Background: an optimization exercise with open tools, aiming at small area, a short achievable clock period and few clock cycles. Do not read the settings as production practice.
Only simulation tests tie the RTL to the original design; equivalence was not proved.
Not every run is shown, and edits may drop behaviour that the tests do not exercise.
Power and IR drop assume default switching activity.

==> flow/design.v <==
module cache(
    clk,
    proc_reset,
    proc_read,
    proc_write,
    proc_addr,
    proc_rdata,
    proc_wdata,
    proc_stall,
    mem_read,
    mem_write,
    mem_addr,
    mem_rdata,
    mem_wdata,
    mem_ready
);
    input          clk;
    input          proc_reset;                   
    input          proc_read, proc_write;        
    input   [29:0] proc_addr;                    
    input   [31:0] proc_wdata;                   
    output         proc_stall;                   
    output  [31:0] proc_rdata;                   
    input  [127:0] mem_rdata;                    
    input          mem_ready;                    
    output         mem_read, mem_write;          
    output  [27:0] mem_addr;                     
    output [127:0] mem_wdata;                    
    parameter WORDLEN = 32;
    parameter BLOCKNUM = 8;
    parameter TAGLEN = 25;
    parameter IDLE = 2'd0;
    parameter COMPARE = 2'd1;
    parameter ALLOCATE = 2'd2;
    parameter WRITEBACK = 2'd3;
    reg     [WORDLEN*4-1:0] cch     [0:BLOCKNUM-1];
    reg     [WORDLEN*4-1:0] cch_nxt [0:BLOCKNUM-1];
    reg     [1:0]           state, state_nxt;
    reg     [TAGLEN-1:0]    tag     [0:BLOCKNUM-1];
    reg     [TAGLEN-1:0]    tag_nxt [0:BLOCKNUM-1];
    reg     valid       [0:BLOCKNUM-1];
    reg     valid_nxt   [0:BLOCKNUM-1];
    reg     dirty       [0:BLOCKNUM-1];
    reg     dirty_nxt   [0:BLOCKNUM-1];
    reg     proc_stall, proc_stall_nxt;
    reg     [31:0]  proc_rdata, proc_rdata_nxt;
    reg     mem_read, mem_read_nxt;
    reg     mem_write, mem_write_nxt;
    reg     [27:0]  mem_addr, mem_addr_nxt;
    reg     [127:0] mem_wdata, mem_wdata_nxt;
    wire    [2:0]   block_now;
    wire    [24:0]  tag_now;
    wire    [1:0]   word_idx;
    integer i;
assign block_now = proc_addr[4:2];
assign tag_now = proc_addr[29:5];
assign word_idx = proc_addr[1:0];
always @(*) begin  
    state_nxt = state;
    case (state)
        IDLE: begin
            if (proc_read || proc_write) begin
                state_nxt = COMPARE;
                proc_stall_nxt = 1;
            end
            else begin
                state_nxt = IDLE;
                proc_stall_nxt = 0;
            end
        end 
        COMPARE: begin
            if (valid[block_now]==1) begin
                if (tag[block_now] == tag_now) begin
                    proc_stall_nxt = 0;
                    state_nxt = IDLE;
                end
                else if (dirty[block_now] == 0) begin
                    proc_stall_nxt = 1;
                    state_nxt = ALLOCATE;
                end
                else begin
                    proc_stall_nxt = 1;
                    state_nxt = WRITEBACK;
                end
            end
            else begin
                proc_stall_nxt = 1;
                state_nxt = ALLOCATE;
            end
        end
        ALLOCATE: begin
            proc_stall_nxt = 1;
            if (mem_ready) begin
                state_nxt = COMPARE;
            end
            else begin
                state_nxt = ALLOCATE;
            end
        end
        WRITEBACK: begin
            proc_stall_nxt = 1;
            if (mem_ready) begin
                state_nxt = ALLOCATE;
            end
            else begin
                state_nxt = WRITEBACK;
            end
        end
        default: begin
            proc_stall_nxt = 0;
            state_nxt = IDLE;
        end
    endcase
end
always @(*) begin
    for(i=0;i<BLOCKNUM;i=i+1) begin
        cch_nxt[i] = cch[i];
        valid_nxt[i] = valid[i];
        tag_nxt[i] = tag[i];
        dirty_nxt[i] = dirty[i];
    end
    proc_rdata_nxt = 0;
    mem_read_nxt = 0;
    mem_write_nxt = 0;
    mem_addr_nxt = 0;
    mem_wdata_nxt = 0;
    case (state)
        IDLE: begin
            tag_nxt[block_now] = tag[block_now];
            dirty_nxt[block_now] = dirty[block_now];
            valid_nxt[block_now] = valid[block_now];
        end
        COMPARE: begin
            if (valid[block_now]==1 && tag[block_now] == tag_now) begin
                if (proc_read && ~proc_write) begin
                    case (word_idx)
                        0: proc_rdata_nxt = cch[block_now][31:0];
                        1: proc_rdata_nxt = cch[block_now][63:32];
                        2: proc_rdata_nxt = cch[block_now][95:64];
                        3: proc_rdata_nxt = cch[block_now][127:96];
                        default: proc_rdata_nxt = 0;
                    endcase
                end
                else if (proc_write && ~proc_read) begin
                    case (word_idx)
                        0: cch_nxt[block_now][31:0] = proc_wdata;
                        1: cch_nxt[block_now][63:32] = proc_wdata;
                        2: cch_nxt[block_now][95:64] = proc_wdata;
                        3: cch_nxt[block_now][127:96] = proc_wdata;
                        default: cch_nxt[block_now] = cch[block_now];
                    endcase
                    valid_nxt[block_now] = valid[block_now];
                    tag_nxt[block_now] = tag_now;
                    dirty_nxt[block_now] = 1;
                end
            end
        end
        ALLOCATE: begin
            if (~mem_ready) begin
                mem_read_nxt = 1;
                mem_write_nxt = 0;
                mem_wdata_nxt = 0;
                mem_addr_nxt = proc_addr[29:2];
            end
            else begin
                tag_nxt[block_now] = tag_now;
                valid_nxt[block_now] = 1;
                dirty_nxt[block_now] = 0;
                cch_nxt[block_now] = mem_rdata;
            end
        end
        WRITEBACK: begin
            if (~mem_ready) begin 
                mem_write_nxt = 1;
                mem_wdata_nxt = cch[block_now];
                mem_addr_nxt = {tag[block_now],block_now};
            end
        end
        default: begin
            tag_nxt[block_now] = tag[block_now];
            valid_nxt[block_now] = valid[block_now];
            dirty_nxt[block_now] = dirty[block_now];
        end
    endcase
end
always@( posedge clk ) begin
    if( proc_reset ) begin
        state   <= IDLE;
        for (i = 0; i<BLOCKNUM; i=i+1) begin
            cch[i]      <= 0;
            tag[i]      <= 0;
            valid[i]    <= 0;
            dirty[i]    <= 0;
        end
        proc_stall      <= 0;
        proc_rdata      <= 0;
        mem_read        <= 0;
        mem_write       <= 0;
        mem_addr        <= 0;
        mem_wdata       <= 0;
    end
    else begin
        state   <= state_nxt;
        for (i = 0; i<BLOCKNUM; i=i+1) begin
            cch[i]      <= cch_nxt[i];
            tag[i]      <= tag_nxt[i];
            valid[i]    <= valid_nxt[i];
            dirty[i]    <= dirty_nxt[i];
        end
        proc_rdata      <= proc_rdata_nxt;
        mem_read        <= mem_read_nxt;
        mem_write       <= mem_write_nxt;
        mem_addr        <= mem_addr_nxt;
        mem_wdata       <= mem_wdata_nxt;
        proc_stall      <= proc_stall_nxt;
    end
end
endmodule
==> flow/run.sh <==
#!/bin/bash
# synth_recipe.tcl (not shown) runs the flow's synth.tcl, then flattens the netlist and writes it again
# the make line also repeats each setting of config.mk as NAME=value (left out here)
make -C /OpenROAD-flow-scripts/flow DESIGN_CONFIG=/design/flow/config.mk WORK_HOME=/design/flow/orfs CLKGATE_MAP_FILE= SYNTH_SCRIPT=/design/flow/synth_recipe.tcl finish
==> flow/config.mk <==
export PLATFORM = sky130hd
export DESIGN_NAME = cache
export DESIGN_NICKNAME = cache
export VERILOG_FILES = /design/flow/design.v
export SDC_FILE = /design/flow/constraint.sdc
export NUM_CORES = 4
export LEC_CHECK = 0
export CAP_MARGIN = 20
export CORE_MARGIN = 2
export CORE_UTILIZATION = 40
export SLEW_MARGIN = 20
==> flow/constraint.sdc <==
create_clock -name core_clock -period 5.0 [get_ports {clk}]
set_input_delay 1.0000 -clock core_clock [delete_from_list [all_inputs] [get_ports {clk}]]
set_output_delay 1.0000 -clock core_clock [all_outputs]
set_load 0.01 [all_outputs]
Run 1, placement by cell class:
Bar = 100 um.
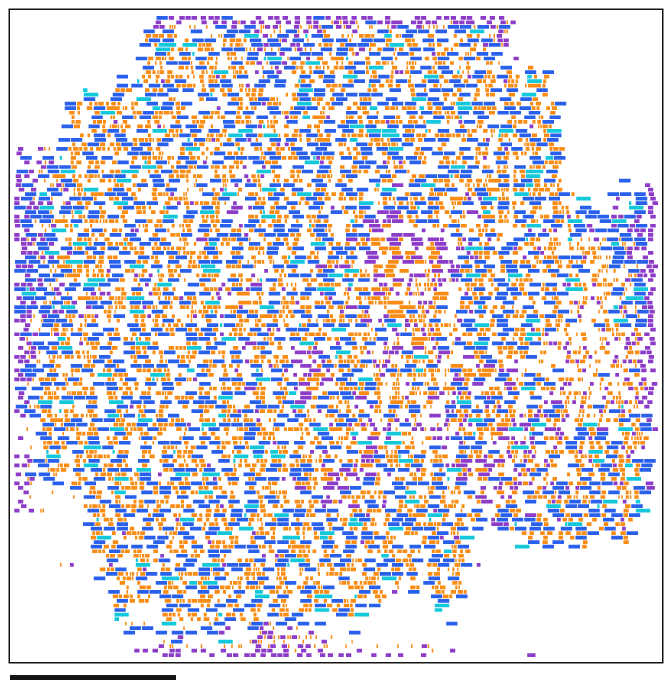
combinational and other logic: in orange, cells 4071. clock drivers and dummy loads: in cyan, cells 285. remaining buffers and delay cells: in purple, cells 860. sequential cells: in blue, cells 1433.
Core ar.: 149800 sq um
sequential share of cell area: 0.3818
row count: 142
Design Area, Final: 75140 sq um
fin util: 0.5017

Run 1, gate families picked out:
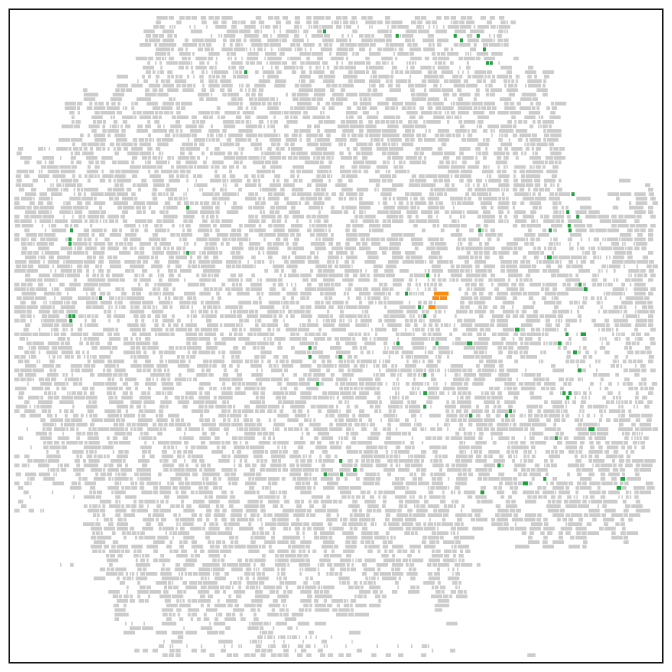
fa/ha/maj cells: in orange, cells 4. and/or cells: in green, cells 66, where widely spread.

==> notes.md, run 1 <==
largest net degree at the start of global routing 221; layout filler cell count roughly 14000; clock share of power 0.390; ys flop type dfxtp_1; most common cell in the netlist dfxtp_1; async set or reset register ratio after synthesis 0; die height 392.3 um; dpl hpwl 175500 um; final hold vios 0; switching part of the total power 0.3001; largest fanout on the critical path 32; WL/cell 30.34 um; Vias/cell 6.105; CTS tree done; drt first pass iters 6; Resize count post-CTS 0; clock skew around 67 ps; global-route usage over all layers 0.3319; vias in the first global route 50856; Worst-Skew Late Latency 830 ps; CTS Hold Bufs 0; maximum VDD drop 0.3495 mV; share of layout cells above drive strength 1 0.1411; CP most frequent cell buf_12; total power 31170 uW; Pleak 0.03052 uW; crit path max-delay cell type a311oi_1; Flop pwr share 0.416; TritonCTS Sinks 1433; Worst-path clk slew 60 ps; Synth Warn # 9; Pins Over Slew Limit 0; die width 392.3 um; max incr delay on CP 690 ps; headroom to the max-slew limit 0.2046; sequential share of the synthesized area 0.4757; mapped cell area 60310 sq um; pwr/cell area 414.8 nW/um^2; Post-synth EDFFs 0; combinational share of power 0.194; post-synth top area cell dfxtp_1; setup TNS 0 ps; Synth top area share 0.4757; #FFs+latches synth 1433; endpoints failing setup 0; Crit path max-delay family simple AND/OR/NAND/NOR gates; outcome finished clean; final hold slack 464.5 ps; Setup Fix Bufs, Post-CTS 0; Crit Path Category in2reg; Post-DRT Antenna Nets 0; CP Buf/Inv Count 5; maximum clock rate 217.0 MHz; Layout area overhead 24.59%; Syn Nets 6244; cts bufs inserted between 150 and 200; GPL Wtd Cong 0.9590; final WL 263400 um; cells along the critical path clkbuf_8 > buf_4 > buf_12 > nand2b_1 > nor2_1 > a311oi_1 > nor3_1 > a221o_1 > or4_1 > o41ai_4 > buf_12 > and3_2 > buf_12 > mux2i_1; RSZ-0062 raised after global routing no; register area approximately 29000 sq um; area taken by multi-input logic gates 29750 sq um; first-pass GRT wire length 372600 um; I/O Buffers between 300 and 400; top post-synthesis cells by area dfxtp_1 48%, mux2i_1 11%, a22o_1 11%; P_int 21820 uW; initial antenna violation count 37; total global routing overflow 0; CP arrival about 5400 ps; Req. time, crit path 5740 ps; H-tree Lvls 4; Commonest cells post-synth 1433 x dfxtp_1, 737 x a22o_1, 648 x mux2i_1, 522 x nand2b_1, 367 x clkbuf_1; critical path capture point type flip-flop; nature of the critical path startpoint primary input; min-delay worst type reg2reg; Final Critical Period 4609 ps; Starting Density 0.4027; Vias about 53000; Area after DPL 69720 sq um; # DRC 0; Least-Margin Pin Slew 1185 ps; I/O pin count 386; Mapped Cells between 6000 and 7000; crit share post-route 0.9218; Nets 6720; Max Cap Violations 0; initial DRC count 6241; Root Buffer clkbuf_16; post-synth cell types 79; die area about 150000 sq um; P_sw 9353 uW; syn avg cell area about 10 sq um; CTS Buffer Depth 3
Testbench counts for the RTL of run 1, summed over its fixed seeds: cycles 209,281.
Run 1, metal 3:
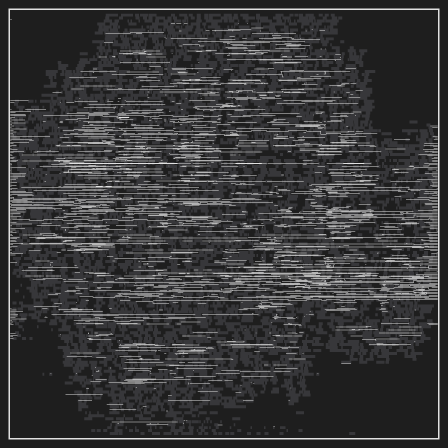
The longest straight run is 173 um. 899 nets have wire on it. The wires run mostly horizontal.

[run 1: layer usage]
layer,vias to the layer above,part of all wire,GRT usage
met3,639,0.10,0.07666
met1,26337,0.41,0.4400
met5,-,0.00069,0
met4,26,0.072,0.2155
li1,23117,-,-
met2,2895,0.42,0.4820
[run 1: registers in the layout (all words and copies together), names as in the netlist]
signal and count:
mem_wdata 128, tag 200, cch 1024, valid 8
mem_read 1, state 2, mem_write 1, proc_rdata 32
dirty 8, proc_stall 1, mem_addr 28
[run 1: placed cells by master, fill, tap and decap left out, types with 95 or more instances in the layout]
cell	instances
clkbuf_16	156
a21oi_1	237
nor2_1	342
nand2b_1	520
buf_4	379
dfxtp_1	1433
nand2_1	317
clkdlybuf4s50_1	379
nor3_1	103
a22o_1	737
mux2i_1	648
buf_12	95
o22ai_1	131
a21o_1	96
o21ai_0	181
[run 1: worst register-to-register path: cells and delay by family (launching register included)]
family	cells	cell delay, ps
buffers and inverters	3	630
flip-flops	1	320
multiplexers	2	410
AND/OR/NAND/NOR	3	1440
AO/OA/AOI/OAI	4	1270
[run 1: area by class of cell]
class,instances,share of cell area
clock buffers,217,0.05873
clock inverters,68,0.01272
multi-input cells,4035,0.3960
diodes,19,0.0006327
well taps,2016,0.03357
inverters,36,0.001865
repair buffers,860,0.1147
flip-flops and latches,1433,0.3818
[run 1: path summary, 6_finish.rpt]
kind	startpoint	to	slack (ps)	depth (start not counted)
worst min register to register	tag[1][22]$_SDFFE_PP0P_	tag[1][22]$_SDFFE_PP0P_	460	1
worst max-delay path	proc_addr[2]	cch[1][115]$_SDFFE_PP0P_	390	14
worst max register to register	tag[7][5]$_SDFFE_PP0P_	cch[1][115]$_SDFFE_PP0P_	860	12
worst min-delay path	tag[1][22]$_SDFFE_PP0P_	tag[1][22]$_SDFFE_PP0P_	460	1
[run 1: power groups by stage]
stage	combinational (uW)	clock (uW)	sequential, uW
after global placement	5810	0	13100
after detailed placement	5870	0	13200
after CTS	5890	12200	12900
final	6040	12200	13000
after global routing	6210	12700	13100
after floorplan	3220	0	13000
[run 1: through the flow]
stage | setup slack (ps) | instances
6_report | 390.8 | 8684
5_1_grt | 346.9 | 8669
4_1_cts | 556.9 | 8665
3_5_place_dp | -280.0 | 8380
3_3_place_gp | -290.2 | 8380
2_1_floorplan | 466.3 | 6045
[run 1: logic make-up after synthesis]
logic type | synth area share
compound gates | 0.2231
buf+inv | 0.04162
mux | 0.1341
simple gates | 0.1242
fa+ha+maj | 0.0008299
flops | 0.4757
xor+xnor | 0.0005810
==> inputs of run 2 (changes only) <==
==> flow/design.v (replaced) <==
module cache(
    clk,
    proc_reset,
    proc_read,
    proc_write,
    proc_addr,
    proc_rdata,
    proc_wdata,
    proc_stall,
    mem_read,
    mem_write,
    mem_addr,
    mem_rdata,
    mem_wdata,
    mem_ready
);
    input          clk;
    input          proc_reset;
    input          proc_read, proc_write;
    input   [29:0] proc_addr;
    input   [31:0] proc_wdata;
    output         proc_stall;
    output  [31:0] proc_rdata;
    input  [127:0] mem_rdata;
    input          mem_ready;
    output         mem_read, mem_write;
    output  [27:0] mem_addr;
    output [127:0] mem_wdata;
    reg [127:0] data  [0:7];
    reg  [24:0] tag   [0:7];
    reg   [7:0] valid;
    reg   [7:0] dirty;
    reg         st_acc;      
    reg         st_hit;      
    reg         st_wb;       
    reg         st_rd;       
    reg         mem_read_q, mem_write_q;
    reg  [27:0] mem_addr_q;
    reg   [7:0] blk_q;       
    reg   [3:0] word_q;      
    reg   [3:0] wsel_q;      
    reg         wr_q;
    wire  [2:0] idx  = proc_addr[4:2];
    wire [24:0] ptag = proc_addr[29:5];
    wire        req  = proc_read | proc_write;
    wire [24:0] tag_idx = tag[idx];
    wire        hit     = valid[idx] & (tag_idx == ptag);
    wire        vd      = valid[idx] & dirty[idx];
    wire        fill    = st_rd & mem_ready;
    integer b, w;
    reg [127:0] sel_blk;
    always @(*) begin
        sel_blk = 128'd0;
        for (b = 0; b < 8; b = b + 1)
            sel_blk = sel_blk | (data[b] & {128{blk_q[b]}});
    end
    reg [31:0] rword;
    always @(*) begin
        rword = 32'd0;
        for (w = 0; w < 4; w = w + 1)
            rword = rword | (sel_blk[32*w +: 32] & {32{st_hit & word_q[w]}})
                          | (mem_rdata[32*w +: 32] & {32{~st_hit & word_q[w]}});
    end
    reg [127:0] wdata;
    always @(*) begin
        for (w = 0; w < 4; w = w + 1)
            wdata[32*w +: 32] = wsel_q[w] ? proc_wdata : mem_rdata[32*w +: 32];
    end
    assign proc_stall = ~(st_hit | fill);
    assign proc_rdata = rword;
    assign mem_read   = mem_read_q;
    assign mem_write  = mem_write_q;
    assign mem_addr   = mem_addr_q;
    assign mem_wdata  = sel_blk;
    always @(posedge clk) begin
        blk_q  <= 8'd1 << idx;
        word_q <= 4'd1 << proc_addr[1:0];
        wsel_q <= {4{proc_write}} & (4'd1 << proc_addr[1:0]);
        wr_q   <= proc_write;
        mem_addr_q <= {(st_acc & vd) ? tag_idx : ptag, idx};
    end
    always @(posedge clk) begin
        if (proc_reset) begin
            st_acc      <= 1'b1;
            st_hit      <= 1'b0;
            st_wb       <= 1'b0;
            st_rd       <= 1'b0;
            mem_read_q  <= 1'b0;
            mem_write_q <= 1'b0;
        end else begin
            st_acc      <= (st_acc & ~req) | st_hit | fill;
            st_hit      <= st_acc & req & hit;
            st_wb       <= (st_acc & req & ~hit & vd) | (st_wb & ~mem_ready);
            st_rd       <= (st_acc & req & ~hit & ~vd) | (st_wb & mem_ready) | (st_rd & ~mem_ready);
            mem_read_q  <= (st_acc & req & ~hit & ~vd) | (st_wb & mem_ready);
            mem_write_q <= st_acc & req & ~hit & vd;
        end
    end
    always @(posedge clk) begin
        for (b = 0; b < 8; b = b + 1) begin
            for (w = 0; w < 4; w = w + 1)
                if (blk_q[b] & (fill | (st_hit & wsel_q[w])))
                    data[b][32*w +: 32] <= wdata[32*w +: 32];
            if (blk_q[b] & fill)
                tag[b] <= ptag;
            if (blk_q[b] & (fill | (st_hit & wr_q)))
                dirty[b] <= wr_q;
        end
    end
    always @(posedge clk) begin
        if (proc_reset)
            valid <= 8'd0;
        else
            for (b = 0; b < 8; b = b + 1)
                if (blk_q[b] & fill)
                    valid[b] <= 1'b1;
    end
endmodule
==> run 2 against run 1 <==
Net effect: highest routed layer unchanged; still clean on timing, DRC and antenna; design area down 20%; non-clock buffer count shrank 336; total power shrank 23%; via count decreased by 39%; wire length is 32% lower; critical endpoint is now proc_rdata[8]; sequential cell count is 142 lower; global-route usage down 5.3 points; critical path depth shrank 7.
==> notes.md, run 2 <==
outcome finished clean; HP Start st_acc$_SDFF_PP1_; drt first pass iters 6; total global routing overflow 0; Crit Path Category reg2out; setup TNS 0 ps; Layout area overhead 22.01%; post-synth cell types 63; CTS Hold Bufs 0; sequential share of the synthesized area 0.7725; Worst-Skew Late Latency 750 ps; commonest non-fill, non-tap cells in the layout 1232 x edfxtp_1, 586 x a22oi_1, 382 x clkdlybuf4s50_1, 144 x mux2_2, 139 x clkbuf_16; die width 355.5 um; reg2reg start st_rd$_SDFF_PP0_; reg-to-reg endpoint data[3][49]$_DFFE_PP_; async set or reset register ratio after synthesis 0; cells along the critical path buf_4 > buf_4 > a22oi_1 > nand4_1 > a22oi_1 > nand3_1 > clkdlybuf4s50_1; vias in the first global route 30224; CP arrival 3880 ps; Nets roughly 3500; global-route usage over all layers 0.2788; CTS tree done; Hold EP st_acc$_SDFF_PP1_; Mapped Cells 2893; max incr delay on CP 610 ps; register area about 38000 sq um; Post-DRT Antenna Nets 0; Synth Warn # 3; most common cell in the netlist edfxtp_1; Post-synth EDFFs approximately 1200; final hold vios 0; nature of the critical path startpoint flip-flop; layout filler cell count 10195; row count between 100 and 150; path depth of the worst reg2reg path 4; ys flop type edfxtp_1; Final Critical Period 4879 ps; Syn Nets 3088; syn avg cell area 17.08 sq um; RSZ-0062 raised after global routing no; CP Buf/Inv Count 3; mapped cell area 49420 sq um; I/O Buffers 385; crit path max-delay cell type a22oi_1; Setup Fix Bufs, Post-CTS 0; GPL Wtd Cong between 1 and 1.5; maximum clock rate between 200 and 250 MHz; largest registers data x1024, tag x200, mem_addr_q x28; Worst-path clk slew around 60 ps; post-synth top area cell edfxtp_1; headroom to the max-slew limit 0.2654; first-pass GRT wire length 245700 um; Root Buffer clkbuf_16; final WL 179700 um; die height 355.5 um; endpoints failing setup 0; H-tree Lvls 4; initial antenna violation count 16; CTS Buffer Depth 3; #FFs+latches synth 1291; Resize count post-CTS 0; critical path capture point type output port; Synth top area share 0.7486; total power 24070 uW; largest net degree at the start of global routing 61; max reg flops 1024
Testbench counts for the RTL of run 2, summed over its fixed seeds: cycles 154,099.
[run 2: area by class of cell]
cell class	instances	area share
clock inverters	79	0.01320
flip-flops and latches	1291	0.6337
clock buffers	165	0.05930
well taps	1625	0.03372
multi-input cells	1372	0.1760
diodes	4	0.0001660
repair buffers	524	0.08246
inverters	23	0.001432
[run 2: how the worst max path moves through the flow]
| stage | start | endpoint | slack (ps) | cells past startpoint |
|---|---|---|---|---|
| floorplan | mem_ready | data[4][0]$_DFFE_PP_ | 1640 | 4 |
| global placement | proc_addr[3] | st_wb$_SDFF_PP0_ | 740 | 10 |
| detailed placement | proc_addr[3] | st_wb$_SDFF_PP0_ | 660 | 10 |
| CTS | blk_q[5]$_SDFF_PN0_ | proc_rdata[18] | 190 | 7 |
| global route | blk_q[4]$_SDFF_PN0_ | proc_rdata[8] | 100 | 7 |
| finish | blk_q[4]$_SDFF_PN0_ | proc_rdata[8] | 120 | 7 |
[run 2: kinds of logic (layout without fill, tap and decap cells)]
family / count (synthesis) / in the layout / share of synthesized area
flops: 1291 / 1291 / 0.7725
mux: 189 / 189 / 0.04329
simple gates: 387 / 387 / 0.04380
buf+inv: 230 / 791 / 0.01866
xor+xnor: 6 / 6 / 0.001063
compound gates: 790 / 790 / 0.1207
other cells: 0 / 4 / 0
[run 2: metrics by stage]
| stage | area (sq um) | utilization | setup slack [ps] | instances | hold WS [ps] |
|---|---|---|---|---|---|
| after global routing | 60290 | 0.4934 | 98.52 | 5079 | 518.3 |
| final | 60300 | 0.4935 | 121.1 | 5083 | 494.0 |
| after floorplan | 49420 | - | 1643 | 2893 | 457.1 |
| after CTS | 60290 | 0.4934 | 192.2 | 5079 | 497.0 |
| after global placement | 55920 | 0.4576 | 738.4 | 4835 | 471.6 |
| after detailed placement | 55920 | 0.4576 | 664.8 | 4835 | 484.8 |
[run 2: routing by layer]
metal / routed length (um) / track usage
met1: 70970 / 0.3868
met3: 20610 / 0.07093
met4: 7827 / 0.1107
met2: 80250 / 0.4207
met5: 59 / 0
[run 2: where the power goes]
group | switching, uW | internal, uW
registers | 96.0 | 12000
clock network | 4250 | 5710
logic | 1270 | 721
[run 2: worst reg2reg max path, stage by stage, from the launching register on]
cell and delay, ps:
dfxtp_1 510, and2_1 510, a21oi_2 290, nor2b_4 700, buf_4 460
Run 2, a small window of the routed layout:
Bar = 5 um. Region (168, 97) to (188, 117) um. Cells in grey, sequential cells in the stronger grey; small squares are vias.
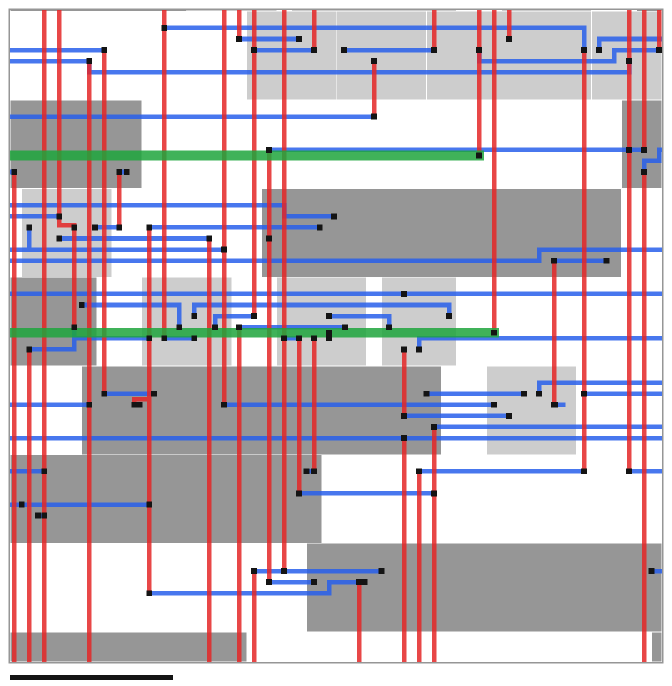
metal 2: in red. metal 3: in green. metal 1: in blue.
Sequential cells in the window: 4. Most frequent: a22oi_1 (4), edfxtp_1 (4), buf_4 (3). 13 logic cells have their middle in the window. Netlist names of flops here include data (4).

Run 2, cell outlines without signal wires:
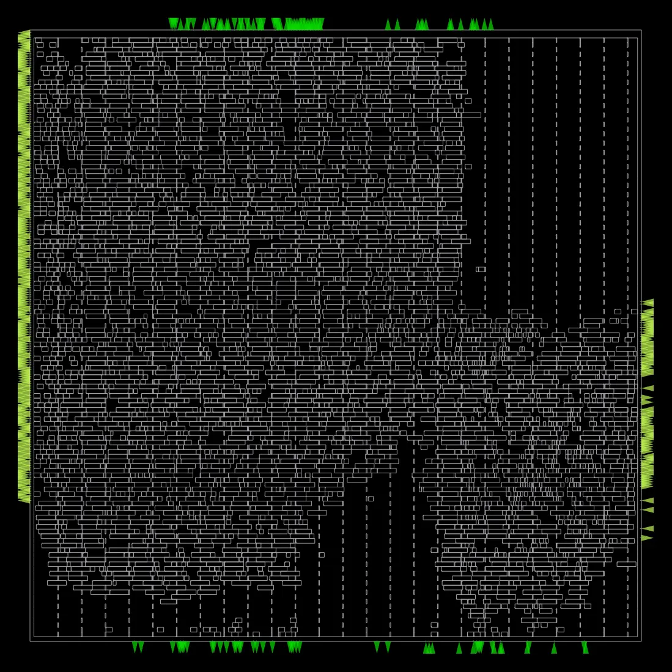
Layout Cells excl Fill: 5083
Tapcells: 1625

==> inputs of run 3 (changes only) <==
--- a/flow/design.v
+++ b/flow/design.v
@@ -38,8 +38,9 @@
     reg  [27:0] mem_addr_q;
-    reg   [7:0] blk_q;       
-    reg   [3:0] word_q;      
-    reg   [3:0] wsel_q;      
-    reg         wr_q;
+    reg [127:0] blk_q;       
+    reg   [3:0] hsel_q;      
+    reg   [3:0] fsel_q;      
     wire  [2:0] idx  = proc_addr[4:2];
     wire [24:0] ptag = proc_addr[29:5];
+    wire  [3:0] word = 4'd1 << proc_addr[1:0];
+    wire  [7:0] blk  = 8'd1 << idx;
     wire        req  = proc_read | proc_write;
@@ -48,2 +49,3 @@
     wire        vd      = valid[idx] & dirty[idx];
+    wire        look    = st_acc & req;
     wire        fill    = st_rd & mem_ready;
@@ -54,3 +56,3 @@
         for (b = 0; b < 8; b = b + 1)
-            sel_blk = sel_blk | (data[b] & {128{blk_q[b]}});
+            sel_blk = sel_blk | (data[b] & {128{blk[b]}});
     end
@@ -60,9 +62,11 @@
         for (w = 0; w < 4; w = w + 1)
-            rword = rword | (sel_blk[32*w +: 32] & {32{st_hit & word_q[w]}})
-                          | (mem_rdata[32*w +: 32] & {32{~st_hit & word_q[w]}});
+            rword = rword | (blk_q[32*w +: 32] & {32{hsel_q[w]}})
+                          | (mem_rdata[32*w +: 32] & {32{fsel_q[w]}});
     end
     reg [127:0] wdata;
+    reg   [3:0] wsel;
     always @(*) begin
+        wsel = {4{proc_write}} & word;
         for (w = 0; w < 4; w = w + 1)
-            wdata[32*w +: 32] = wsel_q[w] ? proc_wdata : mem_rdata[32*w +: 32];
+            wdata[32*w +: 32] = wsel[w] ? proc_wdata : mem_rdata[32*w +: 32];
     end
@@ -73,8 +77,7 @@
     assign mem_addr   = mem_addr_q;
-    assign mem_wdata  = sel_blk;
+    assign mem_wdata  = blk_q;
     always @(posedge clk) begin
-        blk_q  <= 8'd1 << idx;
-        word_q <= 4'd1 << proc_addr[1:0];
-        wsel_q <= {4{proc_write}} & (4'd1 << proc_addr[1:0]);
-        wr_q   <= proc_write;
+        blk_q      <= sel_blk;
+        hsel_q     <= {4{look & hit}} & word;
+        fsel_q     <= {4{~(look & hit)}} & word;
         mem_addr_q <= {(st_acc & vd) ? tag_idx : ptag, idx};
@@ -91,7 +94,7 @@
             st_acc      <= (st_acc & ~req) | st_hit | fill;
-            st_hit      <= st_acc & req & hit;
-            st_wb       <= (st_acc & req & ~hit & vd) | (st_wb & ~mem_ready);
-            st_rd       <= (st_acc & req & ~hit & ~vd) | (st_wb & mem_ready) | (st_rd & ~mem_ready);
-            mem_read_q  <= (st_acc & req & ~hit & ~vd) | (st_wb & mem_ready);
-            mem_write_q <= st_acc & req & ~hit & vd;
+            st_hit      <= look & hit;
+            st_wb       <= (look & ~hit & vd) | (st_wb & ~mem_ready);
+            st_rd       <= (look & ~hit & ~vd) | (st_wb & mem_ready) | (st_rd & ~mem_ready);
+            mem_read_q  <= (look & ~hit & ~vd) | (st_wb & mem_ready);
+            mem_write_q <= look & ~hit & vd;
         end
@@ -101,8 +104,8 @@
             for (w = 0; w < 4; w = w + 1)
-                if (blk_q[b] & (fill | (st_hit & wsel_q[w])))
+                if (blk[b] & (fill | (st_hit & wsel[w])))
                     data[b][32*w +: 32] <= wdata[32*w +: 32];
-            if (blk_q[b] & fill)
+            if (blk[b] & fill)
                 tag[b] <= ptag;
-            if (blk_q[b] & (fill | (st_hit & wr_q)))
-                dirty[b] <= wr_q;
+            if (blk[b] & (fill | (st_hit & proc_write)))
+                dirty[b] <= proc_write;
         end
@@ -114,3 +117,3 @@
             for (b = 0; b < 8; b = b + 1)
-                if (blk_q[b] & fill)
+                if (blk[b] & fill)
                     valid[b] <= 1'b1;
--- a/flow/config.mk
+++ b/flow/config.mk
@@ -9,3 +9,4 @@
 export CORE_MARGIN = 2
-export CORE_UTILIZATION = 40
+export CORE_UTILIZATION = 60
+export SETUP_SLACK_MARGIN = 2.5
 export SLEW_MARGIN = 20
==> run 3 against run 2 <==
Net effect: first-iteration DRC count is 0.58% higher; worst hold slack worse by 37 ps; largest power group unchanged; synthesized cell count is 5.6% higher; total power is 6.4% higher; die area is 29% lower; sequential cell count is 119 higher; fmax is 51% higher.
==> notes.md, run 3 <==
headroom to the max-slew limit 0.2376; cts bufs inserted 139; #FFs+latches synth 1410; WL/cell around 37 um; Vias/cell 6.951; syn avg cell area 17.24 sq um; HP Start data[1][119]$_DFFE_PP_; final WL 182400 um; Layout area overhead 25.34%; Post-synth EDFFs approximately 1200; Hold EP blk_q[119]$_DFF_P_; clock skew 24.60 ps; initial DRC count 5197; GPL Wtd Cong 1.018; async set or reset register ratio after synthesis 0; max reg flops 1024; reg2reg setup slack between 2000 and 2500 ps; critical path capture point type output port; Root Buffer clkbuf_16; compound-cell area share of the yosys netlist 0.1111; total global routing overflow 0; outcome finished clean; nature of the critical path startpoint flip-flop; maximum clock rate 309.6 MHz; most flop-heavy register data; largest family of logic cells by synthesized area compound AO/OA/AOI/OAI gates; endpoints failing setup 0; sequential share of the synthesized area 0.7700; Starting Density 0.6062; Least-Margin Pin Slew between 1000 and 1500 ps; Max Cap Violations 0; combinational share of power 0.078; commonest non-fill, non-tap cells in the layout 1232 x edfxtp_1, 343 x a22oi_1, 213 x mux2_2, 192 x dlygate4sd2_1, 146 x clkbuf_16; Hold Path Cell Cnt 2; initial antenna violation count 15; final worst setup slack 1770 ps; setup TNS 0 ps; Vias 34075; Final Critical Period 3230 ps; Synth top area share 0.7023; H-tree Lvls 4; Pleak 0.02238 uW; Post-Synth Simple-Gate Area 0.03081; global-route usage over all layers 0.4000; first-pass GRT wire length 249400 um; Req. time, crit path 4000 ps; post-synthesis mux area share 0.06905; largest net degree at the start of global routing 96; crit share post-route 0.6461; vias in the first global route roughly 33000; P_int 19690 uW; RSZ-0062 raised after global routing yes; Pins Over Slew Limit 0; final hold vios 0; dpl hpwl roughly 110000 um; maximum VDD drop about 0.39 mV; I/O pin count just under 400; min-delay worst type reg2reg; post-synth cell types 60; Flop pwr share 0.519; die width around 300 um; Worst-path clk slew 60 ps; commonest non-fill, non-tap cell in the layout edfxtp_1; # DRC 0; CTS Hold Bufs 0; mapped cell area approximately 53000 sq um; pre-CTS setup slack 850.5 ps; reg2reg start tag[7][8]$_DFFE_PP_; P_sw 5928 uW; CTS Buffer Depth 3; switching part of the total power 0.2314; CTS tree done; Commonest cells post-synth 1232 x edfxtp_1, 401 x a22oi_1, 275 x mux2_2, 178 x dfxtp_1, 157 x clkbuf_1; path depth of the worst reg2reg path 9; largest fanout on the critical path 5; top post-synthesis cells by area edfxtp_1 70%, dfxtp_1 6.8%, mux2_2 5.9%; Synth Area in XOR/XNOR 0.002162; post-synth top area cell edfxtp_1; pwr/cell area 388.0 nW/um^2; Crit Path Category reg2out; largest registers data x1024, tag x200, blk_q x128; drt first pass iters 9; Synth Area in Adders 0; Worst-Skew Late Latency 770 ps; Post-DRT Antenna Nets 0; share of layout cells above drive strength 1 0.3033; layout filler cell count 5009; Synth Warn # 3; most common cell in the netlist edfxtp_1; reg-to-reg endpoint hsel_q[1]$_DFF_P_; Placed Cells 4497; die height 300.3 um
Testbench counts for the RTL of run 3, summed over its fixed seeds: cycles 154,099.
==> run 3: layout make-up <==
cell class | count | area [sq um] | share of cell area
flip-flops and latches | 1410 | 40840 | 0.6186
multi-input cells | 1423 | 12920 | 0.1958
repair buffers | 625 | 6183 | 0.09366
clock buffers | 183 | 3806 | 0.05765
well taps | 1155 | 1445 | 0.02189
clock inverters | 70 | 689.4 | 0.01044
inverters | 24 | 103.9 | 0.001573
diodes | 12 | 30.03 | 0.0004548
==> run 3: power by group through the flow <==
stage / registers [uW] / logic, uW / clock network, uW
floorplan: 13400 / 854 / 0
CTS: 13300 / 1880 / 10300
global placement: 13500 / 1830 / 0
global route: 13300 / 2050 / 10800
detailed placement: 13500 / 1860 / 0
finish: 13300 / 2000 / 10300
==> run 3: how the worst max path moves through the flow <==
stage / start / endpoint / slack, ps / depth (start not counted)
CTS: hsel_q[0]$_DFF_P_ / proc_rdata[29] / 1880 / 5
global route: hsel_q[0]$_DFF_P_ / proc_rdata[4] / 1760 / 4
detailed placement: proc_addr[2] / hsel_q[1]$_DFF_P_ / 850 / 11
finish: hsel_q[0]$_DFF_P_ / proc_rdata[4] / 1770 / 4
floorplan: proc_addr[3] / hsel_q[0]$_DFF_P_ / 1730 / 11
global placement: proc_addr[4] / blk_q[79]$_DFF_P_ / 910 / 6
==> run 3: cell families (layout without fill, tap and decap cells) <==
group	Yosys count	in the layout
AO/OA/AOI/OAI	773	773
other	0	12
XOR/XNOR	13	13
multiplexers	319	319
buffers and inverters	223	902
flip-flops	1410	1410
AND/OR/NAND/NOR	317	318
==> run 3: per-layer routing <==
metal	part of all wire	vias up	track usage
met5	0.00012	-	0
met4	0.058	4	0.1969
met3	0.14	401	0.1259
met2	0.44	2575	0.5778
met1	0.36	17332	0.5553
li1	-	13763	-
==> run 3: critical path, cell delays in order (launching register included) <==
cell and delay [ps]:
dfxtp_4 420, buf_6 140, a22oi_2 470, nand4_1 230, buf_2 200
==> run 3: repair_timing <==
item / in CTS / in global routing
endpoints found under the setup margin: 2560 / 909
pin swaps: 88 / 68
cloned: 13 / 6
buffers inserted: 82 / 39
resized for setup: 764 / 102
==> run 3: metrics by stage <==
stage	total power [uW]	area, sq um	hold WS (ps)
floorplan	14240	54350	434.8
global placement	15360	59140	445.2
detailed placement	15380	59160	452.9
CTS	25500	65220	465.3
global route	26110	66000	487.3
finish	25620	66020	457.0
Run 3, gate families picked out:
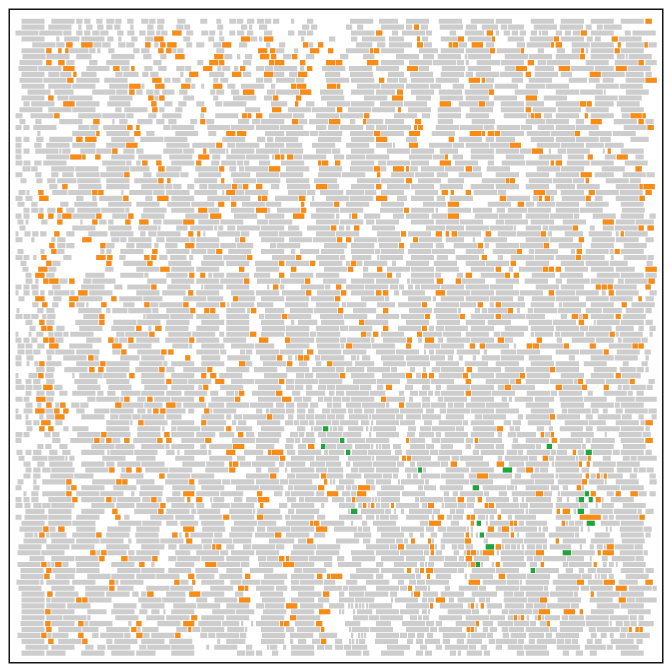
aoi and oai cells: in orange, cells 723, where widely spread. and/or cells: in green, cells 21.
Layout Cells excl Fill: 4902
multi-input combinational area share: 0.1958

Run 3, cell outlines without signal wires:
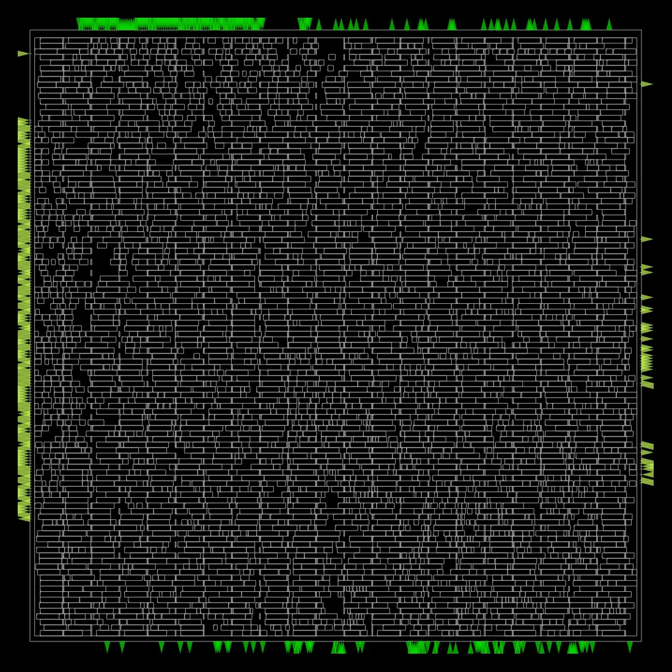
fin util: 0.7598
sequential share of cell area: 0.6186
Core ar.: 86890 sq um
row count: 108

==> inputs of run 4 (changes only) <==
--- a/flow/design.v
+++ b/flow/design.v
@@ -41,2 +41,3 @@
     reg   [3:0] fsel_q;      
+    integer b, w;
     wire  [2:0] idx  = proc_addr[4:2];
@@ -47,7 +48,10 @@
     wire [24:0] tag_idx = tag[idx];
-    wire        hit     = valid[idx] & (tag_idx == ptag);
-    wire        vd      = valid[idx] & dirty[idx];
+    wire        vd      = |(blk & valid & dirty);
+    reg   [7:0] match;
+    always @(*)
+        for (b = 0; b < 8; b = b + 1)
+            match[b] = valid[b] & (tag[b] == ptag);
+    wire        hit     = |(blk & match);
     wire        look    = st_acc & req;
     wire        fill    = st_rd & mem_ready;
-    integer b, w;
     reg [127:0] sel_blk;
--- a/flow/config.mk
+++ b/flow/config.mk
@@ -10,2 +10,4 @@
 export CORE_UTILIZATION = 60
+export CTS_CLUSTER_DIAMETER = 100
+export CTS_CLUSTER_SIZE = 20
 export SETUP_SLACK_MARGIN = 2.5
==> run 4 against run 3 <==
Net effect: largest power group unchanged; via count increased by 0.60%; critical path type is now in2out; worst hold slack improved by 3.4 ps; critical path depth unchanged; sequential power about the same; sequential share of layout area increased by 2.9 points; area after synthesis increased by 1.1%; clock power decreased by 34%; die area increased by 1.1%; sequential cell count unchanged; still clean; clock skew increased by 29 ps.
==> notes.md, run 4 <==
initial antenna violation count 22; Hold Path Cell Cnt 2; I/O Buffers 385; CTS Buffer Depth 3; Layout area overhead 18.30%; Hold EP blk_q[111]$_DFF_P_; Pleak approximately 0.021 uW; CTS tree done; maximum clock rate 324.3 MHz; clock skew between 50 and 60 ps; largest registers data x1024, tag x200, blk_q x128; syn avg cell area 16.49 sq um; Core ar. 88240 sq um; path depth of the worst reg2reg path 5; TritonCTS Sinks 1410; largest fanout on the critical path 2; async set or reset register ratio after synthesis 0; Synth Warn # 3; most flop-heavy register data; Least-Margin Pin Slew 1042 ps; maximum VDD drop between 0.4 and 0.5 mV; ys flop type edfxtp_1; Crit path max-delay family compound AO/OA/AOI/OAI gates; Worst-Skew Late Latency 690 ps; post-synth cell types 47; pre-CTS setup slack 981.2 ps; dpl hpwl 116100 um; endpoints failing setup 0; final hold vios 0; drt first pass iters 6; initial DRC count 5501; Post-synth EDFFs 1232; max incr delay on CP 420 ps; total power roughly 22000 uW; # DRC 0; die height 302.0 um; Pins Over Slew Limit 0; mapped cell area 53280 sq um; Synth top area share 0.6944; commonest non-fill, non-tap cell in the layout edfxtp_1; Nets 3851; max reg flops around 1000; cells along the critical path clkdlybuf4s15_1 > a22oi_2 > nand4_1 > buf_2; CP arrival 2080 ps; global-route usage over all layers 0.4020; final worst setup slack between 1500 and 2000 ps; Commonest cells post-synth 1232 x edfxtp_1, 650 x a22oi_1, 195 x nand4_1, 178 x dfxtp_1, 154 x clkbuf_1; H-tree Lvls 3; WL/cell ~38 um; reg2reg setup slack 2610 ps; Root Buffer clkbuf_16; Crit Path Category in2out; layout filler cell count 5678; Final Critical Period around 3100 ps; HP Start data[6][111]$_DFFE_PP_; Starting Density 0.6038; Syn Nets 3426; first-pass GRT wire length between 200000 and 300000 um; GPL Wtd Cong slightly below 1; sequential share of the synthesized area 0.7612; reg-to-reg endpoint data[3][100]$_DFFE_PP_; largest net degree at the start of global routing 113; CP Buf/Inv Count 2; RSZ-0062 raised after global routing yes; crit share post-route 0.6168; total global routing overflow 0; Post-DRT Antenna Nets 0; Req. time, crit path ~4000 ps; I/O pin count 386; cts bufs inserted 80; vias in the first global route 32171; Layout Cells excl Fill 4893; outcome finished clean; Vias/cell roughly 7.0; die width 302.0 um; commonest non-fill, non-tap cells in the layout 1232 x edfxtp_1, 575 x a22oi_1, 250 x dlygate4sd2_1, 195 x nand4_1, 139 x mux2_2; headroom to the max-slew limit 0.3051; setup TNS 0 ps; reg2reg start st_rd$_SDFF_PP0_; die area 91200 sq um; crit path max-delay cell type a22oi_2; top post-synthesis cells by area edfxtp_1 69%, a22oi_1 9.2%, dfxtp_1 6.7%; most common cell in the netlist edfxtp_1; critical path capture point type output port; Mapped Cells about 3200; min-delay worst type reg2reg; Placed Cells 4648; #FFs+latches synth ~1400; share of layout cells above drive strength 1 0.2049; Worst-path clk slew 80 ps; pwr/cell area 348.2 nW/um^2; Max Cap Violations 0; nature of the critical path startpoint primary input; post-synth top area cell edfxtp_1
Testbench counts for the RTL of run 4, summed over its fixed seeds: cycles 154,099.
## run 4: logic make-up (layout without fill, tap and decap cells)
family,Yosys count,count (layout),synth area share
other,0,10,0
XOR/XNOR,200,200,0.03288
flip-flops,1410,1410,0.7612
AO/OA/AOI/OAI,796,796,0.1091
buffers and inverters,237,720,0.01900
AND/OR/NAND/NOR,429,433,0.04394
multiplexers,159,159,0.03384
## run 4: where the power goes
group | switching [uW] | leakage (uW) | internal, uW
clock | 3750 | 0.00111 | 3080
sequential | 281 | 0.0126 | 13000
combinational | 1190 | 0.00680 | 640
## run 4: worst max path at each step
stage | endpoint | start | slack [ps] | cells past startpoint
floorplan | data[1][100]$_DFFE_PP_ | proc_addr[4] | 2090 | 7
global placement | fsel_q[2]$_DFF_P_ | proc_addr[20] | 1030 | 8
detailed placement | fsel_q[2]$_DFF_P_ | proc_addr[20] | 980 | 8
CTS | proc_rdata[8] | hsel_q[0]$_DFF_P_ | 2020 | 4
global route | proc_rdata[26] | fsel_q[0]$_DFF_P_ | 1960 | 4
finish | proc_rdata[24] | mem_rdata[24] | 1920 | 4
## run 4: per-layer routing
metal  vias to the layer above  wire length (um)  part of all wire  global-route usage
li1                      13887                 -                 -                   -
met1                     17286             66300              0.36              0.5511
met2                      2653             83340              0.45              0.6026
met3                       440             25300              0.14              0.1090
met4                        14             11720             0.063              0.1973
met5                         -                88           0.00047                   0
## run 4: worst reg2reg max path, cell delays in order (launching register included)
cell,delay [ps]
dfxtp_1,360
nand2_1,390
nand2_4,400
nand2_8,130
nor2_4,120
buf_4,540
## run 4: area by class of cell
class | instances | area, sq um | share of cell area
diodes | 10 | 25.02 | 0.0003970
clock buffers | 136 | 2212 | 0.03510
clock inverters | 8 | 140.1 | 0.002223
inverters | 23 | 86.33 | 0.001370
multi-input cells | 1588 | 12740 | 0.2022
flip-flops and latches | 1410 | 40850 | 0.6481
well taps | 1165 | 1458 | 0.02313
repair buffers | 553 | 5518 | 0.08754
## run 4: what timing repair did
action | in CTS | in global routing
gates resized for setup | 927 | 84
cloned | 8 | 6
endpoints found under the setup margin | 2370 | 372
hold buffers | 0 | 0
pin swaps | 96 | 46
setup buffers | 54 | 23
hold endpoints to repair | 0 | 0
## run 4: stage by stage
step                      utilization  instance area, sq um  hold WS (ps)
final                          0.7143                 63030         460.4
after global routing           0.7141                 63010         480.1
after CTS                      0.7071                 62390         460.5
after detailed placement       0.6664                 58800         455.4
after global placement         0.6664                 58800         435.2
after floorplan                     -                 54010         426.9
Run 4, cell outlines without signal wires:
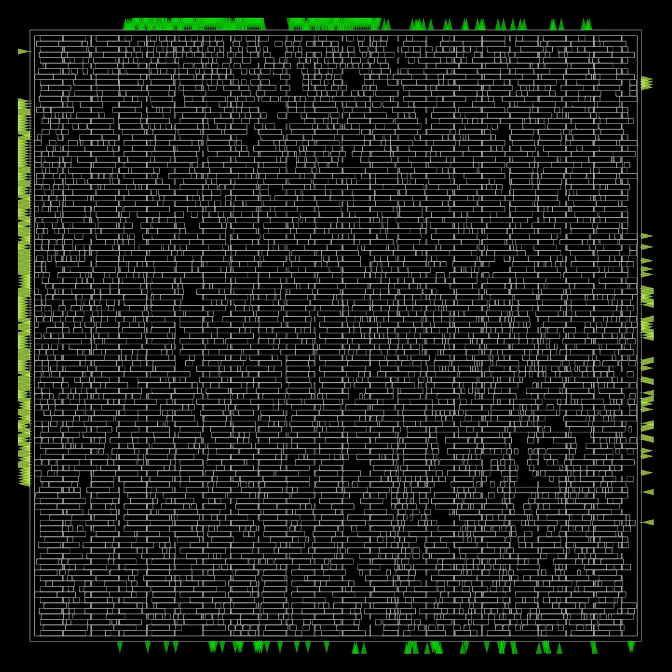
Tapcells: 1165
fin util: 0.7143
row count: 109

Run 4, metal 3:
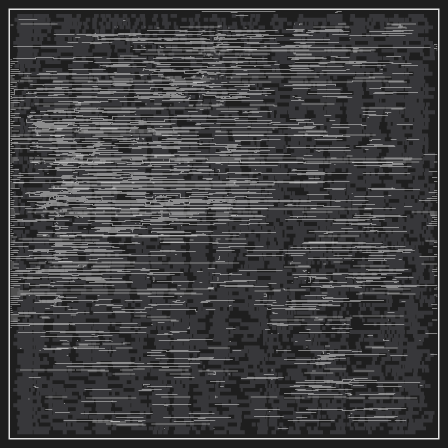
The wires run mostly horizontal. The layer carries 25.3 mm of wire. The layer holds 14% of the routed length. The longest straight run is 193 um. 770 nets have wire on it.
Vias: 34280
final WL: 186700 um
met3 Track Usage GR: 0.1090

==> inputs of run 5 (changes only) <==
==> flow/flow/run.sh (new file) <==
#!/bin/bash
# The standard layout (standard.sh, unchanged synthesis and steps),
# with the input and output port buffers made of the smallest buffer cell
# (sky130_fd_sc_hd__buf_1) instead of clkdlybuf4s50_1; timing repair still
# resizes any of them that limit timing. make's full output goes to
# standard.log; each ORFS step keeps its own log under orfs/logs/.
set -uo pipefail
export BUFFER_PORTS_ARGS="-buffer_cell sky130_fd_sc_hd__buf_1"
bash standard.sh > standard.log 2>&1
==> flow/standard.sh (new file) <==
#!/bin/bash
# synth_recipe.tcl (not shown) runs the flow's synth.tcl, then flattens the netlist and writes it again
# the make line also repeats each setting of config.mk as NAME=value (left out here)
make -C /OpenROAD-flow-scripts/flow DESIGN_CONFIG=/design/flow/config.mk WORK_HOME=/design/flow/orfs CLKGATE_MAP_FILE= SYNTH_SCRIPT=/design/flow/synth_recipe.tcl "${@:-finish}"
removed: flow/run.sh
==> run 5 against run 4 <==
Net effect: area after synthesis unchanged; largest cell class unchanged; critical path depth unchanged; register-to-register slack about the same; first-iteration DRC count down 0.27%; critical path type is now reg2out.
==> notes.md, run 5 <==
top post-synthesis cells by area edfxtp_1 69%, a22oi_1 9.2%, dfxtp_1 6.7%; P_sw 5233 uW; HP Start data[0][63]$_DFFE_PP_; Nets 3895; commonest non-fill, non-tap cells in the layout 1232 x edfxtp_1, 572 x a22oi_1, 320 x buf_1, 195 x nand4_1; vias in the first global route ~32000; total global routing overflow 0; Post-DRT Antenna Nets 0; Commonest cells post-synth 1232 x edfxtp_1, 650 x a22oi_1, 195 x nand4_1, 178 x dfxtp_1, 154 x clkbuf_1; Flop pwr share 0.607; Post-synth EDFFs between 1000 and 1500; Synth top area share 0.6944; GPL Wtd Cong 1.012; max reg flops ~1000; share of layout cells above drive strength 1 0.1889; WL/cell 38.63 um; Crit Path Category reg2out; total power 21930 uW; largest fanout on the critical path 8; final hold vios 0; pwr/cell area 356.9 nW/um^2; CTS Buffer Depth 3; die area 91200 sq um; post-synth cell types 47; mapped cell area 53280 sq um; initial DRC count 5486; endpoints failing setup 0; first-pass GRT wire length 255700 um; CP arrival around 2100 ps; #FFs+latches synth 1410; most common cell in the netlist edfxtp_1; min-delay worst type reg2reg; CTS tree done; Max Cap Violations 0; reg-to-reg endpoint data[0][121]$_DFFE_PP_; Vias 34812; outcome finished clean; Worst-path clk slew 80 ps; drt first pass iters 8; Final Critical Period around 3100 ps; crit share post-route 0.6267; Syn Nets 3426; switching part of the total power 0.2387; row count 109; largest net degree at the start of global routing about 100; Pins Over Slew Limit 0; fin util 0.6961; layout filler cell count ~5900; Req. time, crit path about 4000 ps; Worst-Skew Late Latency between 600 and 700 ps; Pleak 0.01942 uW; Worst Setup EP proc_rdata[5]; reg2reg start st_rd$_SDFF_PP0_; nature of the critical path startpoint flip-flop; Root Buffer clkbuf_16; clock share of power 0.315; I/O pin count between 300 and 400; Mapped Cells approximately 3200; sequential share of the synthesized area 0.7612; Area after DPL 56450 sq um; Least-Margin Pin Slew approximately 1100 ps; I/O Buffers approximately 390; ys flop type edfxtp_1; initial antenna violation count 22; P_int 16690 uW; critical path capture point type output port; Layout area overhead 15.29%; path depth of the worst reg2reg path 5; largest registers data x1024, tag x200, blk_q x128; H-tree Lvls 3; clock skew about 25 ps; maximum VDD drop 0.3828 mV; Starting Density 0.6038; CTS Hold Bufs 0; most flop-heavy register data; die height 302.0 um; global-route usage over all layers 0.4109; Vias/cell 7.050; maximum clock rate approximately 320 MHz; # DRC 0; TritonCTS Sinks 1410; syn avg cell area 16.49 sq um; final WL 190800 um; async set or reset register ratio after synthesis 0; dpl hpwl ~110000 um; die width approximately 300 um; combinational share of power 0.079; cts bufs inserted 80; post-synth top area cell edfxtp_1; setup TNS 0 ps; Worst Setup SP hsel_q[0]$_DFF_P_; RSZ-0062 raised after global routing yes; Synth Warn # 3; headroom to the max-slew limit 0.2954; commonest non-fill, non-tap cell in the layout edfxtp_1; reg2reg setup slack 2610 ps
[run 5: cell counts after synthesis]
No cell type changed its count.
[run 5: timing repair]
item                                     CTS  global route
resized for setup                        267            65
pin swaps                                 69            41
endpoints found under the setup margin  1034           911
buffers inserted                          77            36
gates cloned                              13             3
[run 5: worst max-delay path, cell delays in order, from the launching register on]
cell	delay, ps
dfxtp_4	380
buf_12	160
a22oi_2	550
nand4_1	170
buf_1	180
[run 5: layer usage]
metal,up-vias,GRT usage,routed length [um]
li1,13980,-,-
met1,17617,0.5486,67330
met2,2656,0.6102,84440
met3,535,0.1347,26700
met4,24,0.2069,11990
met5,-,0.006211,302
[run 5: through the flow]
step | std cells | hold slack [ps] | worst slack (ps)
floorplan | 3231 | 426.9 | 2092
global placement | 4654 | 436.0 | 1231
detailed placement | 4654 | 455.4 | 1217
CTS | 4889 | 473.4 | 1937
global route | 4934 | 487.2 | 1891
finish | 4938 | 475.2 | 1867
[run 5: cell type report]
type / count / area (sq um) / area share
antenna: 10 / 25.02 / 0.0004074
clock buffer: 140 / 2291 / 0.03730
clock inverter: 5 / 80.08 / 0.001304
inverter: 23 / 90.09 / 0.001467
multi-input combinational: 1588 / 12680 / 0.2064
sequential: 1410 / 40630 / 0.6614
tap: 1165 / 1458 / 0.02373
timing repair buffer: 597 / 4178 / 0.06801
[run 5: kinds of logic after synthesis]
logic type	after synthesis	synth area share
and+or+nand+nor	429	0.04394
buffers and inverters	237	0.01900
xor gates and xnor gates	200	0.03288
DFF	1410	0.7612
muxes	159	0.03384
AOI/OAI and AO/OA	796	0.1091
[run 5: power groups by stage]
stage | Sequential [uW] | Clock (uW) | Combinational, uW
CTS | 13300 | 6910 | 1640
finish | 13300 | 6900 | 1730
floorplan | 13400 | 0 | 768
global placement | 13500 | 0 | 1450
detailed placement | 13500 | 0 | 1480
global route | 13300 | 7290 | 1770
[run 5: worst min path at each step]
stage	slack (ps)	cells after the start	to
CTS	470	2	blk_q[63]$_DFF_P_
global route	490	2	blk_q[64]$_DFF_P_
floorplan	430	1	st_wb$_SDFF_PP0_
finish	480	2	blk_q[63]$_DFF_P_
detailed placement	460	2	blk_q[72]$_DFF_P_
global placement	440	1	st_wb$_SDFF_PP0_
Run 5, gate families picked out:
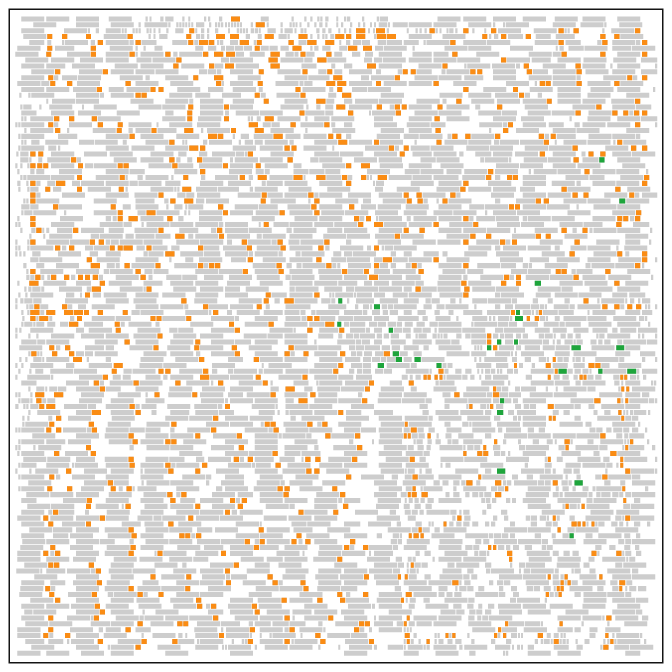
and/or cells: in green, cells 27. aoi and oai cells: in orange, cells 771, where widely spread.

Run 5, placement by cell class:
Bar = 100 um.
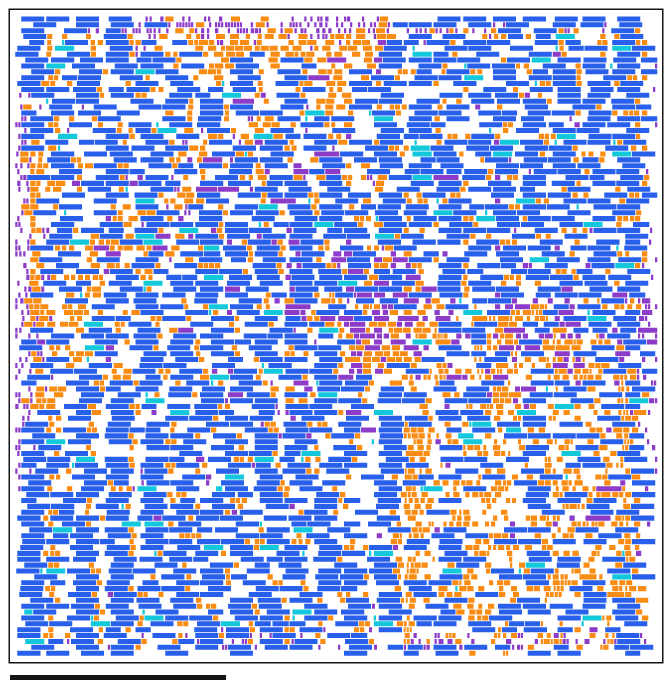
combinational and other logic: in orange, cells 1611. clock drivers and dummy loads: in cyan, cells 145. remaining buffers and delay cells: in purple, cells 597. sequential cells: in blue, cells 1410.
Design Area, Final: 61430 sq um
Core ar.: 88240 sq um

==> inputs of run 6 (changes only) <==
==> flow/flow/run.sh (replaced) <==
#!/bin/bash
# The standard layout (standard.sh: unchanged synthesis and steps)
# with two changes to how it is placed:
#  - the input and output port buffers are the smallest buffer cell
#    (sky130_fd_sc_hd__buf_1) instead of clkdlybuf4s50_1; timing repair
#    still resizes any of them that limit timing;
#  - before pin placement, flow/pins.tcl groups the ports of each data bit
#    side by side on the die edge (see gen/make_pins.py).
# make's full output goes to standard.log; each ORFS step keeps its own log
# under orfs/logs/.
set -uo pipefail
here=$(pwd)
export BUFFER_PORTS_ARGS="-buffer_cell sky130_fd_sc_hd__buf_1"
export PRE_IO_PLACEMENT_TCL="$here/flow/pins.tcl"
bash standard.sh > standard.log 2>&1
==> flow/flow/pins.tcl (new file) <==
set_io_pin_constraint -group -order -pin_names {proc_wdata[0] mem_rdata[0] mem_rdata[32] mem_rdata[64] mem_rdata[96] proc_rdata[0] mem_wdata[0] mem_wdata[32] mem_wdata[64] mem_wdata[96]}
set_io_pin_constraint -group -order -pin_names {proc_wdata[1] mem_rdata[1] mem_rdata[33] mem_rdata[65] mem_rdata[97] proc_rdata[1] mem_wdata[1] mem_wdata[33] mem_wdata[65] mem_wdata[97]}
set_io_pin_constraint -group -order -pin_names {proc_wdata[2] mem_rdata[2] mem_rdata[34] mem_rdata[66] mem_rdata[98] proc_rdata[2] mem_wdata[2] mem_wdata[34] mem_wdata[66] mem_wdata[98]}
set_io_pin_constraint -group -order -pin_names {proc_wdata[3] mem_rdata[3] mem_rdata[35] mem_rdata[67] mem_rdata[99] proc_rdata[3] mem_wdata[3] mem_wdata[35] mem_wdata[67] mem_wdata[99]}
set_io_pin_constraint -group -order -pin_names {proc_wdata[4] mem_rdata[4] mem_rdata[36] mem_rdata[68] mem_rdata[100] proc_rdata[4] mem_wdata[4] mem_wdata[36] mem_wdata[68] mem_wdata[100]}
set_io_pin_constraint -group -order -pin_names {proc_wdata[5] mem_rdata[5] mem_rdata[37] mem_rdata[69] mem_rdata[101] proc_rdata[5] mem_wdata[5] mem_wdata[37] mem_wdata[69] mem_wdata[101]}
set_io_pin_constraint -group -order -pin_names {proc_wdata[6] mem_rdata[6] mem_rdata[38] mem_rdata[70] mem_rdata[102] proc_rdata[6] mem_wdata[6] mem_wdata[38] mem_wdata[70] mem_wdata[102]}
set_io_pin_constraint -group -order -pin_names {proc_wdata[7] mem_rdata[7] mem_rdata[39] mem_rdata[71] mem_rdata[103] proc_rdata[7] mem_wdata[7] mem_wdata[39] mem_wdata[71] mem_wdata[103]}
set_io_pin_constraint -group -order -pin_names {proc_wdata[8] mem_rdata[8] mem_rdata[40] mem_rdata[72] mem_rdata[104] proc_rdata[8] mem_wdata[8] mem_wdata[40] mem_wdata[72] mem_wdata[104]}
set_io_pin_constraint -group -order -pin_names {proc_wdata[9] mem_rdata[9] mem_rdata[41] mem_rdata[73] mem_rdata[105] proc_rdata[9] mem_wdata[9] mem_wdata[41] mem_wdata[73] mem_wdata[105]}
set_io_pin_constraint -group -order -pin_names {proc_wdata[10] mem_rdata[10] mem_rdata[42] mem_rdata[74] mem_rdata[106] proc_rdata[10] mem_wdata[10] mem_wdata[42] mem_wdata[74] mem_wdata[106]}
set_io_pin_constraint -group -order -pin_names {proc_wdata[11] mem_rdata[11] mem_rdata[43] mem_rdata[75] mem_rdata[107] proc_rdata[11] mem_wdata[11] mem_wdata[43] mem_wdata[75] mem_wdata[107]}
set_io_pin_constraint -group -order -pin_names {proc_wdata[12] mem_rdata[12] mem_rdata[44] mem_rdata[76] mem_rdata[108] proc_rdata[12] mem_wdata[12] mem_wdata[44] mem_wdata[76] mem_wdata[108]}
set_io_pin_constraint -group -order -pin_names {proc_wdata[13] mem_rdata[13] mem_rdata[45] mem_rdata[77] mem_rdata[109] proc_rdata[13] mem_wdata[13] mem_wdata[45] mem_wdata[77] mem_wdata[109]}
set_io_pin_constraint -group -order -pin_names {proc_wdata[14] mem_rdata[14] mem_rdata[46] mem_rdata[78] mem_rdata[110] proc_rdata[14] mem_wdata[14] mem_wdata[46] mem_wdata[78] mem_wdata[110]}
set_io_pin_constraint -group -order -pin_names {proc_wdata[15] mem_rdata[15] mem_rdata[47] mem_rdata[79] mem_rdata[111] proc_rdata[15] mem_wdata[15] mem_wdata[47] mem_wdata[79] mem_wdata[111]}
set_io_pin_constraint -group -order -pin_names {proc_wdata[16] mem_rdata[16] mem_rdata[48] mem_rdata[80] mem_rdata[112] proc_rdata[16] mem_wdata[16] mem_wdata[48] mem_wdata[80] mem_wdata[112]}
set_io_pin_constraint -group -order -pin_names {proc_wdata[17] mem_rdata[17] mem_rdata[49] mem_rdata[81] mem_rdata[113] proc_rdata[17] mem_wdata[17] mem_wdata[49] mem_wdata[81] mem_wdata[113]}
set_io_pin_constraint -group -order -pin_names {proc_wdata[18] mem_rdata[18] mem_rdata[50] mem_rdata[82] mem_rdata[114] proc_rdata[18] mem_wdata[18] mem_wdata[50] mem_wdata[82] mem_wdata[114]}
set_io_pin_constraint -group -order -pin_names {proc_wdata[19] mem_rdata[19] mem_rdata[51] mem_rdata[83] mem_rdata[115] proc_rdata[19] mem_wdata[19] mem_wdata[51] mem_wdata[83] mem_wdata[115]}
set_io_pin_constraint -group -order -pin_names {proc_wdata[20] mem_rdata[20] mem_rdata[52] mem_rdata[84] mem_rdata[116] proc_rdata[20] mem_wdata[20] mem_wdata[52] mem_wdata[84] mem_wdata[116]}
set_io_pin_constraint -group -order -pin_names {proc_wdata[21] mem_rdata[21] mem_rdata[53] mem_rdata[85] mem_rdata[117] proc_rdata[21] mem_wdata[21] mem_wdata[53] mem_wdata[85] mem_wdata[117]}
set_io_pin_constraint -group -order -pin_names {proc_wdata[22] mem_rdata[22] mem_rdata[54] mem_rdata[86] mem_rdata[118] proc_rdata[22] mem_wdata[22] mem_wdata[54] mem_wdata[86] mem_wdata[118]}
set_io_pin_constraint -group -order -pin_names {proc_wdata[23] mem_rdata[23] mem_rdata[55] mem_rdata[87] mem_rdata[119] proc_rdata[23] mem_wdata[23] mem_wdata[55] mem_wdata[87] mem_wdata[119]}
set_io_pin_constraint -group -order -pin_names {proc_wdata[24] mem_rdata[24] mem_rdata[56] mem_rdata[88] mem_rdata[120] proc_rdata[24] mem_wdata[24] mem_wdata[56] mem_wdata[88] mem_wdata[120]}
set_io_pin_constraint -group -order -pin_names {proc_wdata[25] mem_rdata[25] mem_rdata[57] mem_rdata[89] mem_rdata[121] proc_rdata[25] mem_wdata[25] mem_wdata[57] mem_wdata[89] mem_wdata[121]}
set_io_pin_constraint -group -order -pin_names {proc_wdata[26] mem_rdata[26] mem_rdata[58] mem_rdata[90] mem_rdata[122] proc_rdata[26] mem_wdata[26] mem_wdata[58] mem_wdata[90] mem_wdata[122]}
set_io_pin_constraint -group -order -pin_names {proc_wdata[27] mem_rdata[27] mem_rdata[59] mem_rdata[91] mem_rdata[123] proc_rdata[27] mem_wdata[27] mem_wdata[59] mem_wdata[91] mem_wdata[123]}
set_io_pin_constraint -group -order -pin_names {proc_wdata[28] mem_rdata[28] mem_rdata[60] mem_rdata[92] mem_rdata[124] proc_rdata[28] mem_wdata[28] mem_wdata[60] mem_wdata[92] mem_wdata[124]}
set_io_pin_constraint -group -order -pin_names {proc_wdata[29] mem_rdata[29] mem_rdata[61] mem_rdata[93] mem_rdata[125] proc_rdata[29] mem_wdata[29] mem_wdata[61] mem_wdata[93] mem_wdata[125]}
set_io_pin_constraint -group -order -pin_names {proc_wdata[30] mem_rdata[30] mem_rdata[62] mem_rdata[94] mem_rdata[126] proc_rdata[30] mem_wdata[30] mem_wdata[62] mem_wdata[94] mem_wdata[126]}
set_io_pin_constraint -group -order -pin_names {proc_wdata[31] mem_rdata[31] mem_rdata[63] mem_rdata[95] mem_rdata[127] proc_rdata[31] mem_wdata[31] mem_wdata[63] mem_wdata[95] mem_wdata[127]}
==> run 6 against run 5 <==
Net effect: global-route usage decreased by 1.8 points; fmax increased by 8.7%; die area unchanged; worst hold slack got worse by 28 ps; clock skew increased by 13 ps; first-iteration DRC count increased by 6.1%; sequential share of layout area about the same; register-to-register slack about the same.
==> notes.md, run 6 <==
die height 302.0 um; most flop-heavy register data; I/O pin count 386; setup TNS 0 ps; # DRC 0; top post-synthesis cells by area edfxtp_1 69%, a22oi_1 9.2%, dfxtp_1 6.7%; share of layout cells above drive strength 1 0.1798; clock skew 37.69 ps; path depth of the worst reg2reg path 7; Nets 3878; async set or reset register ratio after synthesis 0; die width 302.0 um; sequential share of the synthesized area 0.7612; final hold vios 0; Worst Setup EP proc_rdata[30]; ys flop type edfxtp_1; Worst-path clk slew roughly 80 ps; Worst-Skew Late Latency 690 ps; area taken by multi-input logic gates 12700 sq um; total global routing overflow 0; Mapped Cells 3231; CTS Buffer Depth 3; Placed Cells 4654; Vias 34372; first-pass GRT wire length 246800 um; #FFs+latches synth roughly 1400; mapped cell area between 50000 and 60000 sq um; maximum clock rate 346.9 MHz; CTS tree done; pwr/cell area between 300 and 400 nW/um^2; Final Critical Period 2883 ps; TritonCTS Sinks between 1000 and 1500; critical path capture point type output port; post-synth top area cell edfxtp_1; Crit Path Category reg2out; Synth top area share 0.6944; syn avg cell area around 16 sq um; register area about 40000 sq um; Worst Setup SP hsel_q[2]$_DFF_P_; outcome finished clean; Starting Density 0.6038; H-tree Lvls 3; Syn Nets 3426; Req. time, crit path about 4000 ps; Least-Margin Pin Slew 1006 ps; most common cell in the netlist edfxtp_1; Pins Over Slew Limit 0; dpl hpwl 105200 um; reg2reg setup slack ~2600 ps; row count 109; die area 91200 sq um; WL/cell 37.12 um; GPL Wtd Cong 0.9181; largest net degree at the start of global routing 129; vias in the first global route 32237; crit share post-route 0.5765; Synth Warn # 3; Post-synth EDFFs ~1200; largest registers data x1024, tag x200, blk_q x128; initial DRC count between 5000 and 6000; endpoints failing setup 0; reg-to-reg endpoint st_rd$_SDFF_PP0_; maximum VDD drop 0.3492 mV; commonest non-fill, non-tap cell in the layout edfxtp_1; Layout area overhead 15.22%; reg2reg start tag[7][4]$_DFFE_PP_; I/O Buffers 385; cts bufs inserted 80; RSZ-0062 raised after global routing yes; Core ar. 88240 sq um; layout filler cell count just under 6000; min-delay worst type reg2reg; Layout Cells excl Fill 4916; post-synth cell types 47; Pleak between 0.015 and 0.02 uW; commonest non-fill, non-tap cells in the layout 1232 x edfxtp_1, 590 x a22oi_1, 325 x buf_1, 195 x nand4_1, 148 x dfxtp_1; initial antenna violation count 15; CTS Hold Bufs 0; Vias/cell between 6 and 7; max reg flops 1024; largest fanout on the critical path 8; Commonest cells post-synth 1232 x edfxtp_1, 650 x a22oi_1, 195 x nand4_1, 178 x dfxtp_1, 154 x clkbuf_1; Post-DRT Antenna Nets 0; final WL 182500 um; global-route usage over all layers 0.3925; Max Cap Violations 0; CP arrival roughly 1900 ps; Root Buffer clkbuf_16; nature of the critical path startpoint flip-flop; drt first pass iters 8; headroom to the max-slew limit 0.3292
==> run 6: worst max-delay path, stage by stage (launching register included) <==
cell     delay (ps)
dfxtp_4         430
buf_12          160
buf_16          160
a22oi_2         170
nand4_1         120
buf_2           160
==> run 6: final cells by class <==
cell class | instances | share of cell area
Sequential cell | 1410 | 0.6616
Clock buffer | 137 | 0.03679
Tap cell | 1165 | 0.02375
Antenna cell | 7 | 0.0002853
Timing Repair Buffer | 578 | 0.06783
Inverter | 23 | 0.001406
Multi-Input combinational cell | 1590 | 0.2069
Clock inverter | 6 | 0.001488
==> run 6: cells by family (layout without fill, tap and decap cells) <==
kind of cell | Yosys count | count (layout) | synth area share
multiplexers | 159 | 159 | 0.03384
AND/OR/NAND/NOR | 429 | 435 | 0.04394
buffers and inverters | 237 | 744 | 0.01900
flip-flops | 1410 | 1410 | 0.7612
other | 0 | 7 | 0
AO/OA/AOI/OAI | 796 | 796 | 0.1091
XOR/XNOR | 200 | 200 | 0.03288
==> run 6: metrics by stage <==
| stage | total power [uW] | hold slack [ps] | instance area [sq um] | setup WS (ps) |
|---|---|---|---|---|
| 6_report | 21790 | 447.3 | 61390 | 2117 |
| 3_5_place_dp | 14940 | 444.6 | 56440 | 1032 |
| 4_1_cts | 21680 | 452.0 | 60820 | 2151 |
| 2_1_floorplan | 14160 | 426.9 | 54010 | 2092 |
| 3_3_place_gp | 14920 | 437.5 | 56440 | 1017 |
| 5_1_grt | 22300 | 465.9 | 61380 | 2067 |
==> run 6: routing by layer <==
layer  routed length [um]  GRT usage  up-vias
met4                 8375     0.1433        4
met3                25720     0.1143      408
met1                68650     0.5644    17410
li1                     -          -    13964
met5                   26          0        -
met2                79710     0.5768     2586
==> run 6: timing repair <==
item	4_1_cts	5_1_grt
setup endpoints to repair	1446	522
setup buffers	61	21
cloned	23	7
pin swaps	60	32
resized for setup	263	90
==> run 6: where the power goes <==
group	leakage, uW	total, uW	switching, uW	internal [uW]
clock network	0.00112	6840	3720	3120
logic	0.00565	1660	1120	538
registers	0.0126	13300	296	13000
==> run 6: worst min path at each step <==
stage	end	depth (start not counted)	start	slack, ps
after detailed placement	st_wb$_SDFF_PP0_	1	st_wb$_SDFF_PP0_	440
after floorplan	st_wb$_SDFF_PP0_	1	st_wb$_SDFF_PP0_	430
after global placement	st_wb$_SDFF_PP0_	1	st_wb$_SDFF_PP0_	440
after CTS	blk_q[47]$_DFF_P_	2	data[5][47]$_DFFE_PP_	450
final	blk_q[47]$_DFF_P_	2	data[5][47]$_DFFE_PP_	450
after global routing	mem_addr_q[1]$_DFF_P_	1	proc_addr[3]	470
Run 6, a small window of the routed layout:
Bar = 5 um. Region (141, 81) to (161, 101) um. Cells in grey, sequential cells in the stronger grey; small squares are vias.
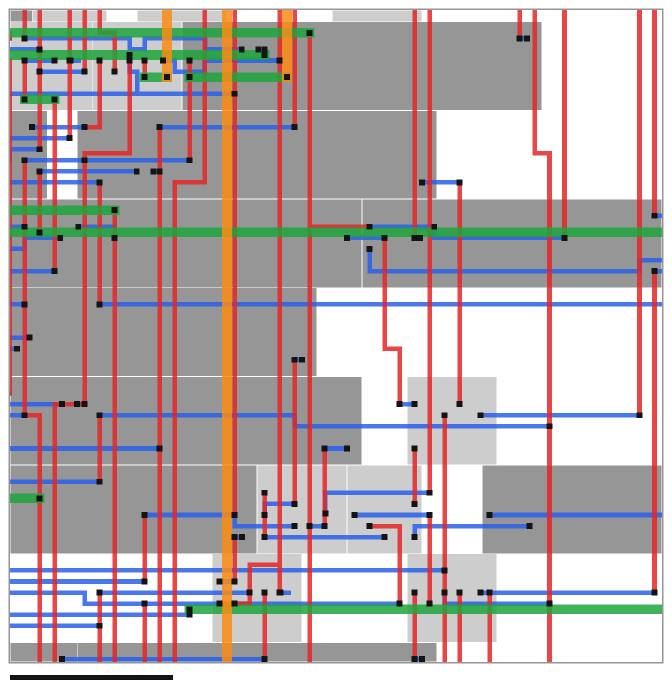
metal 4: in orange. metal 2: in red. metal 3: in green. metal 1: in blue.
Sequential cells in the window: 8. 15 logic cells have their middle in the window. Netlist names of flops here include data (7), blk_q (1). Most frequent: edfxtp_1 (7), a22oi_1 (6).

Run 6, cell outlines without signal wires:
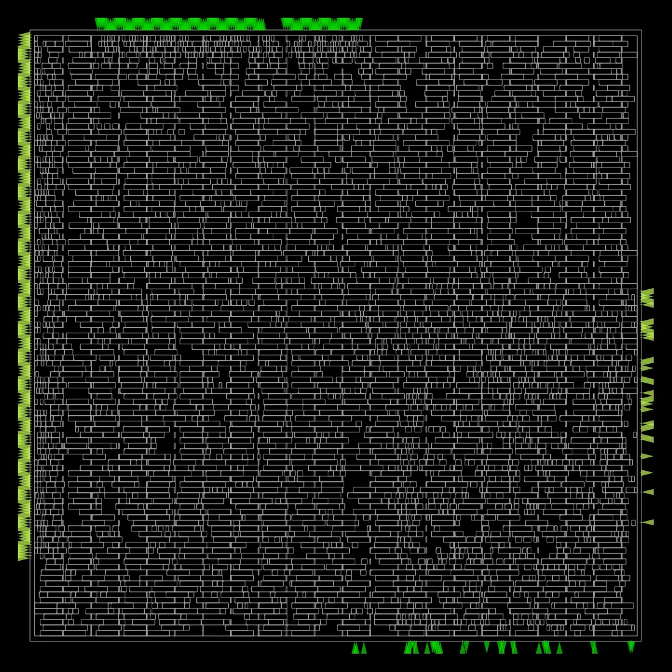
flip-flop and latch count: 1410
fin util: 0.6957

==> inputs of run 7 (changes only) <==
--- a/flow/config.mk
+++ b/flow/config.mk
@@ -12,3 +12,3 @@
 export CTS_CLUSTER_SIZE = 20
-export SETUP_SLACK_MARGIN = 2.5
+export SETUP_SLACK_MARGIN = 2.2
 export SLEW_MARGIN = 20
==> run 7 against run 6 <==
Net effect: design area shrank 3.2%; synthesized cell count is the same; clock skew shrank 8.2 ps; die area is the same; global-route usage shrank 1.9 points; critical path depth grew 1; clock-buffer cell count shrank 1; largest cell class unchanged; critical endpoint is now data[1][58]$_DFFE_PP_; core utilization shrank 2.2 points; critical path type is now in2reg; clock power shrank 2%; worst hold slack gained 23 ps; worst setup slack gained 80 ps; sequential cell count is the same.
==> notes.md, run 7 <==
outcome finished clean; dpl hpwl roughly 110000 um; #FFs+latches synth 1410; GPL Wtd Cong 0.9339; I/O Buffers 385; layout filler cell count just over 6000; path depth of the worst reg2reg path 7; H-tree Lvls 3; row count 109; CTS tree done; Vias/cell between 6 and 7; largest registers data x1024, tag x200, blk_q x128; die height about 300 um; sequential share of the synthesized area 0.7612; headroom to the max-slew limit 0.2014; Core ar. between 80000 and 90000 sq um; reg2reg setup slack 2470 ps; # DRC 0; Mapped Cells 3231; CP arrival roughly 3000 ps; CP Buf/Inv Count 2; register area 40580 sq um; clock share of power 0.312; critical path capture point type flip-flop; drt first pass iters 6; async set or reset register ratio after synthesis 0; endpoints failing setup 0; initial DRC count ~5100; Post-DRT Antenna Nets 0; P_sw 5001 uW; final WL 172300 um; crit path max-delay cell type buf_4; Post-synth EDFFs roughly 1200; first-pass GRT wire length 237400 um; die area 91200 sq um; Nets ~3800; mapped cell area between 50000 and 60000 sq um; Pleak 0.01849 uW; most flop-heavy register data; Pins Over Slew Limit 0; Least-Margin Pin Slew 1198 ps; ys flop type edfxtp_1; top post-synthesis cells by area edfxtp_1 69%, a22oi_1 9.2%, dfxtp_1 6.7%; Commonest cells post-synth 1232 x edfxtp_1, 650 x a22oi_1, 195 x nand4_1, 178 x dfxtp_1, 154 x clkbuf_1; Worst Setup EP data[1][58]$_DFFE_PP_; combinational share of power 0.072; Crit Path Category in2reg; Starting Density 0.6038; CTS Buffer Depth 3; cts bufs inserted 80; initial antenna violation count 12; instance count on the critical path 6; vias in the first global route around 32000; Req. time, crit path 5280 ps; WL/cell 35.63 um; max reg flops 1024; share of layout cells above drive strength 1 0.1246; CTS Hold Bufs 0; maximum VDD drop between 0.3 and 0.4 mV; Worst-Skew Late Latency 670 ps; commonest non-fill, non-tap cells in the layout 1232 x edfxtp_1, 645 x a22oi_1, 363 x buf_1, 195 x nand4_1, 172 x dfxtp_1; Syn Nets ~3400; Worst Setup SP proc_addr[2]; syn avg cell area 16.49 sq um; TritonCTS Sinks 1410; Synth top area share 0.6944; commonest non-fill, non-tap cell in the layout edfxtp_1; P_int 16530 uW; switching part of the total power 0.2323; RSZ-0062 raised after global routing yes; I/O pin count 386; most common cell in the netlist edfxtp_1; Vias 33529; final hold vios 0; global-route usage over all layers 0.3731; maximum clock rate 356.8 MHz; Synth Warn # 3; min-delay worst type reg2reg; reg-to-reg endpoint fsel_q[2]$_DFF_P_
run 7: logic make-up after synthesis:
logic type	Yosys count	share of synthesized area
compound gates	796	0.1091
flops	1410	0.7612
simple gates	429	0.04394
buf+inv	237	0.01900
xor+xnor	200	0.03288
mux	159	0.03384
run 7: timing repair:
action	4_1_cts	5_1_grt
gates cloned	3	2
pin swaps	4	1
gates resized for setup	42	37
setup endpoints to repair	466	355
setup buffers	20	1
run 7: how the worst min path moves through the flow:
| stage | cells after the start | end | from | slack (ps) |
|---|---|---|---|---|
| floorplan | 1 | st_wb$_SDFF_PP0_ | st_wb$_SDFF_PP0_ | 430 |
| global placement | 1 | st_wb$_SDFF_PP0_ | st_wb$_SDFF_PP0_ | 440 |
| detailed placement | 1 | st_wb$_SDFF_PP0_ | st_wb$_SDFF_PP0_ | 450 |
| CTS | 1 | st_wb$_SDFF_PP0_ | st_wb$_SDFF_PP0_ | 480 |
| global route | 2 | blk_q[0]$_DFF_P_ | data[3][0]$_DFFE_PP_ | 500 |
| finish | 2 | blk_q[72]$_DFF_P_ | data[3][72]$_DFFE_PP_ | 470 |
run 7: power groups by stage:
stage | clock network [uW] | logic [uW] | registers [uW]
finish | 6720 | 1540 | 13300
global route | 7150 | 1610 | 13300
CTS | 6750 | 1490 | 13200
detailed placement | 0 | 1440 | 13500
global placement | 0 | 1410 | 13500
floorplan | 0 | 746 | 13400
run 7: stage by stage:
| step | total power [uW] | setup slack [ps] | instance area, sq um | cells | utilization |
|---|---|---|---|---|---|
| floorplan | 14130 | 2001 | 53710 | 3231 | - |
| global placement | 14940 | 1303 | 56470 | 4665 | 0.6399 |
| detailed placement | 14960 | 1237 | 56490 | 4666 | 0.6401 |
| CTS | 21490 | 2134 | 59240 | 4829 | 0.6713 |
| global route | 22030 | 2175 | 59420 | 4834 | 0.6734 |
| finish | 21530 | 2198 | 59430 | 4835 | 0.6735 |
run 7: per-layer routing:
layer,part of all wire,up-vias,GRT usage
met5,0.00085,-,0.01035
met4,0.040,4,0.1280
met3,0.13,357,0.09696
met2,0.44,2350,0.5549
met1,0.38,17057,0.5412
li1,-,13761,-
run 7: worst min-delay path: cells and delay by family (launching register included):
| kind | cells | cell delay [ps] |
|---|---|---|
| flops | 1 | 330 |
| compound gates | 1 | 60 |
| simple gates | 1 | 60 |
run 7: cell type report:
cell class,instances,area share
Antenna cell,3,0.0001263
Clock buffer,136,0.03758
Clock inverter,4,0.0008843
Inverter,23,0.001516
Multi-Input combinational cell,1586,0.2051
Sequential cell,1410,0.6829
Tap cell,1165,0.02453
Timing Repair Buffer,508,0.04744
Run 7, a small window of the routed layout:
Bar = 5 um. Region (141, 81) to (161, 101) um. Cells in grey, sequential cells in the stronger grey; small squares are vias.
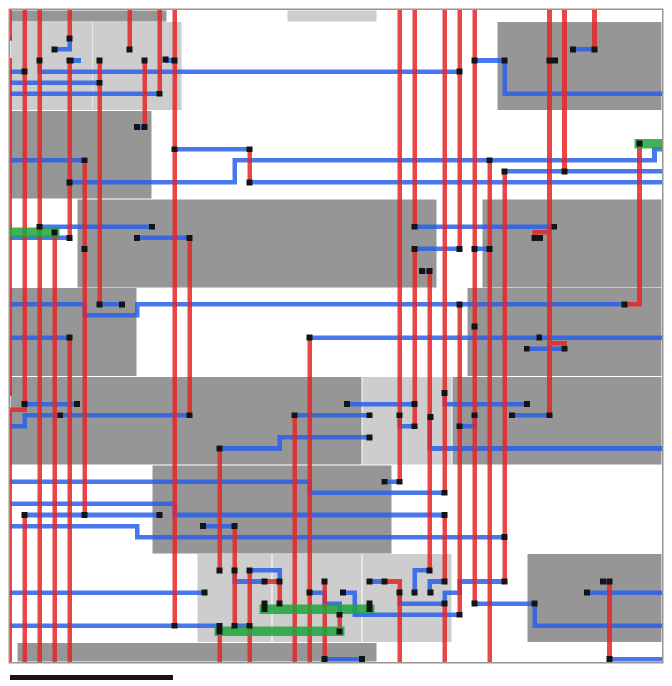
metal 1: in blue. metal 3: in green. metal 2: in red.
Netlist names of flops here include data (4), blk_q (1). 11 logic cells have their middle in the window. Sequential cells in the window: 5. Most frequent: a22oi_1 (5), edfxtp_1 (4).

Run 7, placement by cell class:
Bar = 100 um.
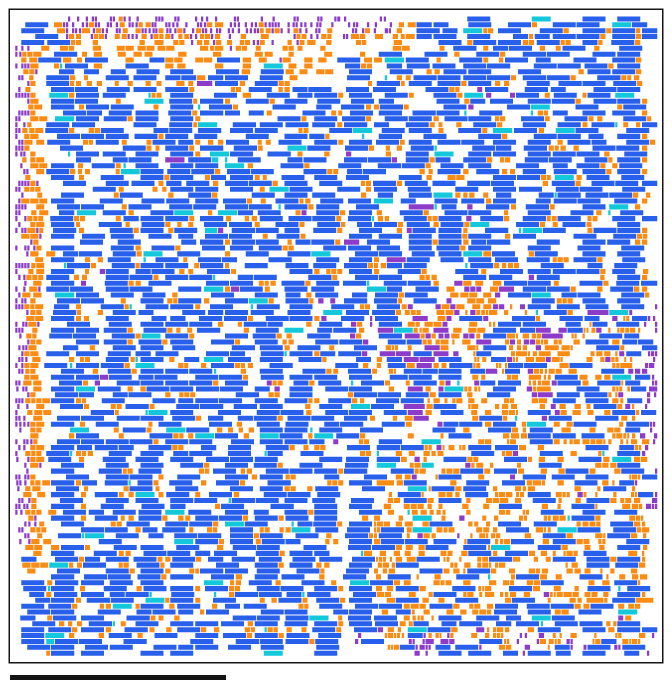
sequential cells: in blue, cells 1410. combinational and other logic: in orange, cells 1609. remaining buffers and delay cells: in purple, cells 508. clock drivers and dummy loads: in cyan, cells 140.
Design Area, Final: 59430 sq um
sequential share of cell area: 0.6829

==> inputs of run 8 (changes only) <==
--- a/flow/config.mk
+++ b/flow/config.mk
@@ -12,3 +12,3 @@
 export CTS_CLUSTER_SIZE = 20
-export SETUP_SLACK_MARGIN = 2.2
+export SETUP_SLACK_MARGIN = 1.9
 export SLEW_MARGIN = 20
==> run 8 against run 7 <==
Net effect: worst setup slack got worse by 230 ps; wire length fell by 3.1%; clock power rose by 1%; via count fell by 0.97%; final cell count fell by 0.27%; non-clock buffer count fell by 21; register-to-register slack got worse by 200 ps; die area did not move; first-iteration DRC count rose by 0.81%; combinational power fell by 3%; core utilization fell by 0.64 points; largest cell class unchanged.
==> notes.md, run 8 <==
Core ar. just under 90000 sq um; dpl hpwl ~110000 um; pwr/cell area 366.8 nW/um^2; commonest non-fill, non-tap cell in the layout edfxtp_1; Crit Path Category in2reg; path depth of the worst reg2reg path 5; Hold Path Cell Cnt 1; max incr delay on CP roughly 680 ps; global-route usage over all layers 0.3635; Pins Over Slew Limit 0; headroom to the max-slew limit 0.2239; vias in the first global route 31233; maximum VDD drop 0.3315 mV; CTS tree done; most common cell in the netlist edfxtp_1; Post-synth EDFFs between 1000 and 1500; Worst-path clk slew 80 ps; final hold slack 460.8 ps; Synth Warn # 3; max reg flops 1024; Vias 33203; final WL between 150000 and 200000 um; first-pass GRT wire length 232500 um; layout filler cell count 6144; cts bufs inserted 80; crit share post-route 0.6056; fin util 0.6670; reg2reg setup slack 2270 ps; share of layout cells above drive strength 1 0.1108; TritonCTS Sinks ~1400; initial DRC count slightly above 5000; I/O Buffers 385; Pleak between 0.015 and 0.02 uW; switching part of the total power 0.2318; WL/cell 34.63 um; Syn Nets 3426; mapped cell area 53280 sq um; Mapped Cells about 3200; sequential share of the synthesized area 0.7612; outcome finished clean; Area after DPL 56410 sq um; CTS Hold Bufs 0; Root Buffer clkbuf_16; async set or reset register ratio after synthesis 0; area taken by multi-input logic gates 12080 sq um; Final Critical Period 3028 ps; total global routing overflow 0; largest registers data x1024, tag x200, blk_q x128; initial antenna violation count 8; I/O pin count 386; ys flop type edfxtp_1; P_sw 5005 uW; die area 91200 sq um; clock skew 26.51 ps; Worst Setup EP st_rd$_SDFF_PP0_; RSZ-0062 raised after global routing yes; H-tree Lvls 3; die height 302.0 um; Vias/cell 6.886; CTS Buffer Depth 3; endpoints failing setup 0; total power 21590 uW; Max Cap Violations 0; reg-to-reg endpoint data[6][61]$_DFFE_PP_; post-synth cell types 47; final hold vios 0; syn avg cell area ~16 sq um; Nets roughly 3800; reg2reg start st_rd$_SDFF_PP0_; die width 302.0 um; nature of the critical path startpoint primary input; clock share of power 0.316; Commonest cells post-synth 1232 x edfxtp_1, 650 x a22oi_1, 195 x nand4_1, 178 x dfxtp_1, 154 x clkbuf_1; register area 40570 sq um; Design Area, Final 58860 sq um; Synth top area share 0.6944; commonest non-fill, non-tap cells in the layout 1232 x edfxtp_1, 650 x a22oi_1, 373 x buf_1, 195 x nand4_1, 174 x dfxtp_1; CP arrival 3610 ps; Starting Density 0.6038; Post-DRT Antenna Nets 0; Layout area overhead 10.47%; #FFs+latches synth 1410; Worst-Skew Late Latency 660 ps
run 8: cell counts after synthesis:
No cell type changed its count.
run 8: power by group through the flow:
stage | clock, uW | sequential [uW] | combinational [uW]
final | 6810 | 13300 | 1500
after CTS | 6870 | 13300 | 1460
after global routing | 7290 | 13300 | 1570
after floorplan | 0 | 13400 | 736
after global placement | 0 | 13500 | 1420
after detailed placement | 0 | 13500 | 1450
run 8: area by class of cell:
type,count,area share
flip-flops and latches,1410,0.6893
multi-input cells,1586,0.2052
clock buffers,145,0.03924
repair buffers,487,0.03922
well taps,1165,0.02477
inverters,23,0.001467
clock inverters,4,0.0006377
diodes,2,0.00008503
run 8: cell families (layout without fill, tap and decap cells):
kind of cell / Yosys count / after routing / synth area share
buffers and inverters: 237 / 659 / 0.01900
AND/OR/NAND/NOR: 429 / 431 / 0.04394
flip-flops: 1410 / 1410 / 0.7612
AO/OA/AOI/OAI: 796 / 796 / 0.1091
multiplexers: 159 / 159 / 0.03384
other: 0 / 2 / 0
XOR/XNOR: 200 / 200 / 0.03288
run 8: worst max-delay path, delay by kind of cell:
kind                   cells  cell delay [ps]
AOI/OAI and AO/OA          2              270
buffers and inverters      2              990
and+or+nand+nor            4             1320
run 8: metal layers:
| layer | vias to the layer above | share of wire | global-route usage |
|---|---|---|---|
| li1 | 13735 | - | - |
| met1 | 16905 | 0.39 | 0.5338 |
| met2 | 2307 | 0.44 | 0.5341 |
| met3 | 254 | 0.14 | 0.1197 |
| met4 | 2 | 0.023 | 0.08498 |
| met5 | - | 0.00078 | 0 |
run 8: timing repair:
item | in CTS | in global routing
setup endpoints to repair | 78 | 150
pin swaps | 1 | 2
gates resized for setup | 6 | 20
cloned | 0 | 2
setup buffers | 0 | 2
run 8: worst min path at each step:
stage,startpoint,end,slack (ps)
CTS,st_wb$_SDFF_PP0_,st_wb$_SDFF_PP0_,460
finish,st_wb$_SDFF_PP0_,st_wb$_SDFF_PP0_,460
global placement,st_wb$_SDFF_PP0_,st_wb$_SDFF_PP0_,440
global route,st_wb$_SDFF_PP0_,st_wb$_SDFF_PP0_,490
floorplan,st_wb$_SDFF_PP0_,st_wb$_SDFF_PP0_,430
detailed placement,st_wb$_SDFF_PP0_,st_wb$_SDFF_PP0_,440
run 8: stage by stage:
step / setup slack [ps] / cells
after global placement: 1104 / 4667
after global routing: 1903 / 4820
final: 1972 / 4822
after CTS: 1864 / 4816
after detailed placement: 1045 / 4667
after floorplan: 1249 / 3231
Run 8, a small window of the routed layout:
Bar = 5 um. Region (141, 81) to (161, 101) um. Cells in grey, sequential cells in the stronger grey; small squares are vias.
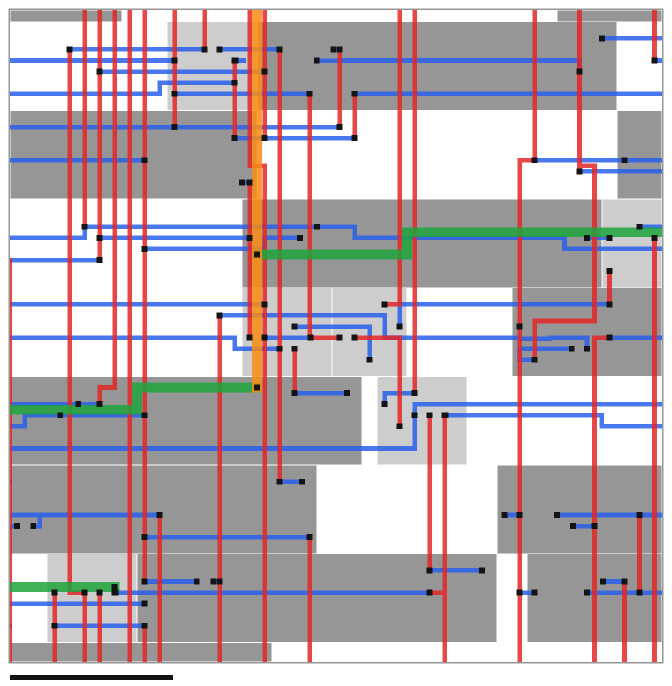
metal 2: in red. metal 4: in orange. metal 1: in blue. metal 3: in green.
Netlist names of flops here include data (6). 12 logic cells have their middle in the window. Most frequent: edfxtp_1 (6), a22oi_1 (5), nand4_1 (1). Sequential cells in the window: 6.

Run 8, gate families picked out:
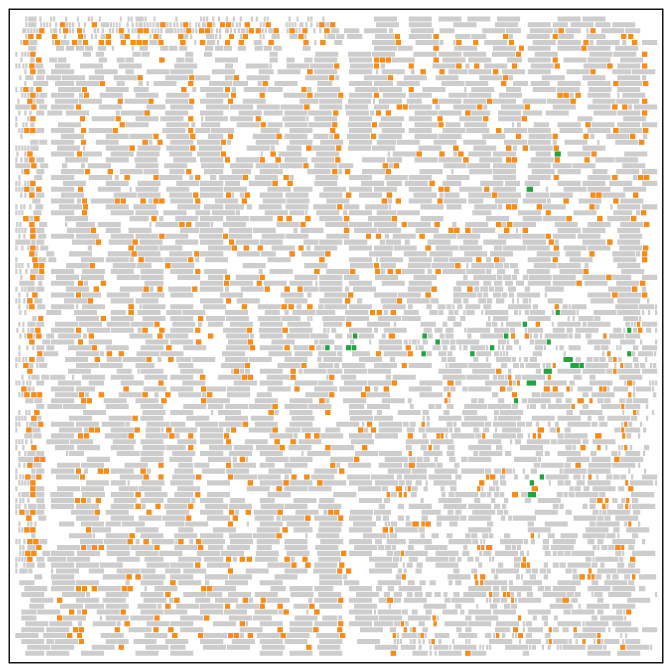
and/or cells: in green, cells 26, where middle right. aoi and oai cells: in orange, cells 771, where widely spread.

==> inputs of run 9 (changes only) <==
--- a/flow/config.mk
+++ b/flow/config.mk
@@ -12,3 +12,3 @@
 export CTS_CLUSTER_SIZE = 20
-export SETUP_SLACK_MARGIN = 1.9
+export SETUP_SLACK_MARGIN = 1.6
 export SLEW_MARGIN = 20
==> run 9 against run 8 <==
Net effect: fmax fell by 7.5%; sequential cell count stayed put; total power down 0.42%; combinational power decreased by 3%; non-clock buffer count is 5 lower; critical path depth decreased by 5; via count is essentially flat; clock-buffer cell count is 9 lower; first-iteration DRC count up 0.55%; core utilization hardly changed; wire length shrank 1.1%; register-to-register slack about the same; critical path type is now reg2out; critical endpoint is now proc_rdata[14].
==> notes.md, run 9 <==
global-route usage over all layers 0.3595; vias in the first global route around 32000; maximum clock rate just over 300 MHz; Post-DRT Antenna Nets 0; headroom to the max-slew limit 0.2439; commonest non-fill, non-tap cell in the layout edfxtp_1; pre-CTS setup slack 1242 ps; min-delay worst type reg2reg; Least-Margin Pin Slew about 1100 ps; nature of the critical path startpoint flip-flop; Flop pwr share 0.617; share of layout cells above drive strength 1 0.1068; CTS Buffer Depth 3; Vias/cell 6.911; Layout Cells excl Fill 4808; H-tree Lvls 3; TritonCTS Sinks 1410; combinational share of power 0.068; #FFs+latches synth about 1400; sequential share of the synthesized area 0.7612; max reg flops 1024; maximum VDD drop 0.3509 mV; Layout area overhead 10.47%; initial DRC count 5146; Core ar. 88240 sq um; mapped cell area 53280 sq um; area taken by multi-input logic gates 12030 sq um; Worst-path clk slew 90 ps; Post-synth EDFFs 1232; crit share post-route 0.6545; outcome finished clean; total global routing overflow 0; P_int ~17000 uW; async set or reset register ratio after synthesis 0; final worst setup slack about 1700 ps; initial antenna violation count 12; Final Critical Period 3272 ps; row count 109; reg2reg setup slack 2270 ps; die width 302.0 um; largest registers data x1024, tag x200, blk_q x128; largest fanout on the critical path 32; post-synth cell types 47; commonest non-fill, non-tap cells in the layout 1232 x edfxtp_1, 650 x a22oi_1, 382 x buf_1, 195 x nand4_1, 171 x dfxtp_1; critical path capture point type output port; switching part of the total power 0.2318; Worst-Skew Late Latency 660 ps; clock skew around 20 ps; syn avg cell area 16.49 sq um; setup TNS 0 ps; Root Buffer clkbuf_16; first-pass GRT wire length about 230000 um; final WL 165100 um; RSZ-0062 raised after global routing no; Starting Density 0.6038; CTS tree done; reg2reg start st_rd$_SDFF_PP0_; P_sw 4983 uW; HP Start data[0][3]$_DFFE_PP_; Hold EP blk_q[3]$_DFF_P_; GPL Wtd Cong 0.9305; Synth Warn # 3; drt first pass iters 6; Placed Cells 4664; endpoints failing setup 0; largest net degree at the start of global routing 131; Max Cap Violations 0; layout filler cell count 6128; Pins Over Slew Limit 0
-- run 9: power groups by stage --
| stage | clock, uW | combinational, uW | sequential [uW] |
|---|---|---|---|
| floorplan | 0 | 729 | 13400 |
| global placement | 0 | 1400 | 13500 |
| detailed placement | 0 | 1420 | 13500 |
| CTS | 6820 | 1430 | 13300 |
| global route | 7180 | 1540 | 13300 |
| finish | 6770 | 1450 | 13300 |
-- run 9: worst max path at each step --
stage / from / end
floorplan: proc_addr[4] / data[2][0]$_DFFE_PP_
global placement: proc_addr[17] / fsel_q[2]$_DFF_P_
detailed placement: proc_addr[17] / fsel_q[2]$_DFF_P_
CTS: fsel_q[2]$_DFF_P_ / proc_rdata[8]
global route: hsel_q[2]$_DFF_P_ / proc_rdata[30]
finish: fsel_q[0]$_DFF_P_ / proc_rdata[14]
-- run 9: through the flow --
stage / utilization / hold slack [ps] / total power (uW) / instance area (sq um)
detailed placement: 0.6405 / 459.8 / 14940 / 56520
global route: 0.6670 / 475.5 / 21990 / 58860
CTS: 0.6670 / 445.1 / 21500 / 58850
finish: 0.6670 / 460.2 / 21500 / 58860
floorplan: - / 426.9 / 14120 / 53450
global placement: 0.6405 / 435.0 / 14920 / 56520
-- run 9: cell families after synthesis --
| kind of cell | count (synthesis) | synth area share |
|---|---|---|
| AND/OR/NAND/NOR | 429 | 0.04394 |
| flip-flops | 1410 | 0.7612 |
| buffers and inverters | 237 | 0.01900 |
| XOR/XNOR | 200 | 0.03288 |
| AO/OA/AOI/OAI | 796 | 0.1091 |
| multiplexers | 159 | 0.03384 |
-- run 9: worst max-delay path, cell delays in order (launching register included) --
cell     delay (ps)
dfxtp_2         970
a22oi_1         230
nand4_1         170
buf_1           170
-- run 9: per-layer routing --
| layer | track usage | wire [um] |
|---|---|---|
| met5 | 0 | 12 |
| met4 | 0.1124 | 5127 |
| met3 | 0.07865 | 20670 |
| met2 | 0.5270 | 73050 |
| met1 | 0.5447 | 66210 |
-- run 9: cell type report --
| class | instances | area share |
|---|---|---|
| Sequential cell | 1410 | 0.6893 |
| Multi-Input combinational cell | 1584 | 0.2044 |
| Timing Repair Buffer | 482 | 0.04039 |
| Clock buffer | 136 | 0.03795 |
| Tap cell | 1165 | 0.02477 |
| Clock inverter | 6 | 0.001679 |
| Inverter | 23 | 0.001467 |
| Antenna cell | 2 | 0.00008503 |
Run 9, metal 3:
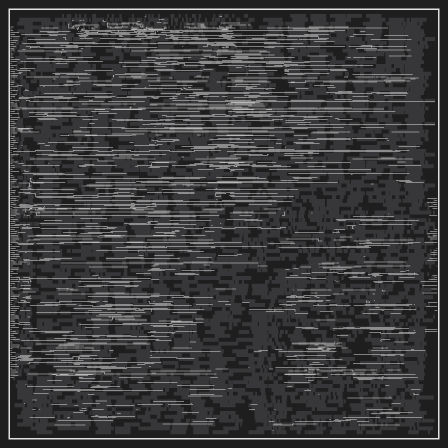
The layer carries 20.7 mm of wire. The longest straight run is 167 um. The layer holds 13% of the routed length.
met3 Track Usage GR: 0.07865
Vias: 33230

Run 9, a small window of the routed layout:
Bar = 5 um. Region (141, 81) to (161, 101) um. Cells in grey, sequential cells in the stronger grey; small squares are vias.
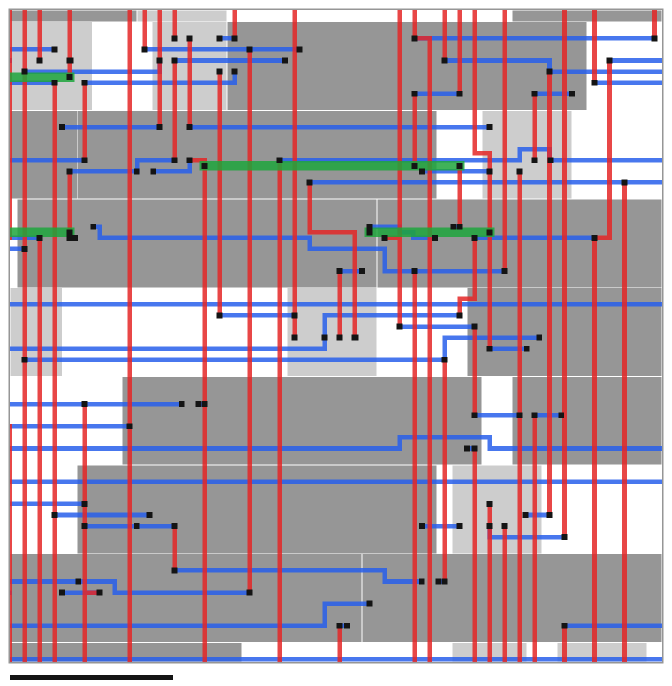
metal 3: in green. metal 2: in red. metal 1: in blue.
Sequential cells in the window: 10. Netlist names of flops here include data (9), blk_q (1). Most frequent: edfxtp_1 (9), a22oi_1 (4). 15 logic cells have their middle in the window.

==> inputs of run 10 (changes only) <==
--- a/flow/config.mk
+++ b/flow/config.mk
@@ -12,3 +12,3 @@
 export CTS_CLUSTER_SIZE = 20
-export SETUP_SLACK_MARGIN = 1.6
+export SETUP_SLACK_MARGIN = 2.35
 export SLEW_MARGIN = 20
==> run 10 against run 9 <==
Net effect: still clean on timing, DRC and antenna; die area unchanged; fmax up 15%; clock skew is 14 ps higher; total power up 0.74%; final cell count is 1.0% higher; non-clock buffer count increased by 43; combinational power increased by 9.7%; sequential share of layout area fell by 1.5 points; design area is 2.3% higher; synthesized cell count is the same; via count up 1.7%; highest routed layer unchanged.
==> notes.md, run 10 <==
fin util 0.6821; maximum clock rate between 300 and 400 MHz; # DRC 0; critical path capture point type output port; share of layout cells above drive strength 1 0.1583; CTS tree done; Post-DRT Antenna Nets 0; pwr/cell area 359.9 nW/um^2; layout filler cell count 5960; #FFs+latches synth roughly 1400; mapped cell area 53280 sq um; ys flop type edfxtp_1; met1 WL 66890 um; most common cell in the netlist edfxtp_1; Max Cap Violations 0; Crit Path Category reg2out; most flop-heavy register data; routed wl met3 20720 um; commonest non-fill, non-tap cells in the layout 1232 x edfxtp_1, 590 x a22oi_1, 327 x buf_1, 195 x nand4_1, 172 x dfxtp_1; Hold Path Cell Cnt 1; WL/cell 35.86 um; Mapped Cells 3231; die area 91200 sq um; DR WL met2 80120 um; Post-synth EDFFs around 1200; Synth Warn # 3; total global routing overflow 0; Commonest cells post-synth 1232 x edfxtp_1, 650 x a22oi_1, 195 x nand4_1, 178 x dfxtp_1, 154 x clkbuf_1; headroom to the max-slew limit 0.2434; final hold vios 0; Least-Margin Pin Slew 1134 ps; Vias/cell 6.958; Nets 3825; CP arrival 1840 ps; Vias ~34000; commonest non-fill, non-tap cell in the layout edfxtp_1; GPL Wtd Cong 0.9742; Req. time, crit path 4000 ps; Pleak 0.01881 uW; setup TNS 0 ps; CTS Hold Bufs 0; Worst-Skew Late Latency 680 ps; Syn Nets 3426; Hold EP st_wb$_SDFF_PP0_; total power between 20000 and 25000 uW; H-tree Lvls 3; Synth top area share 0.6944; Starting Density 0.6038; post-synth top area cell edfxtp_1; final WL between 150000 and 200000 um; endpoints failing setup 0; outcome finished clean; min-delay worst type reg2reg; CTS Buffer Depth 3; Core ar. between 80000 and 90000 sq um; initial DRC count 5122; first-pass GRT wire length 239400 um; crit share post-route 0.5684; cts bufs inserted 80; initial antenna violation count 6; RSZ-0062 raised after global routing yes; Root Buffer clkbuf_16; Layout area overhead 12.97%; die height 302.0 um; Final Critical Period 2842 ps; HP Start st_wb$_SDFF_PP0_; dpl hpwl between 100000 and 150000 um; sequential share of the synthesized area 0.7612; Pins Over Slew Limit 0; largest registers data x1024, tag x200, blk_q x128; row count 109; reg2reg start st_rd$_SDFF_PP0_; largest net degree at the start of global routing ~130; vias in the first global route 31750; largest fanout on the critical path 8; post-synth cell types 47; die width 302.0 um; TritonCTS Sinks 1410; nature of the critical path startpoint flip-flop; max reg flops between 1000 and 1500; syn avg cell area 16.49 sq um; I/O Buffers 385; path depth of the worst reg2reg path 5; maximum VDD drop slightly below 0.3 mV; reg2reg setup slack 2540 ps; drt first pass iters 5; reg-to-reg endpoint data[5][60]$_DFFE_PP_; I/O pin count 386; clock skew about 34 ps; global-route usage over all layers 0.3771; async set or reset register ratio after synthesis 0
==> run 10: critical path: stages (launching register included) <==
cell and delay, ps:
dfxtp_4 550, buf_12 240, a22oi_1 110, nand4_1 110, buf_2 140
==> run 10: per-stage QoR <==
step                      hold slack [ps]  std cells  area (sq um)  setup WS, ps
after floorplan                     426.9       3231         53930          2091
after global placement              437.3       4652         56400         998.9
after detailed placement            439.9       4652         56400         879.6
after CTS                           458.6       4834         59690          2171
after global routing                498.2       4856         60190          2132
final                               456.0       4858         60190          2158
==> run 10: power by group <==
part | internal [uW] | switching [uW] | total [uW] | leakage (uW)
registers | 13000 | 286 | 13300 | 0.0126
logic | 489 | 1100 | 1590 | 0.00512
clock network | 3120 | 3680 | 6800 | 0.00112
==> run 10: logic make-up (layout without fill, tap and decap cells) <==
| group | count (synthesis) | in the layout | synth area share |
|---|---|---|---|
| other | 0 | 3 | 0 |
| flip-flops | 1410 | 1410 | 0.7612 |
| multiplexers | 159 | 159 | 0.03384 |
| XOR/XNOR | 200 | 200 | 0.03288 |
| AND/OR/NAND/NOR | 429 | 435 | 0.04394 |
| AO/OA/AOI/OAI | 796 | 796 | 0.1091 |
| buffers and inverters | 237 | 690 | 0.01900 |
==> run 10: timing repair <==
item,in CTS,in global routing
cloned,6,5
setup endpoints to repair,667,810
gates resized for setup,122,106
buffers inserted,34,16
pin swaps,31,44
==> run 10: cell type report <==
type,count,area (sq um),area share
diodes,3,7.507,0.0001247
clock buffers,136,2255,0.03746
clock inverters,6,85.08,0.001414
inverters,23,90.09,0.001497
multi-input cells,1590,12620,0.2096
flip-flops and latches,1410,40580,0.6742
well taps,1165,1458,0.02422
repair buffers,525,3098,0.05147
==> run 10: worst max path at each step <==
stage / slack [ps] / depth (start not counted) / startpoint / endpoint
3_5_place_dp: 880 / 8 / proc_addr[15] / hsel_q[2]$_DFF_P_
3_3_place_gp: 1000 / 8 / proc_addr[25] / fsel_q[2]$_DFF_P_
5_1_grt: 2130 / 4 / hsel_q[2]$_DFF_P_ / proc_rdata[27]
2_1_floorplan: 2090 / 7 / proc_addr[4] / data[1][100]$_DFFE_PP_
6_report: 2160 / 4 / fsel_q[3]$_DFF_P_ / proc_rdata[23]
4_1_cts: 2170 / 4 / hsel_q[3]$_DFF_P_ / proc_rdata[17]
==> run 10: routing by layer <==
metal	global-route usage	up-vias
met5	0.02070	-
met4	0.1112	6
met3	0.08188	335
met2	0.5886	2408
met1	0.5395	17236
li1	-	13816
Run 10, gate families picked out:
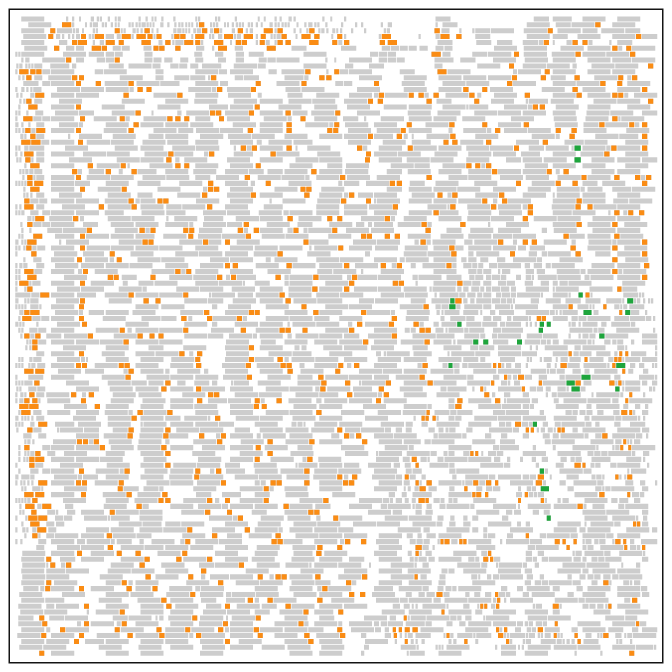
and/or cells: in green, cells 26, where middle right. aoi and oai cells: in orange, cells 771, where widely spread.

Run 10, a small window of the routed layout:
Bar = 5 um. Region (141, 81) to (161, 101) um. Cells in grey, sequential cells in the stronger grey; small squares are vias.
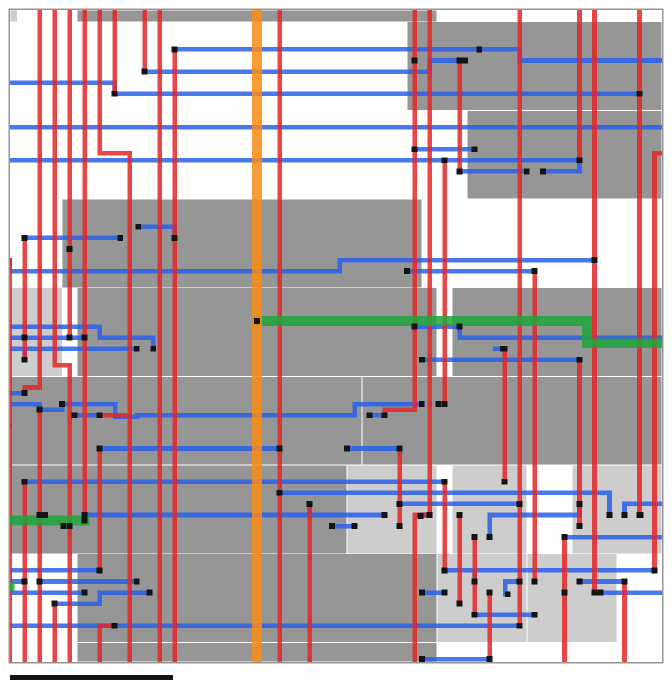
metal 1: in blue. metal 4: in orange. metal 2: in red. metal 3: in green.
Sequential cells in the window: 9. Most frequent: edfxtp_1 (8), a22oi_1 (4). Netlist names of flops here include data (8), blk_q (1). 14 logic cells have their middle in the window.

==> inputs of run 11 (changes only) <==
--- a/flow/config.mk
+++ b/flow/config.mk
@@ -9,6 +9,7 @@
 export CORE_MARGIN = 2
-export CORE_UTILIZATION = 60
+export CORE_UTILIZATION = 66
 export CTS_CLUSTER_DIAMETER = 100
 export CTS_CLUSTER_SIZE = 20
-export SETUP_SLACK_MARGIN = 2.35
+export PLACE_DENSITY = 0.72
+export SETUP_SLACK_MARGIN = 2.5
 export SLEW_MARGIN = 20
==> run 11 against run 10 <==
Net effect: sequential power barely moved; sequential cell count did not move; design area rose by 0.90%; global-route usage rose by 3.7 points; final cell count fell by 1.8%; clock-buffer cell count fell by 1; clock skew fell by 16 ps; register-to-register slack improved by 80 ps; non-clock buffer count rose by 20; wire length fell by 0.56%; synthesized cell count did not move.
==> notes.md, run 11 <==
clock skew 17.41 ps; cells along the critical path buf_12 > buf_16 > a22oi_2 > nand4_1 > buf_2; GR Util met1 0.5774; outcome finished clean; Post-synth EDFFs 1232; reg2reg start tag[5][11]$_DFFE_PP_; crit path max-delay cell type dfxtp_4; most flop-heavy register data; I/O Buffers 385; largest net degree at the start of global routing 129; CP Buf/Inv Count 3; maximum clock rate 353.3 MHz; share of layout cells above drive strength 1 0.1725; Req. time, crit path 4000 ps; row count 104; Synth top area share 0.6944; setup TNS 0 ps; critical path capture point type output port; Nets 3845; commonest non-fill, non-tap cells in the layout 1232 x edfxtp_1, 578 x a22oi_1, 328 x buf_1, 195 x nand4_1, 169 x dfxtp_1; headroom to the max-slew limit 0.3222; final WL 173200 um; # DRC 0; CTS tree done; Root Buffer clkbuf_16; sequential share of the synthesized area 0.7612; largest fanout on the critical path 8; drt first pass iters 7; crit share post-route 0.5661; #FFs+latches synth 1410; H-tree Lvls 3; top post-synthesis cells by area edfxtp_1 69%, a22oi_1 9.2%, dfxtp_1 6.7%; Worst-path clk slew 90 ps; die height ~290 um; Crit path max-delay family buffers and inverters; cts bufs inserted 80; Worst-Skew Late Latency 670 ps; post-synth top area cell edfxtp_1; Hold EP blk_q[32]$_DFF_P_; most common cell in the netlist edfxtp_1; Crit Path Category reg2out; WL/cell between 30 and 40 um; total global routing overflow 0; Syn Nets 3426; mapped cell area 53280 sq um; Commonest cells post-synth 1232 x edfxtp_1, 650 x a22oi_1, 195 x nand4_1, 178 x dfxtp_1, 154 x clkbuf_1; post-synth cell types 47; GRT busiest layer met2; min-delay worst type reg2reg; async set or reset register ratio after synthesis 0; HP Start data[3][32]$_DFFE_PP_; initial DRC count 5769; GR Util met2 0.6231; maximum VDD drop 0.3133 mV; final hold vios 0; Vias 34499; endpoints failing setup 0; global-route usage over all layers 0.4139; TritonCTS Sinks between 1000 and 1500; I/O pin count 386; Vias/cell 7.229; ys flop type edfxtp_1; Starting Density 0.6636; RSZ-0062 raised after global routing yes; path depth of the worst reg2reg path 8; die area 83020 sq um; Post-DRT Antenna Nets 0; Mapped Cells 3231; GPL Wtd Cong 0.9354; total power ~22000 uW; largest registers data x1024, tag x200, blk_q x128; final hold slack 470.3 ps; nature of the critical path startpoint flip-flop; pwr/cell area 356.6 nW/um^2; vias in the first global route 32504; Layout area overhead 13.98%; Synth Warn # 3; max reg flops around 1000; CTS Buffer Depth 3; Pins Over Slew Limit 0; Final Critical Period 2831 ps; Max Cap Violations 0; initial antenna violation count 5; CP arrival 1830 ps; met3 Track Usage GR 0.1172; Hold Path Cell Cnt 2; CTS Hold Bufs 0; reg-to-reg endpoint hsel_q[1]$_DFF_P_; dpl hpwl a little over 100000 um; first-pass GRT wire length around 240000 um; commonest non-fill, non-tap cell in the layout edfxtp_1; Least-Margin Pin Slew 1017 ps; reg2reg setup slack 2620 ps; Pleak about 0.019 uW; max incr delay on CP 410 ps; syn avg cell area 16.49 sq um; die width 288.1 um
run 11: cell counts after synthesis:
No cell type changed its count.
run 11: logic make-up (layout without fill, tap and decap cells):
group / Yosys count / in the layout / synth area share
buf+inv: 237 / 711 / 0.01900
flops: 1410 / 1410 / 0.7612
simple gates: 429 / 435 / 0.04394
mux: 159 / 159 / 0.03384
compound gates: 796 / 796 / 0.1091
other cells: 0 / 1 / 0
xor+xnor: 200 / 200 / 0.03288
run 11: report_power, final:
| part | internal [uW] | switching, uW | leakage [uW] |
|---|---|---|---|
| clock network | 3080 | 3700 | 0.00111 |
| logic | 514 | 1110 | 0.00534 |
| registers | 13000 | 268 | 0.0126 |
| total | 16600 | 5080 | 0.0190 |
run 11: worst max-delay path by stage:
stage	startpoint	endpoint	slack (ps)	depth (start not counted)
2_1_floorplan	proc_addr[4]	data[1][100]$_DFFE_PP_	2090	7
3_3_place_gp	proc_addr[25]	fsel_q[2]$_DFF_P_	1010	8
6_report	fsel_q[0]$_DFF_P_	proc_rdata[31]	2170	5
4_1_cts	fsel_q[0]$_DFF_P_	proc_rdata[13]	2170	5
5_1_grt	fsel_q[0]$_DFF_P_	proc_rdata[25]	2140	5
3_5_place_dp	proc_addr[25]	hsel_q[0]$_DFF_P_	940	8
run 11: through the flow:
step,setup WS [ps],utilization,cell area [sq um],instances
after floorplan,2092,-,54010,3231
after global routing,2144,0.7564,60730,4771
after global placement,1006,0.7015,56320,4549
after detailed placement,937.7,0.7015,56320,4549
final,2169,0.7564,60730,4772
after CTS,2172,0.7500,60220,4760
run 11: routing by layer:
metal | vias to the layer above | share of wire
met5 | - | 0.000075
met4 | 2 | 0.047
met3 | 438 | 0.14
met2 | 2810 | 0.46
met1 | 17409 | 0.36
li1 | 13840 | -
run 11: final cells by class:
cell class              instances  area [sq um]
multi-input cells            1590         12880
clock inverters                 8         148.9
flip-flops and latches       1410         40590
diodes                          1         2.502
repair buffers                545          3485
fillers                      4698         19560
clock buffers                 135          2208
well taps                    1060          1326
inverters                      23         90.09
run 11: tightest hold or removal path: stages (launching register included):
cell and delay (ps):
edfxtp_1 330, a22oi_1 60, nand4_1 60
run 11: repair_timing:
item | in CTS | in global routing
gates resized for setup | 209 | 87
endpoints found under the setup margin | 1935 | 1101
cloned | 8 | 3
pin swaps | 71 | 31
setup buffers | 60 | 8
Run 11, metal 3:
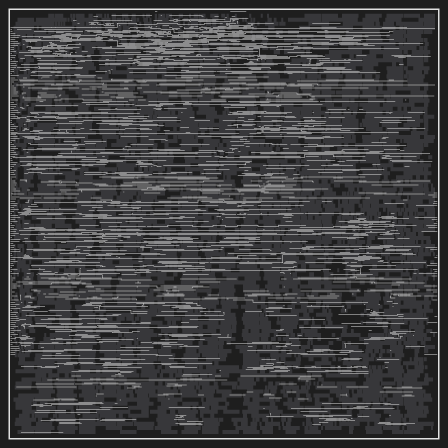
The longest straight run is 173 um. The layer carries 24.6 mm of wire. 772 nets have wire on it.

Run 11, cell outlines without signal wires:
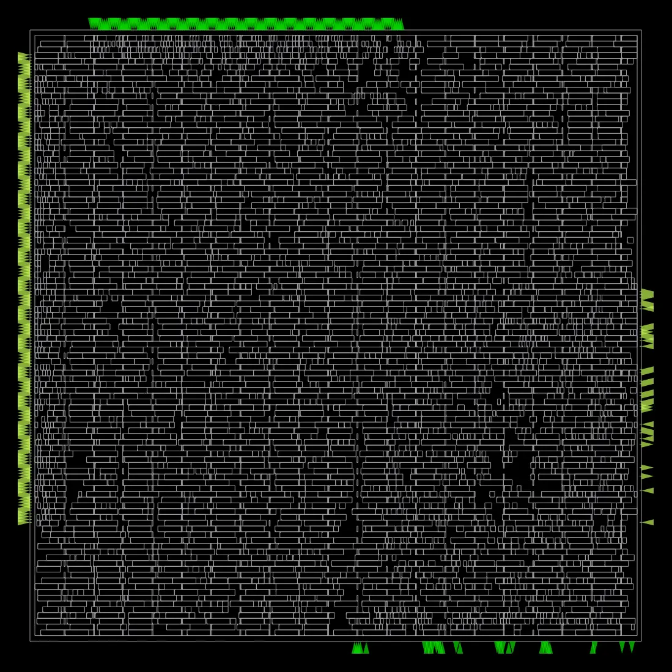
Layout Cells excl Fill: 4772
sequential share of cell area: 0.6683
layout filler cell count: 4698
Tapcells: 1060
Core ar.: 80290 sq um


==> gallery <==
Gate families picked out.
(a)
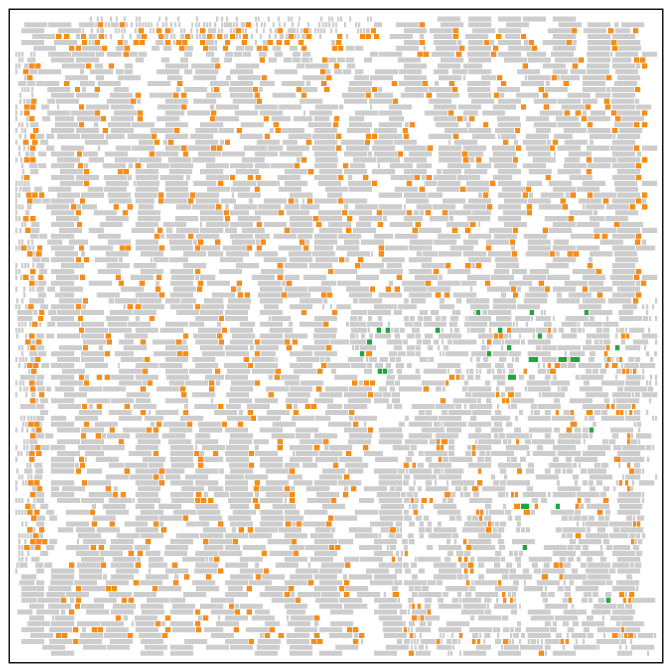
(b)
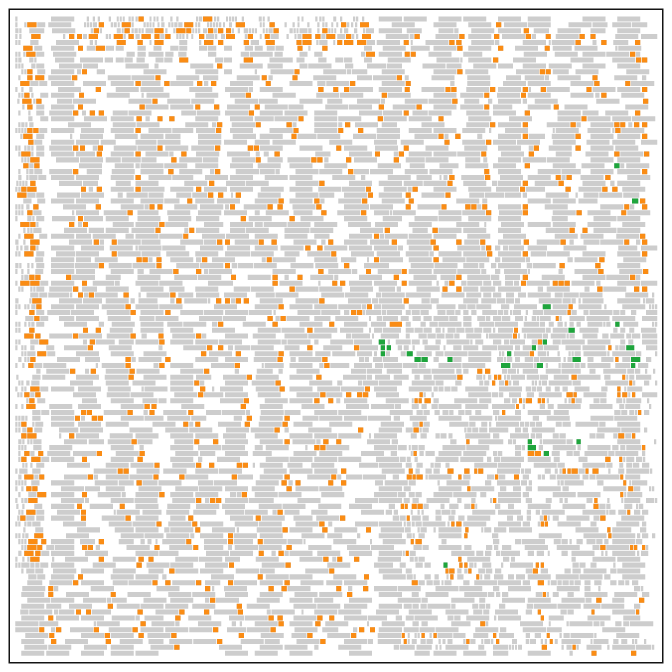
(c)
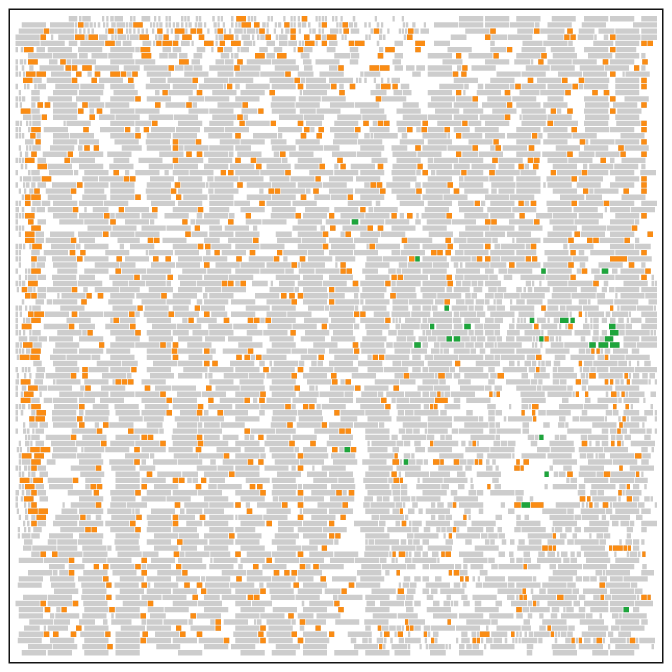
(d)
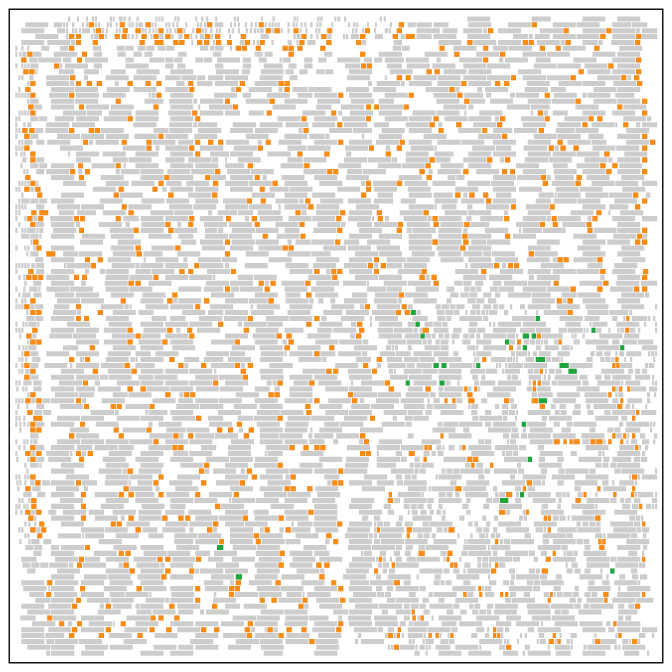
(e)
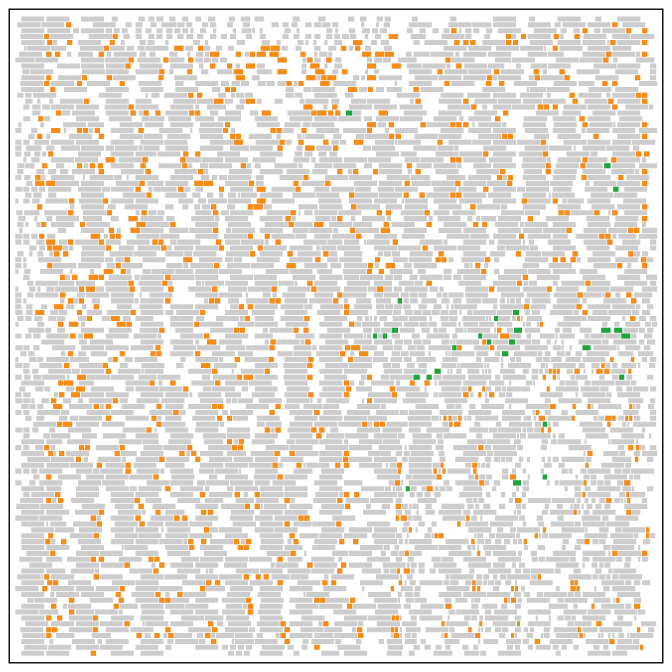
(f)
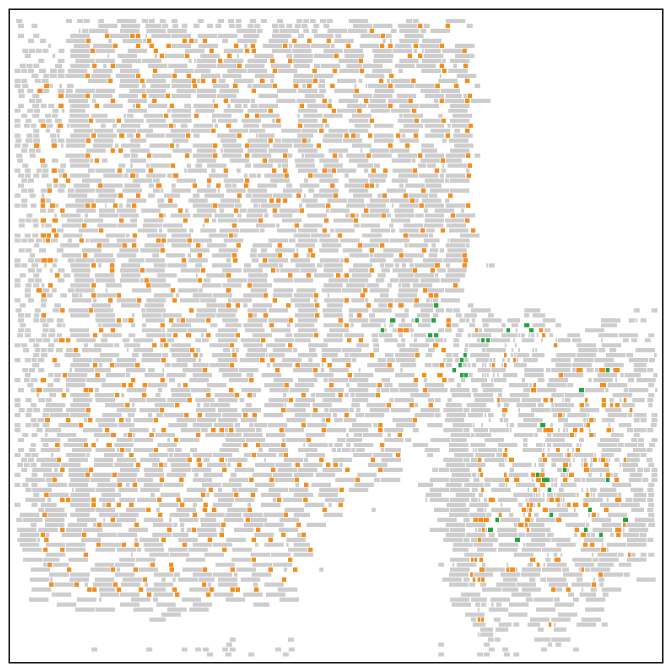
- run 11 = (c)
- run 7 = (d)
- run 2 = (f)
- run 4 = (e)
- run 6 = (b)
- run 9 = (a)

Key to (b):
aoi and oai cells: in orange, cells 771, where widely spread. and/or cells: in green, cells 27, where middle right.


==> screenshots <==
Placement by cell class.
Bar = 100 um.
picture 1
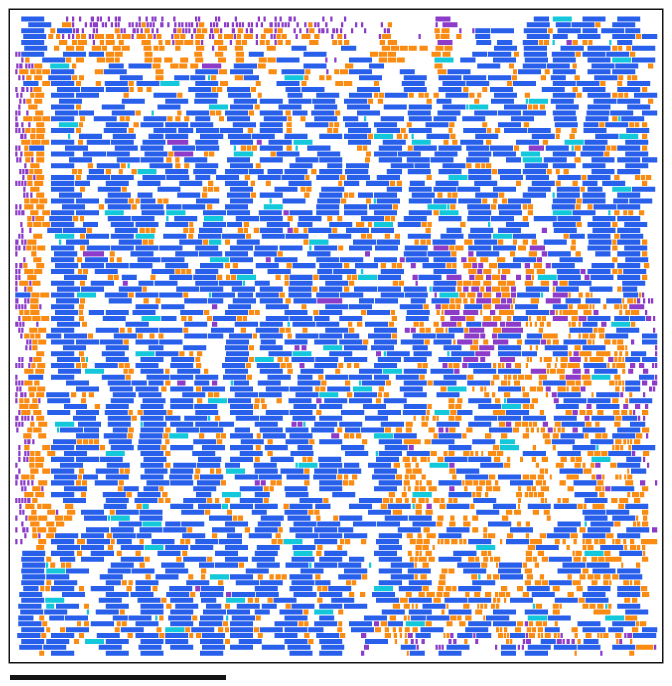
picture 2
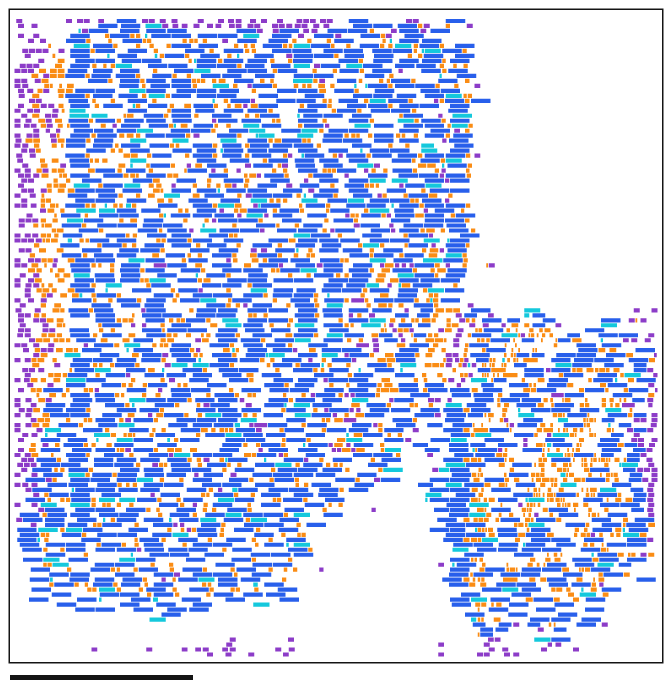
picture 3
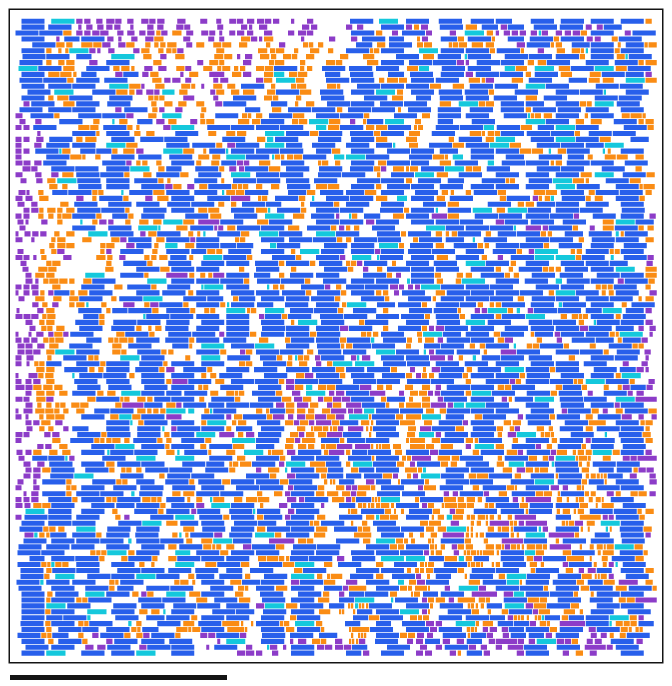
picture 4
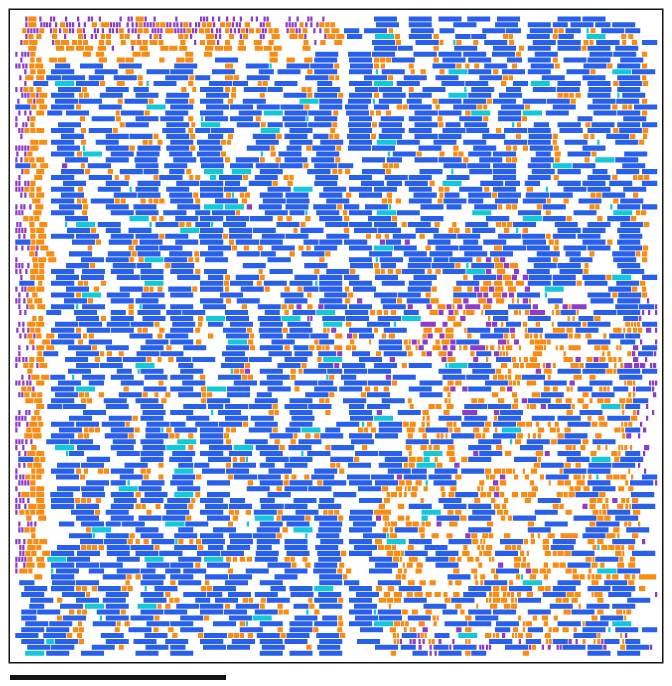
Run 10 is picture 1.
Run 2 is picture 2.
Run 8 is picture 4.
Run 3 is picture 3.

Key to picture 1:
combinational and other logic: in orange, cells 1613. remaining buffers and delay cells: in purple, cells 525. clock drivers and dummy loads: in cyan, cells 142. sequential cells: in blue, cells 1410.

-- re-timing with driven ports --
In the flow no input, the clock included, has a driving cell. The finished layouts below were timed again as built, in two steps.
Step 1: set_driving_cell puts a clkbuf_16 on clk and a buf_2 on each other input, an assumption about the parent block.
Step 2 moves the port delays by t, midway between the first and last clock arrival at a register: inputs arrive t later, outputs are due t later. That takes back most of the time a late clock gives input paths.
Three values: no drivers, after step 1, after step 2; two values: the first two.
| run | t, ns | setup slack, ns | worst setup path at the end | worst data-port slew with drivers (ns) |
|---|---|---|---|---|
| run 1 | 0.885 | 0.391 / 0.437 / -0.448 | input to register | 0.24 |
| run 2 | 0.814 | 0.121 / 0.039 / 0.650 | input to register | 0.24 |
| run 3 | 0.833 | 1.770 / 1.692 / 0.951 | input to register | 0.38 |
| run 4 | 0.736 | 1.916 / 1.833 / 1.791 | input to register | 0.16 |
| run 5 | 0.752 | 1.867 / 1.788 / 1.704 | input to register | 0.17 |
| run 6 | 0.739 | 2.117 / 2.050 / 1.682 | input to register | 0.17 |
| run 7 | 0.728 | 2.198 / 2.130 / 1.448 | input to register | 0.16 |
| run 8 | 0.722 | 1.972 / 1.918 / 1.289 | input to register | 0.26 |
| run 9 | 0.730 | 1.728 / 1.653 / 1.192 | input to register | 0.23 |
| run 10 | 0.740 | 2.158 / 2.082 / 1.444 | input to register | 0.28 |
| run 11 | 0.748 | 2.169 / 2.090 / 1.608 | input to register | 0.25 |
Met with ideal ports but missed after step 2: setup timing in run 1. For run 1, which loses most, drivers alone change the setup slack by +0.046 ns; drivers and shift together by -0.839 ns.
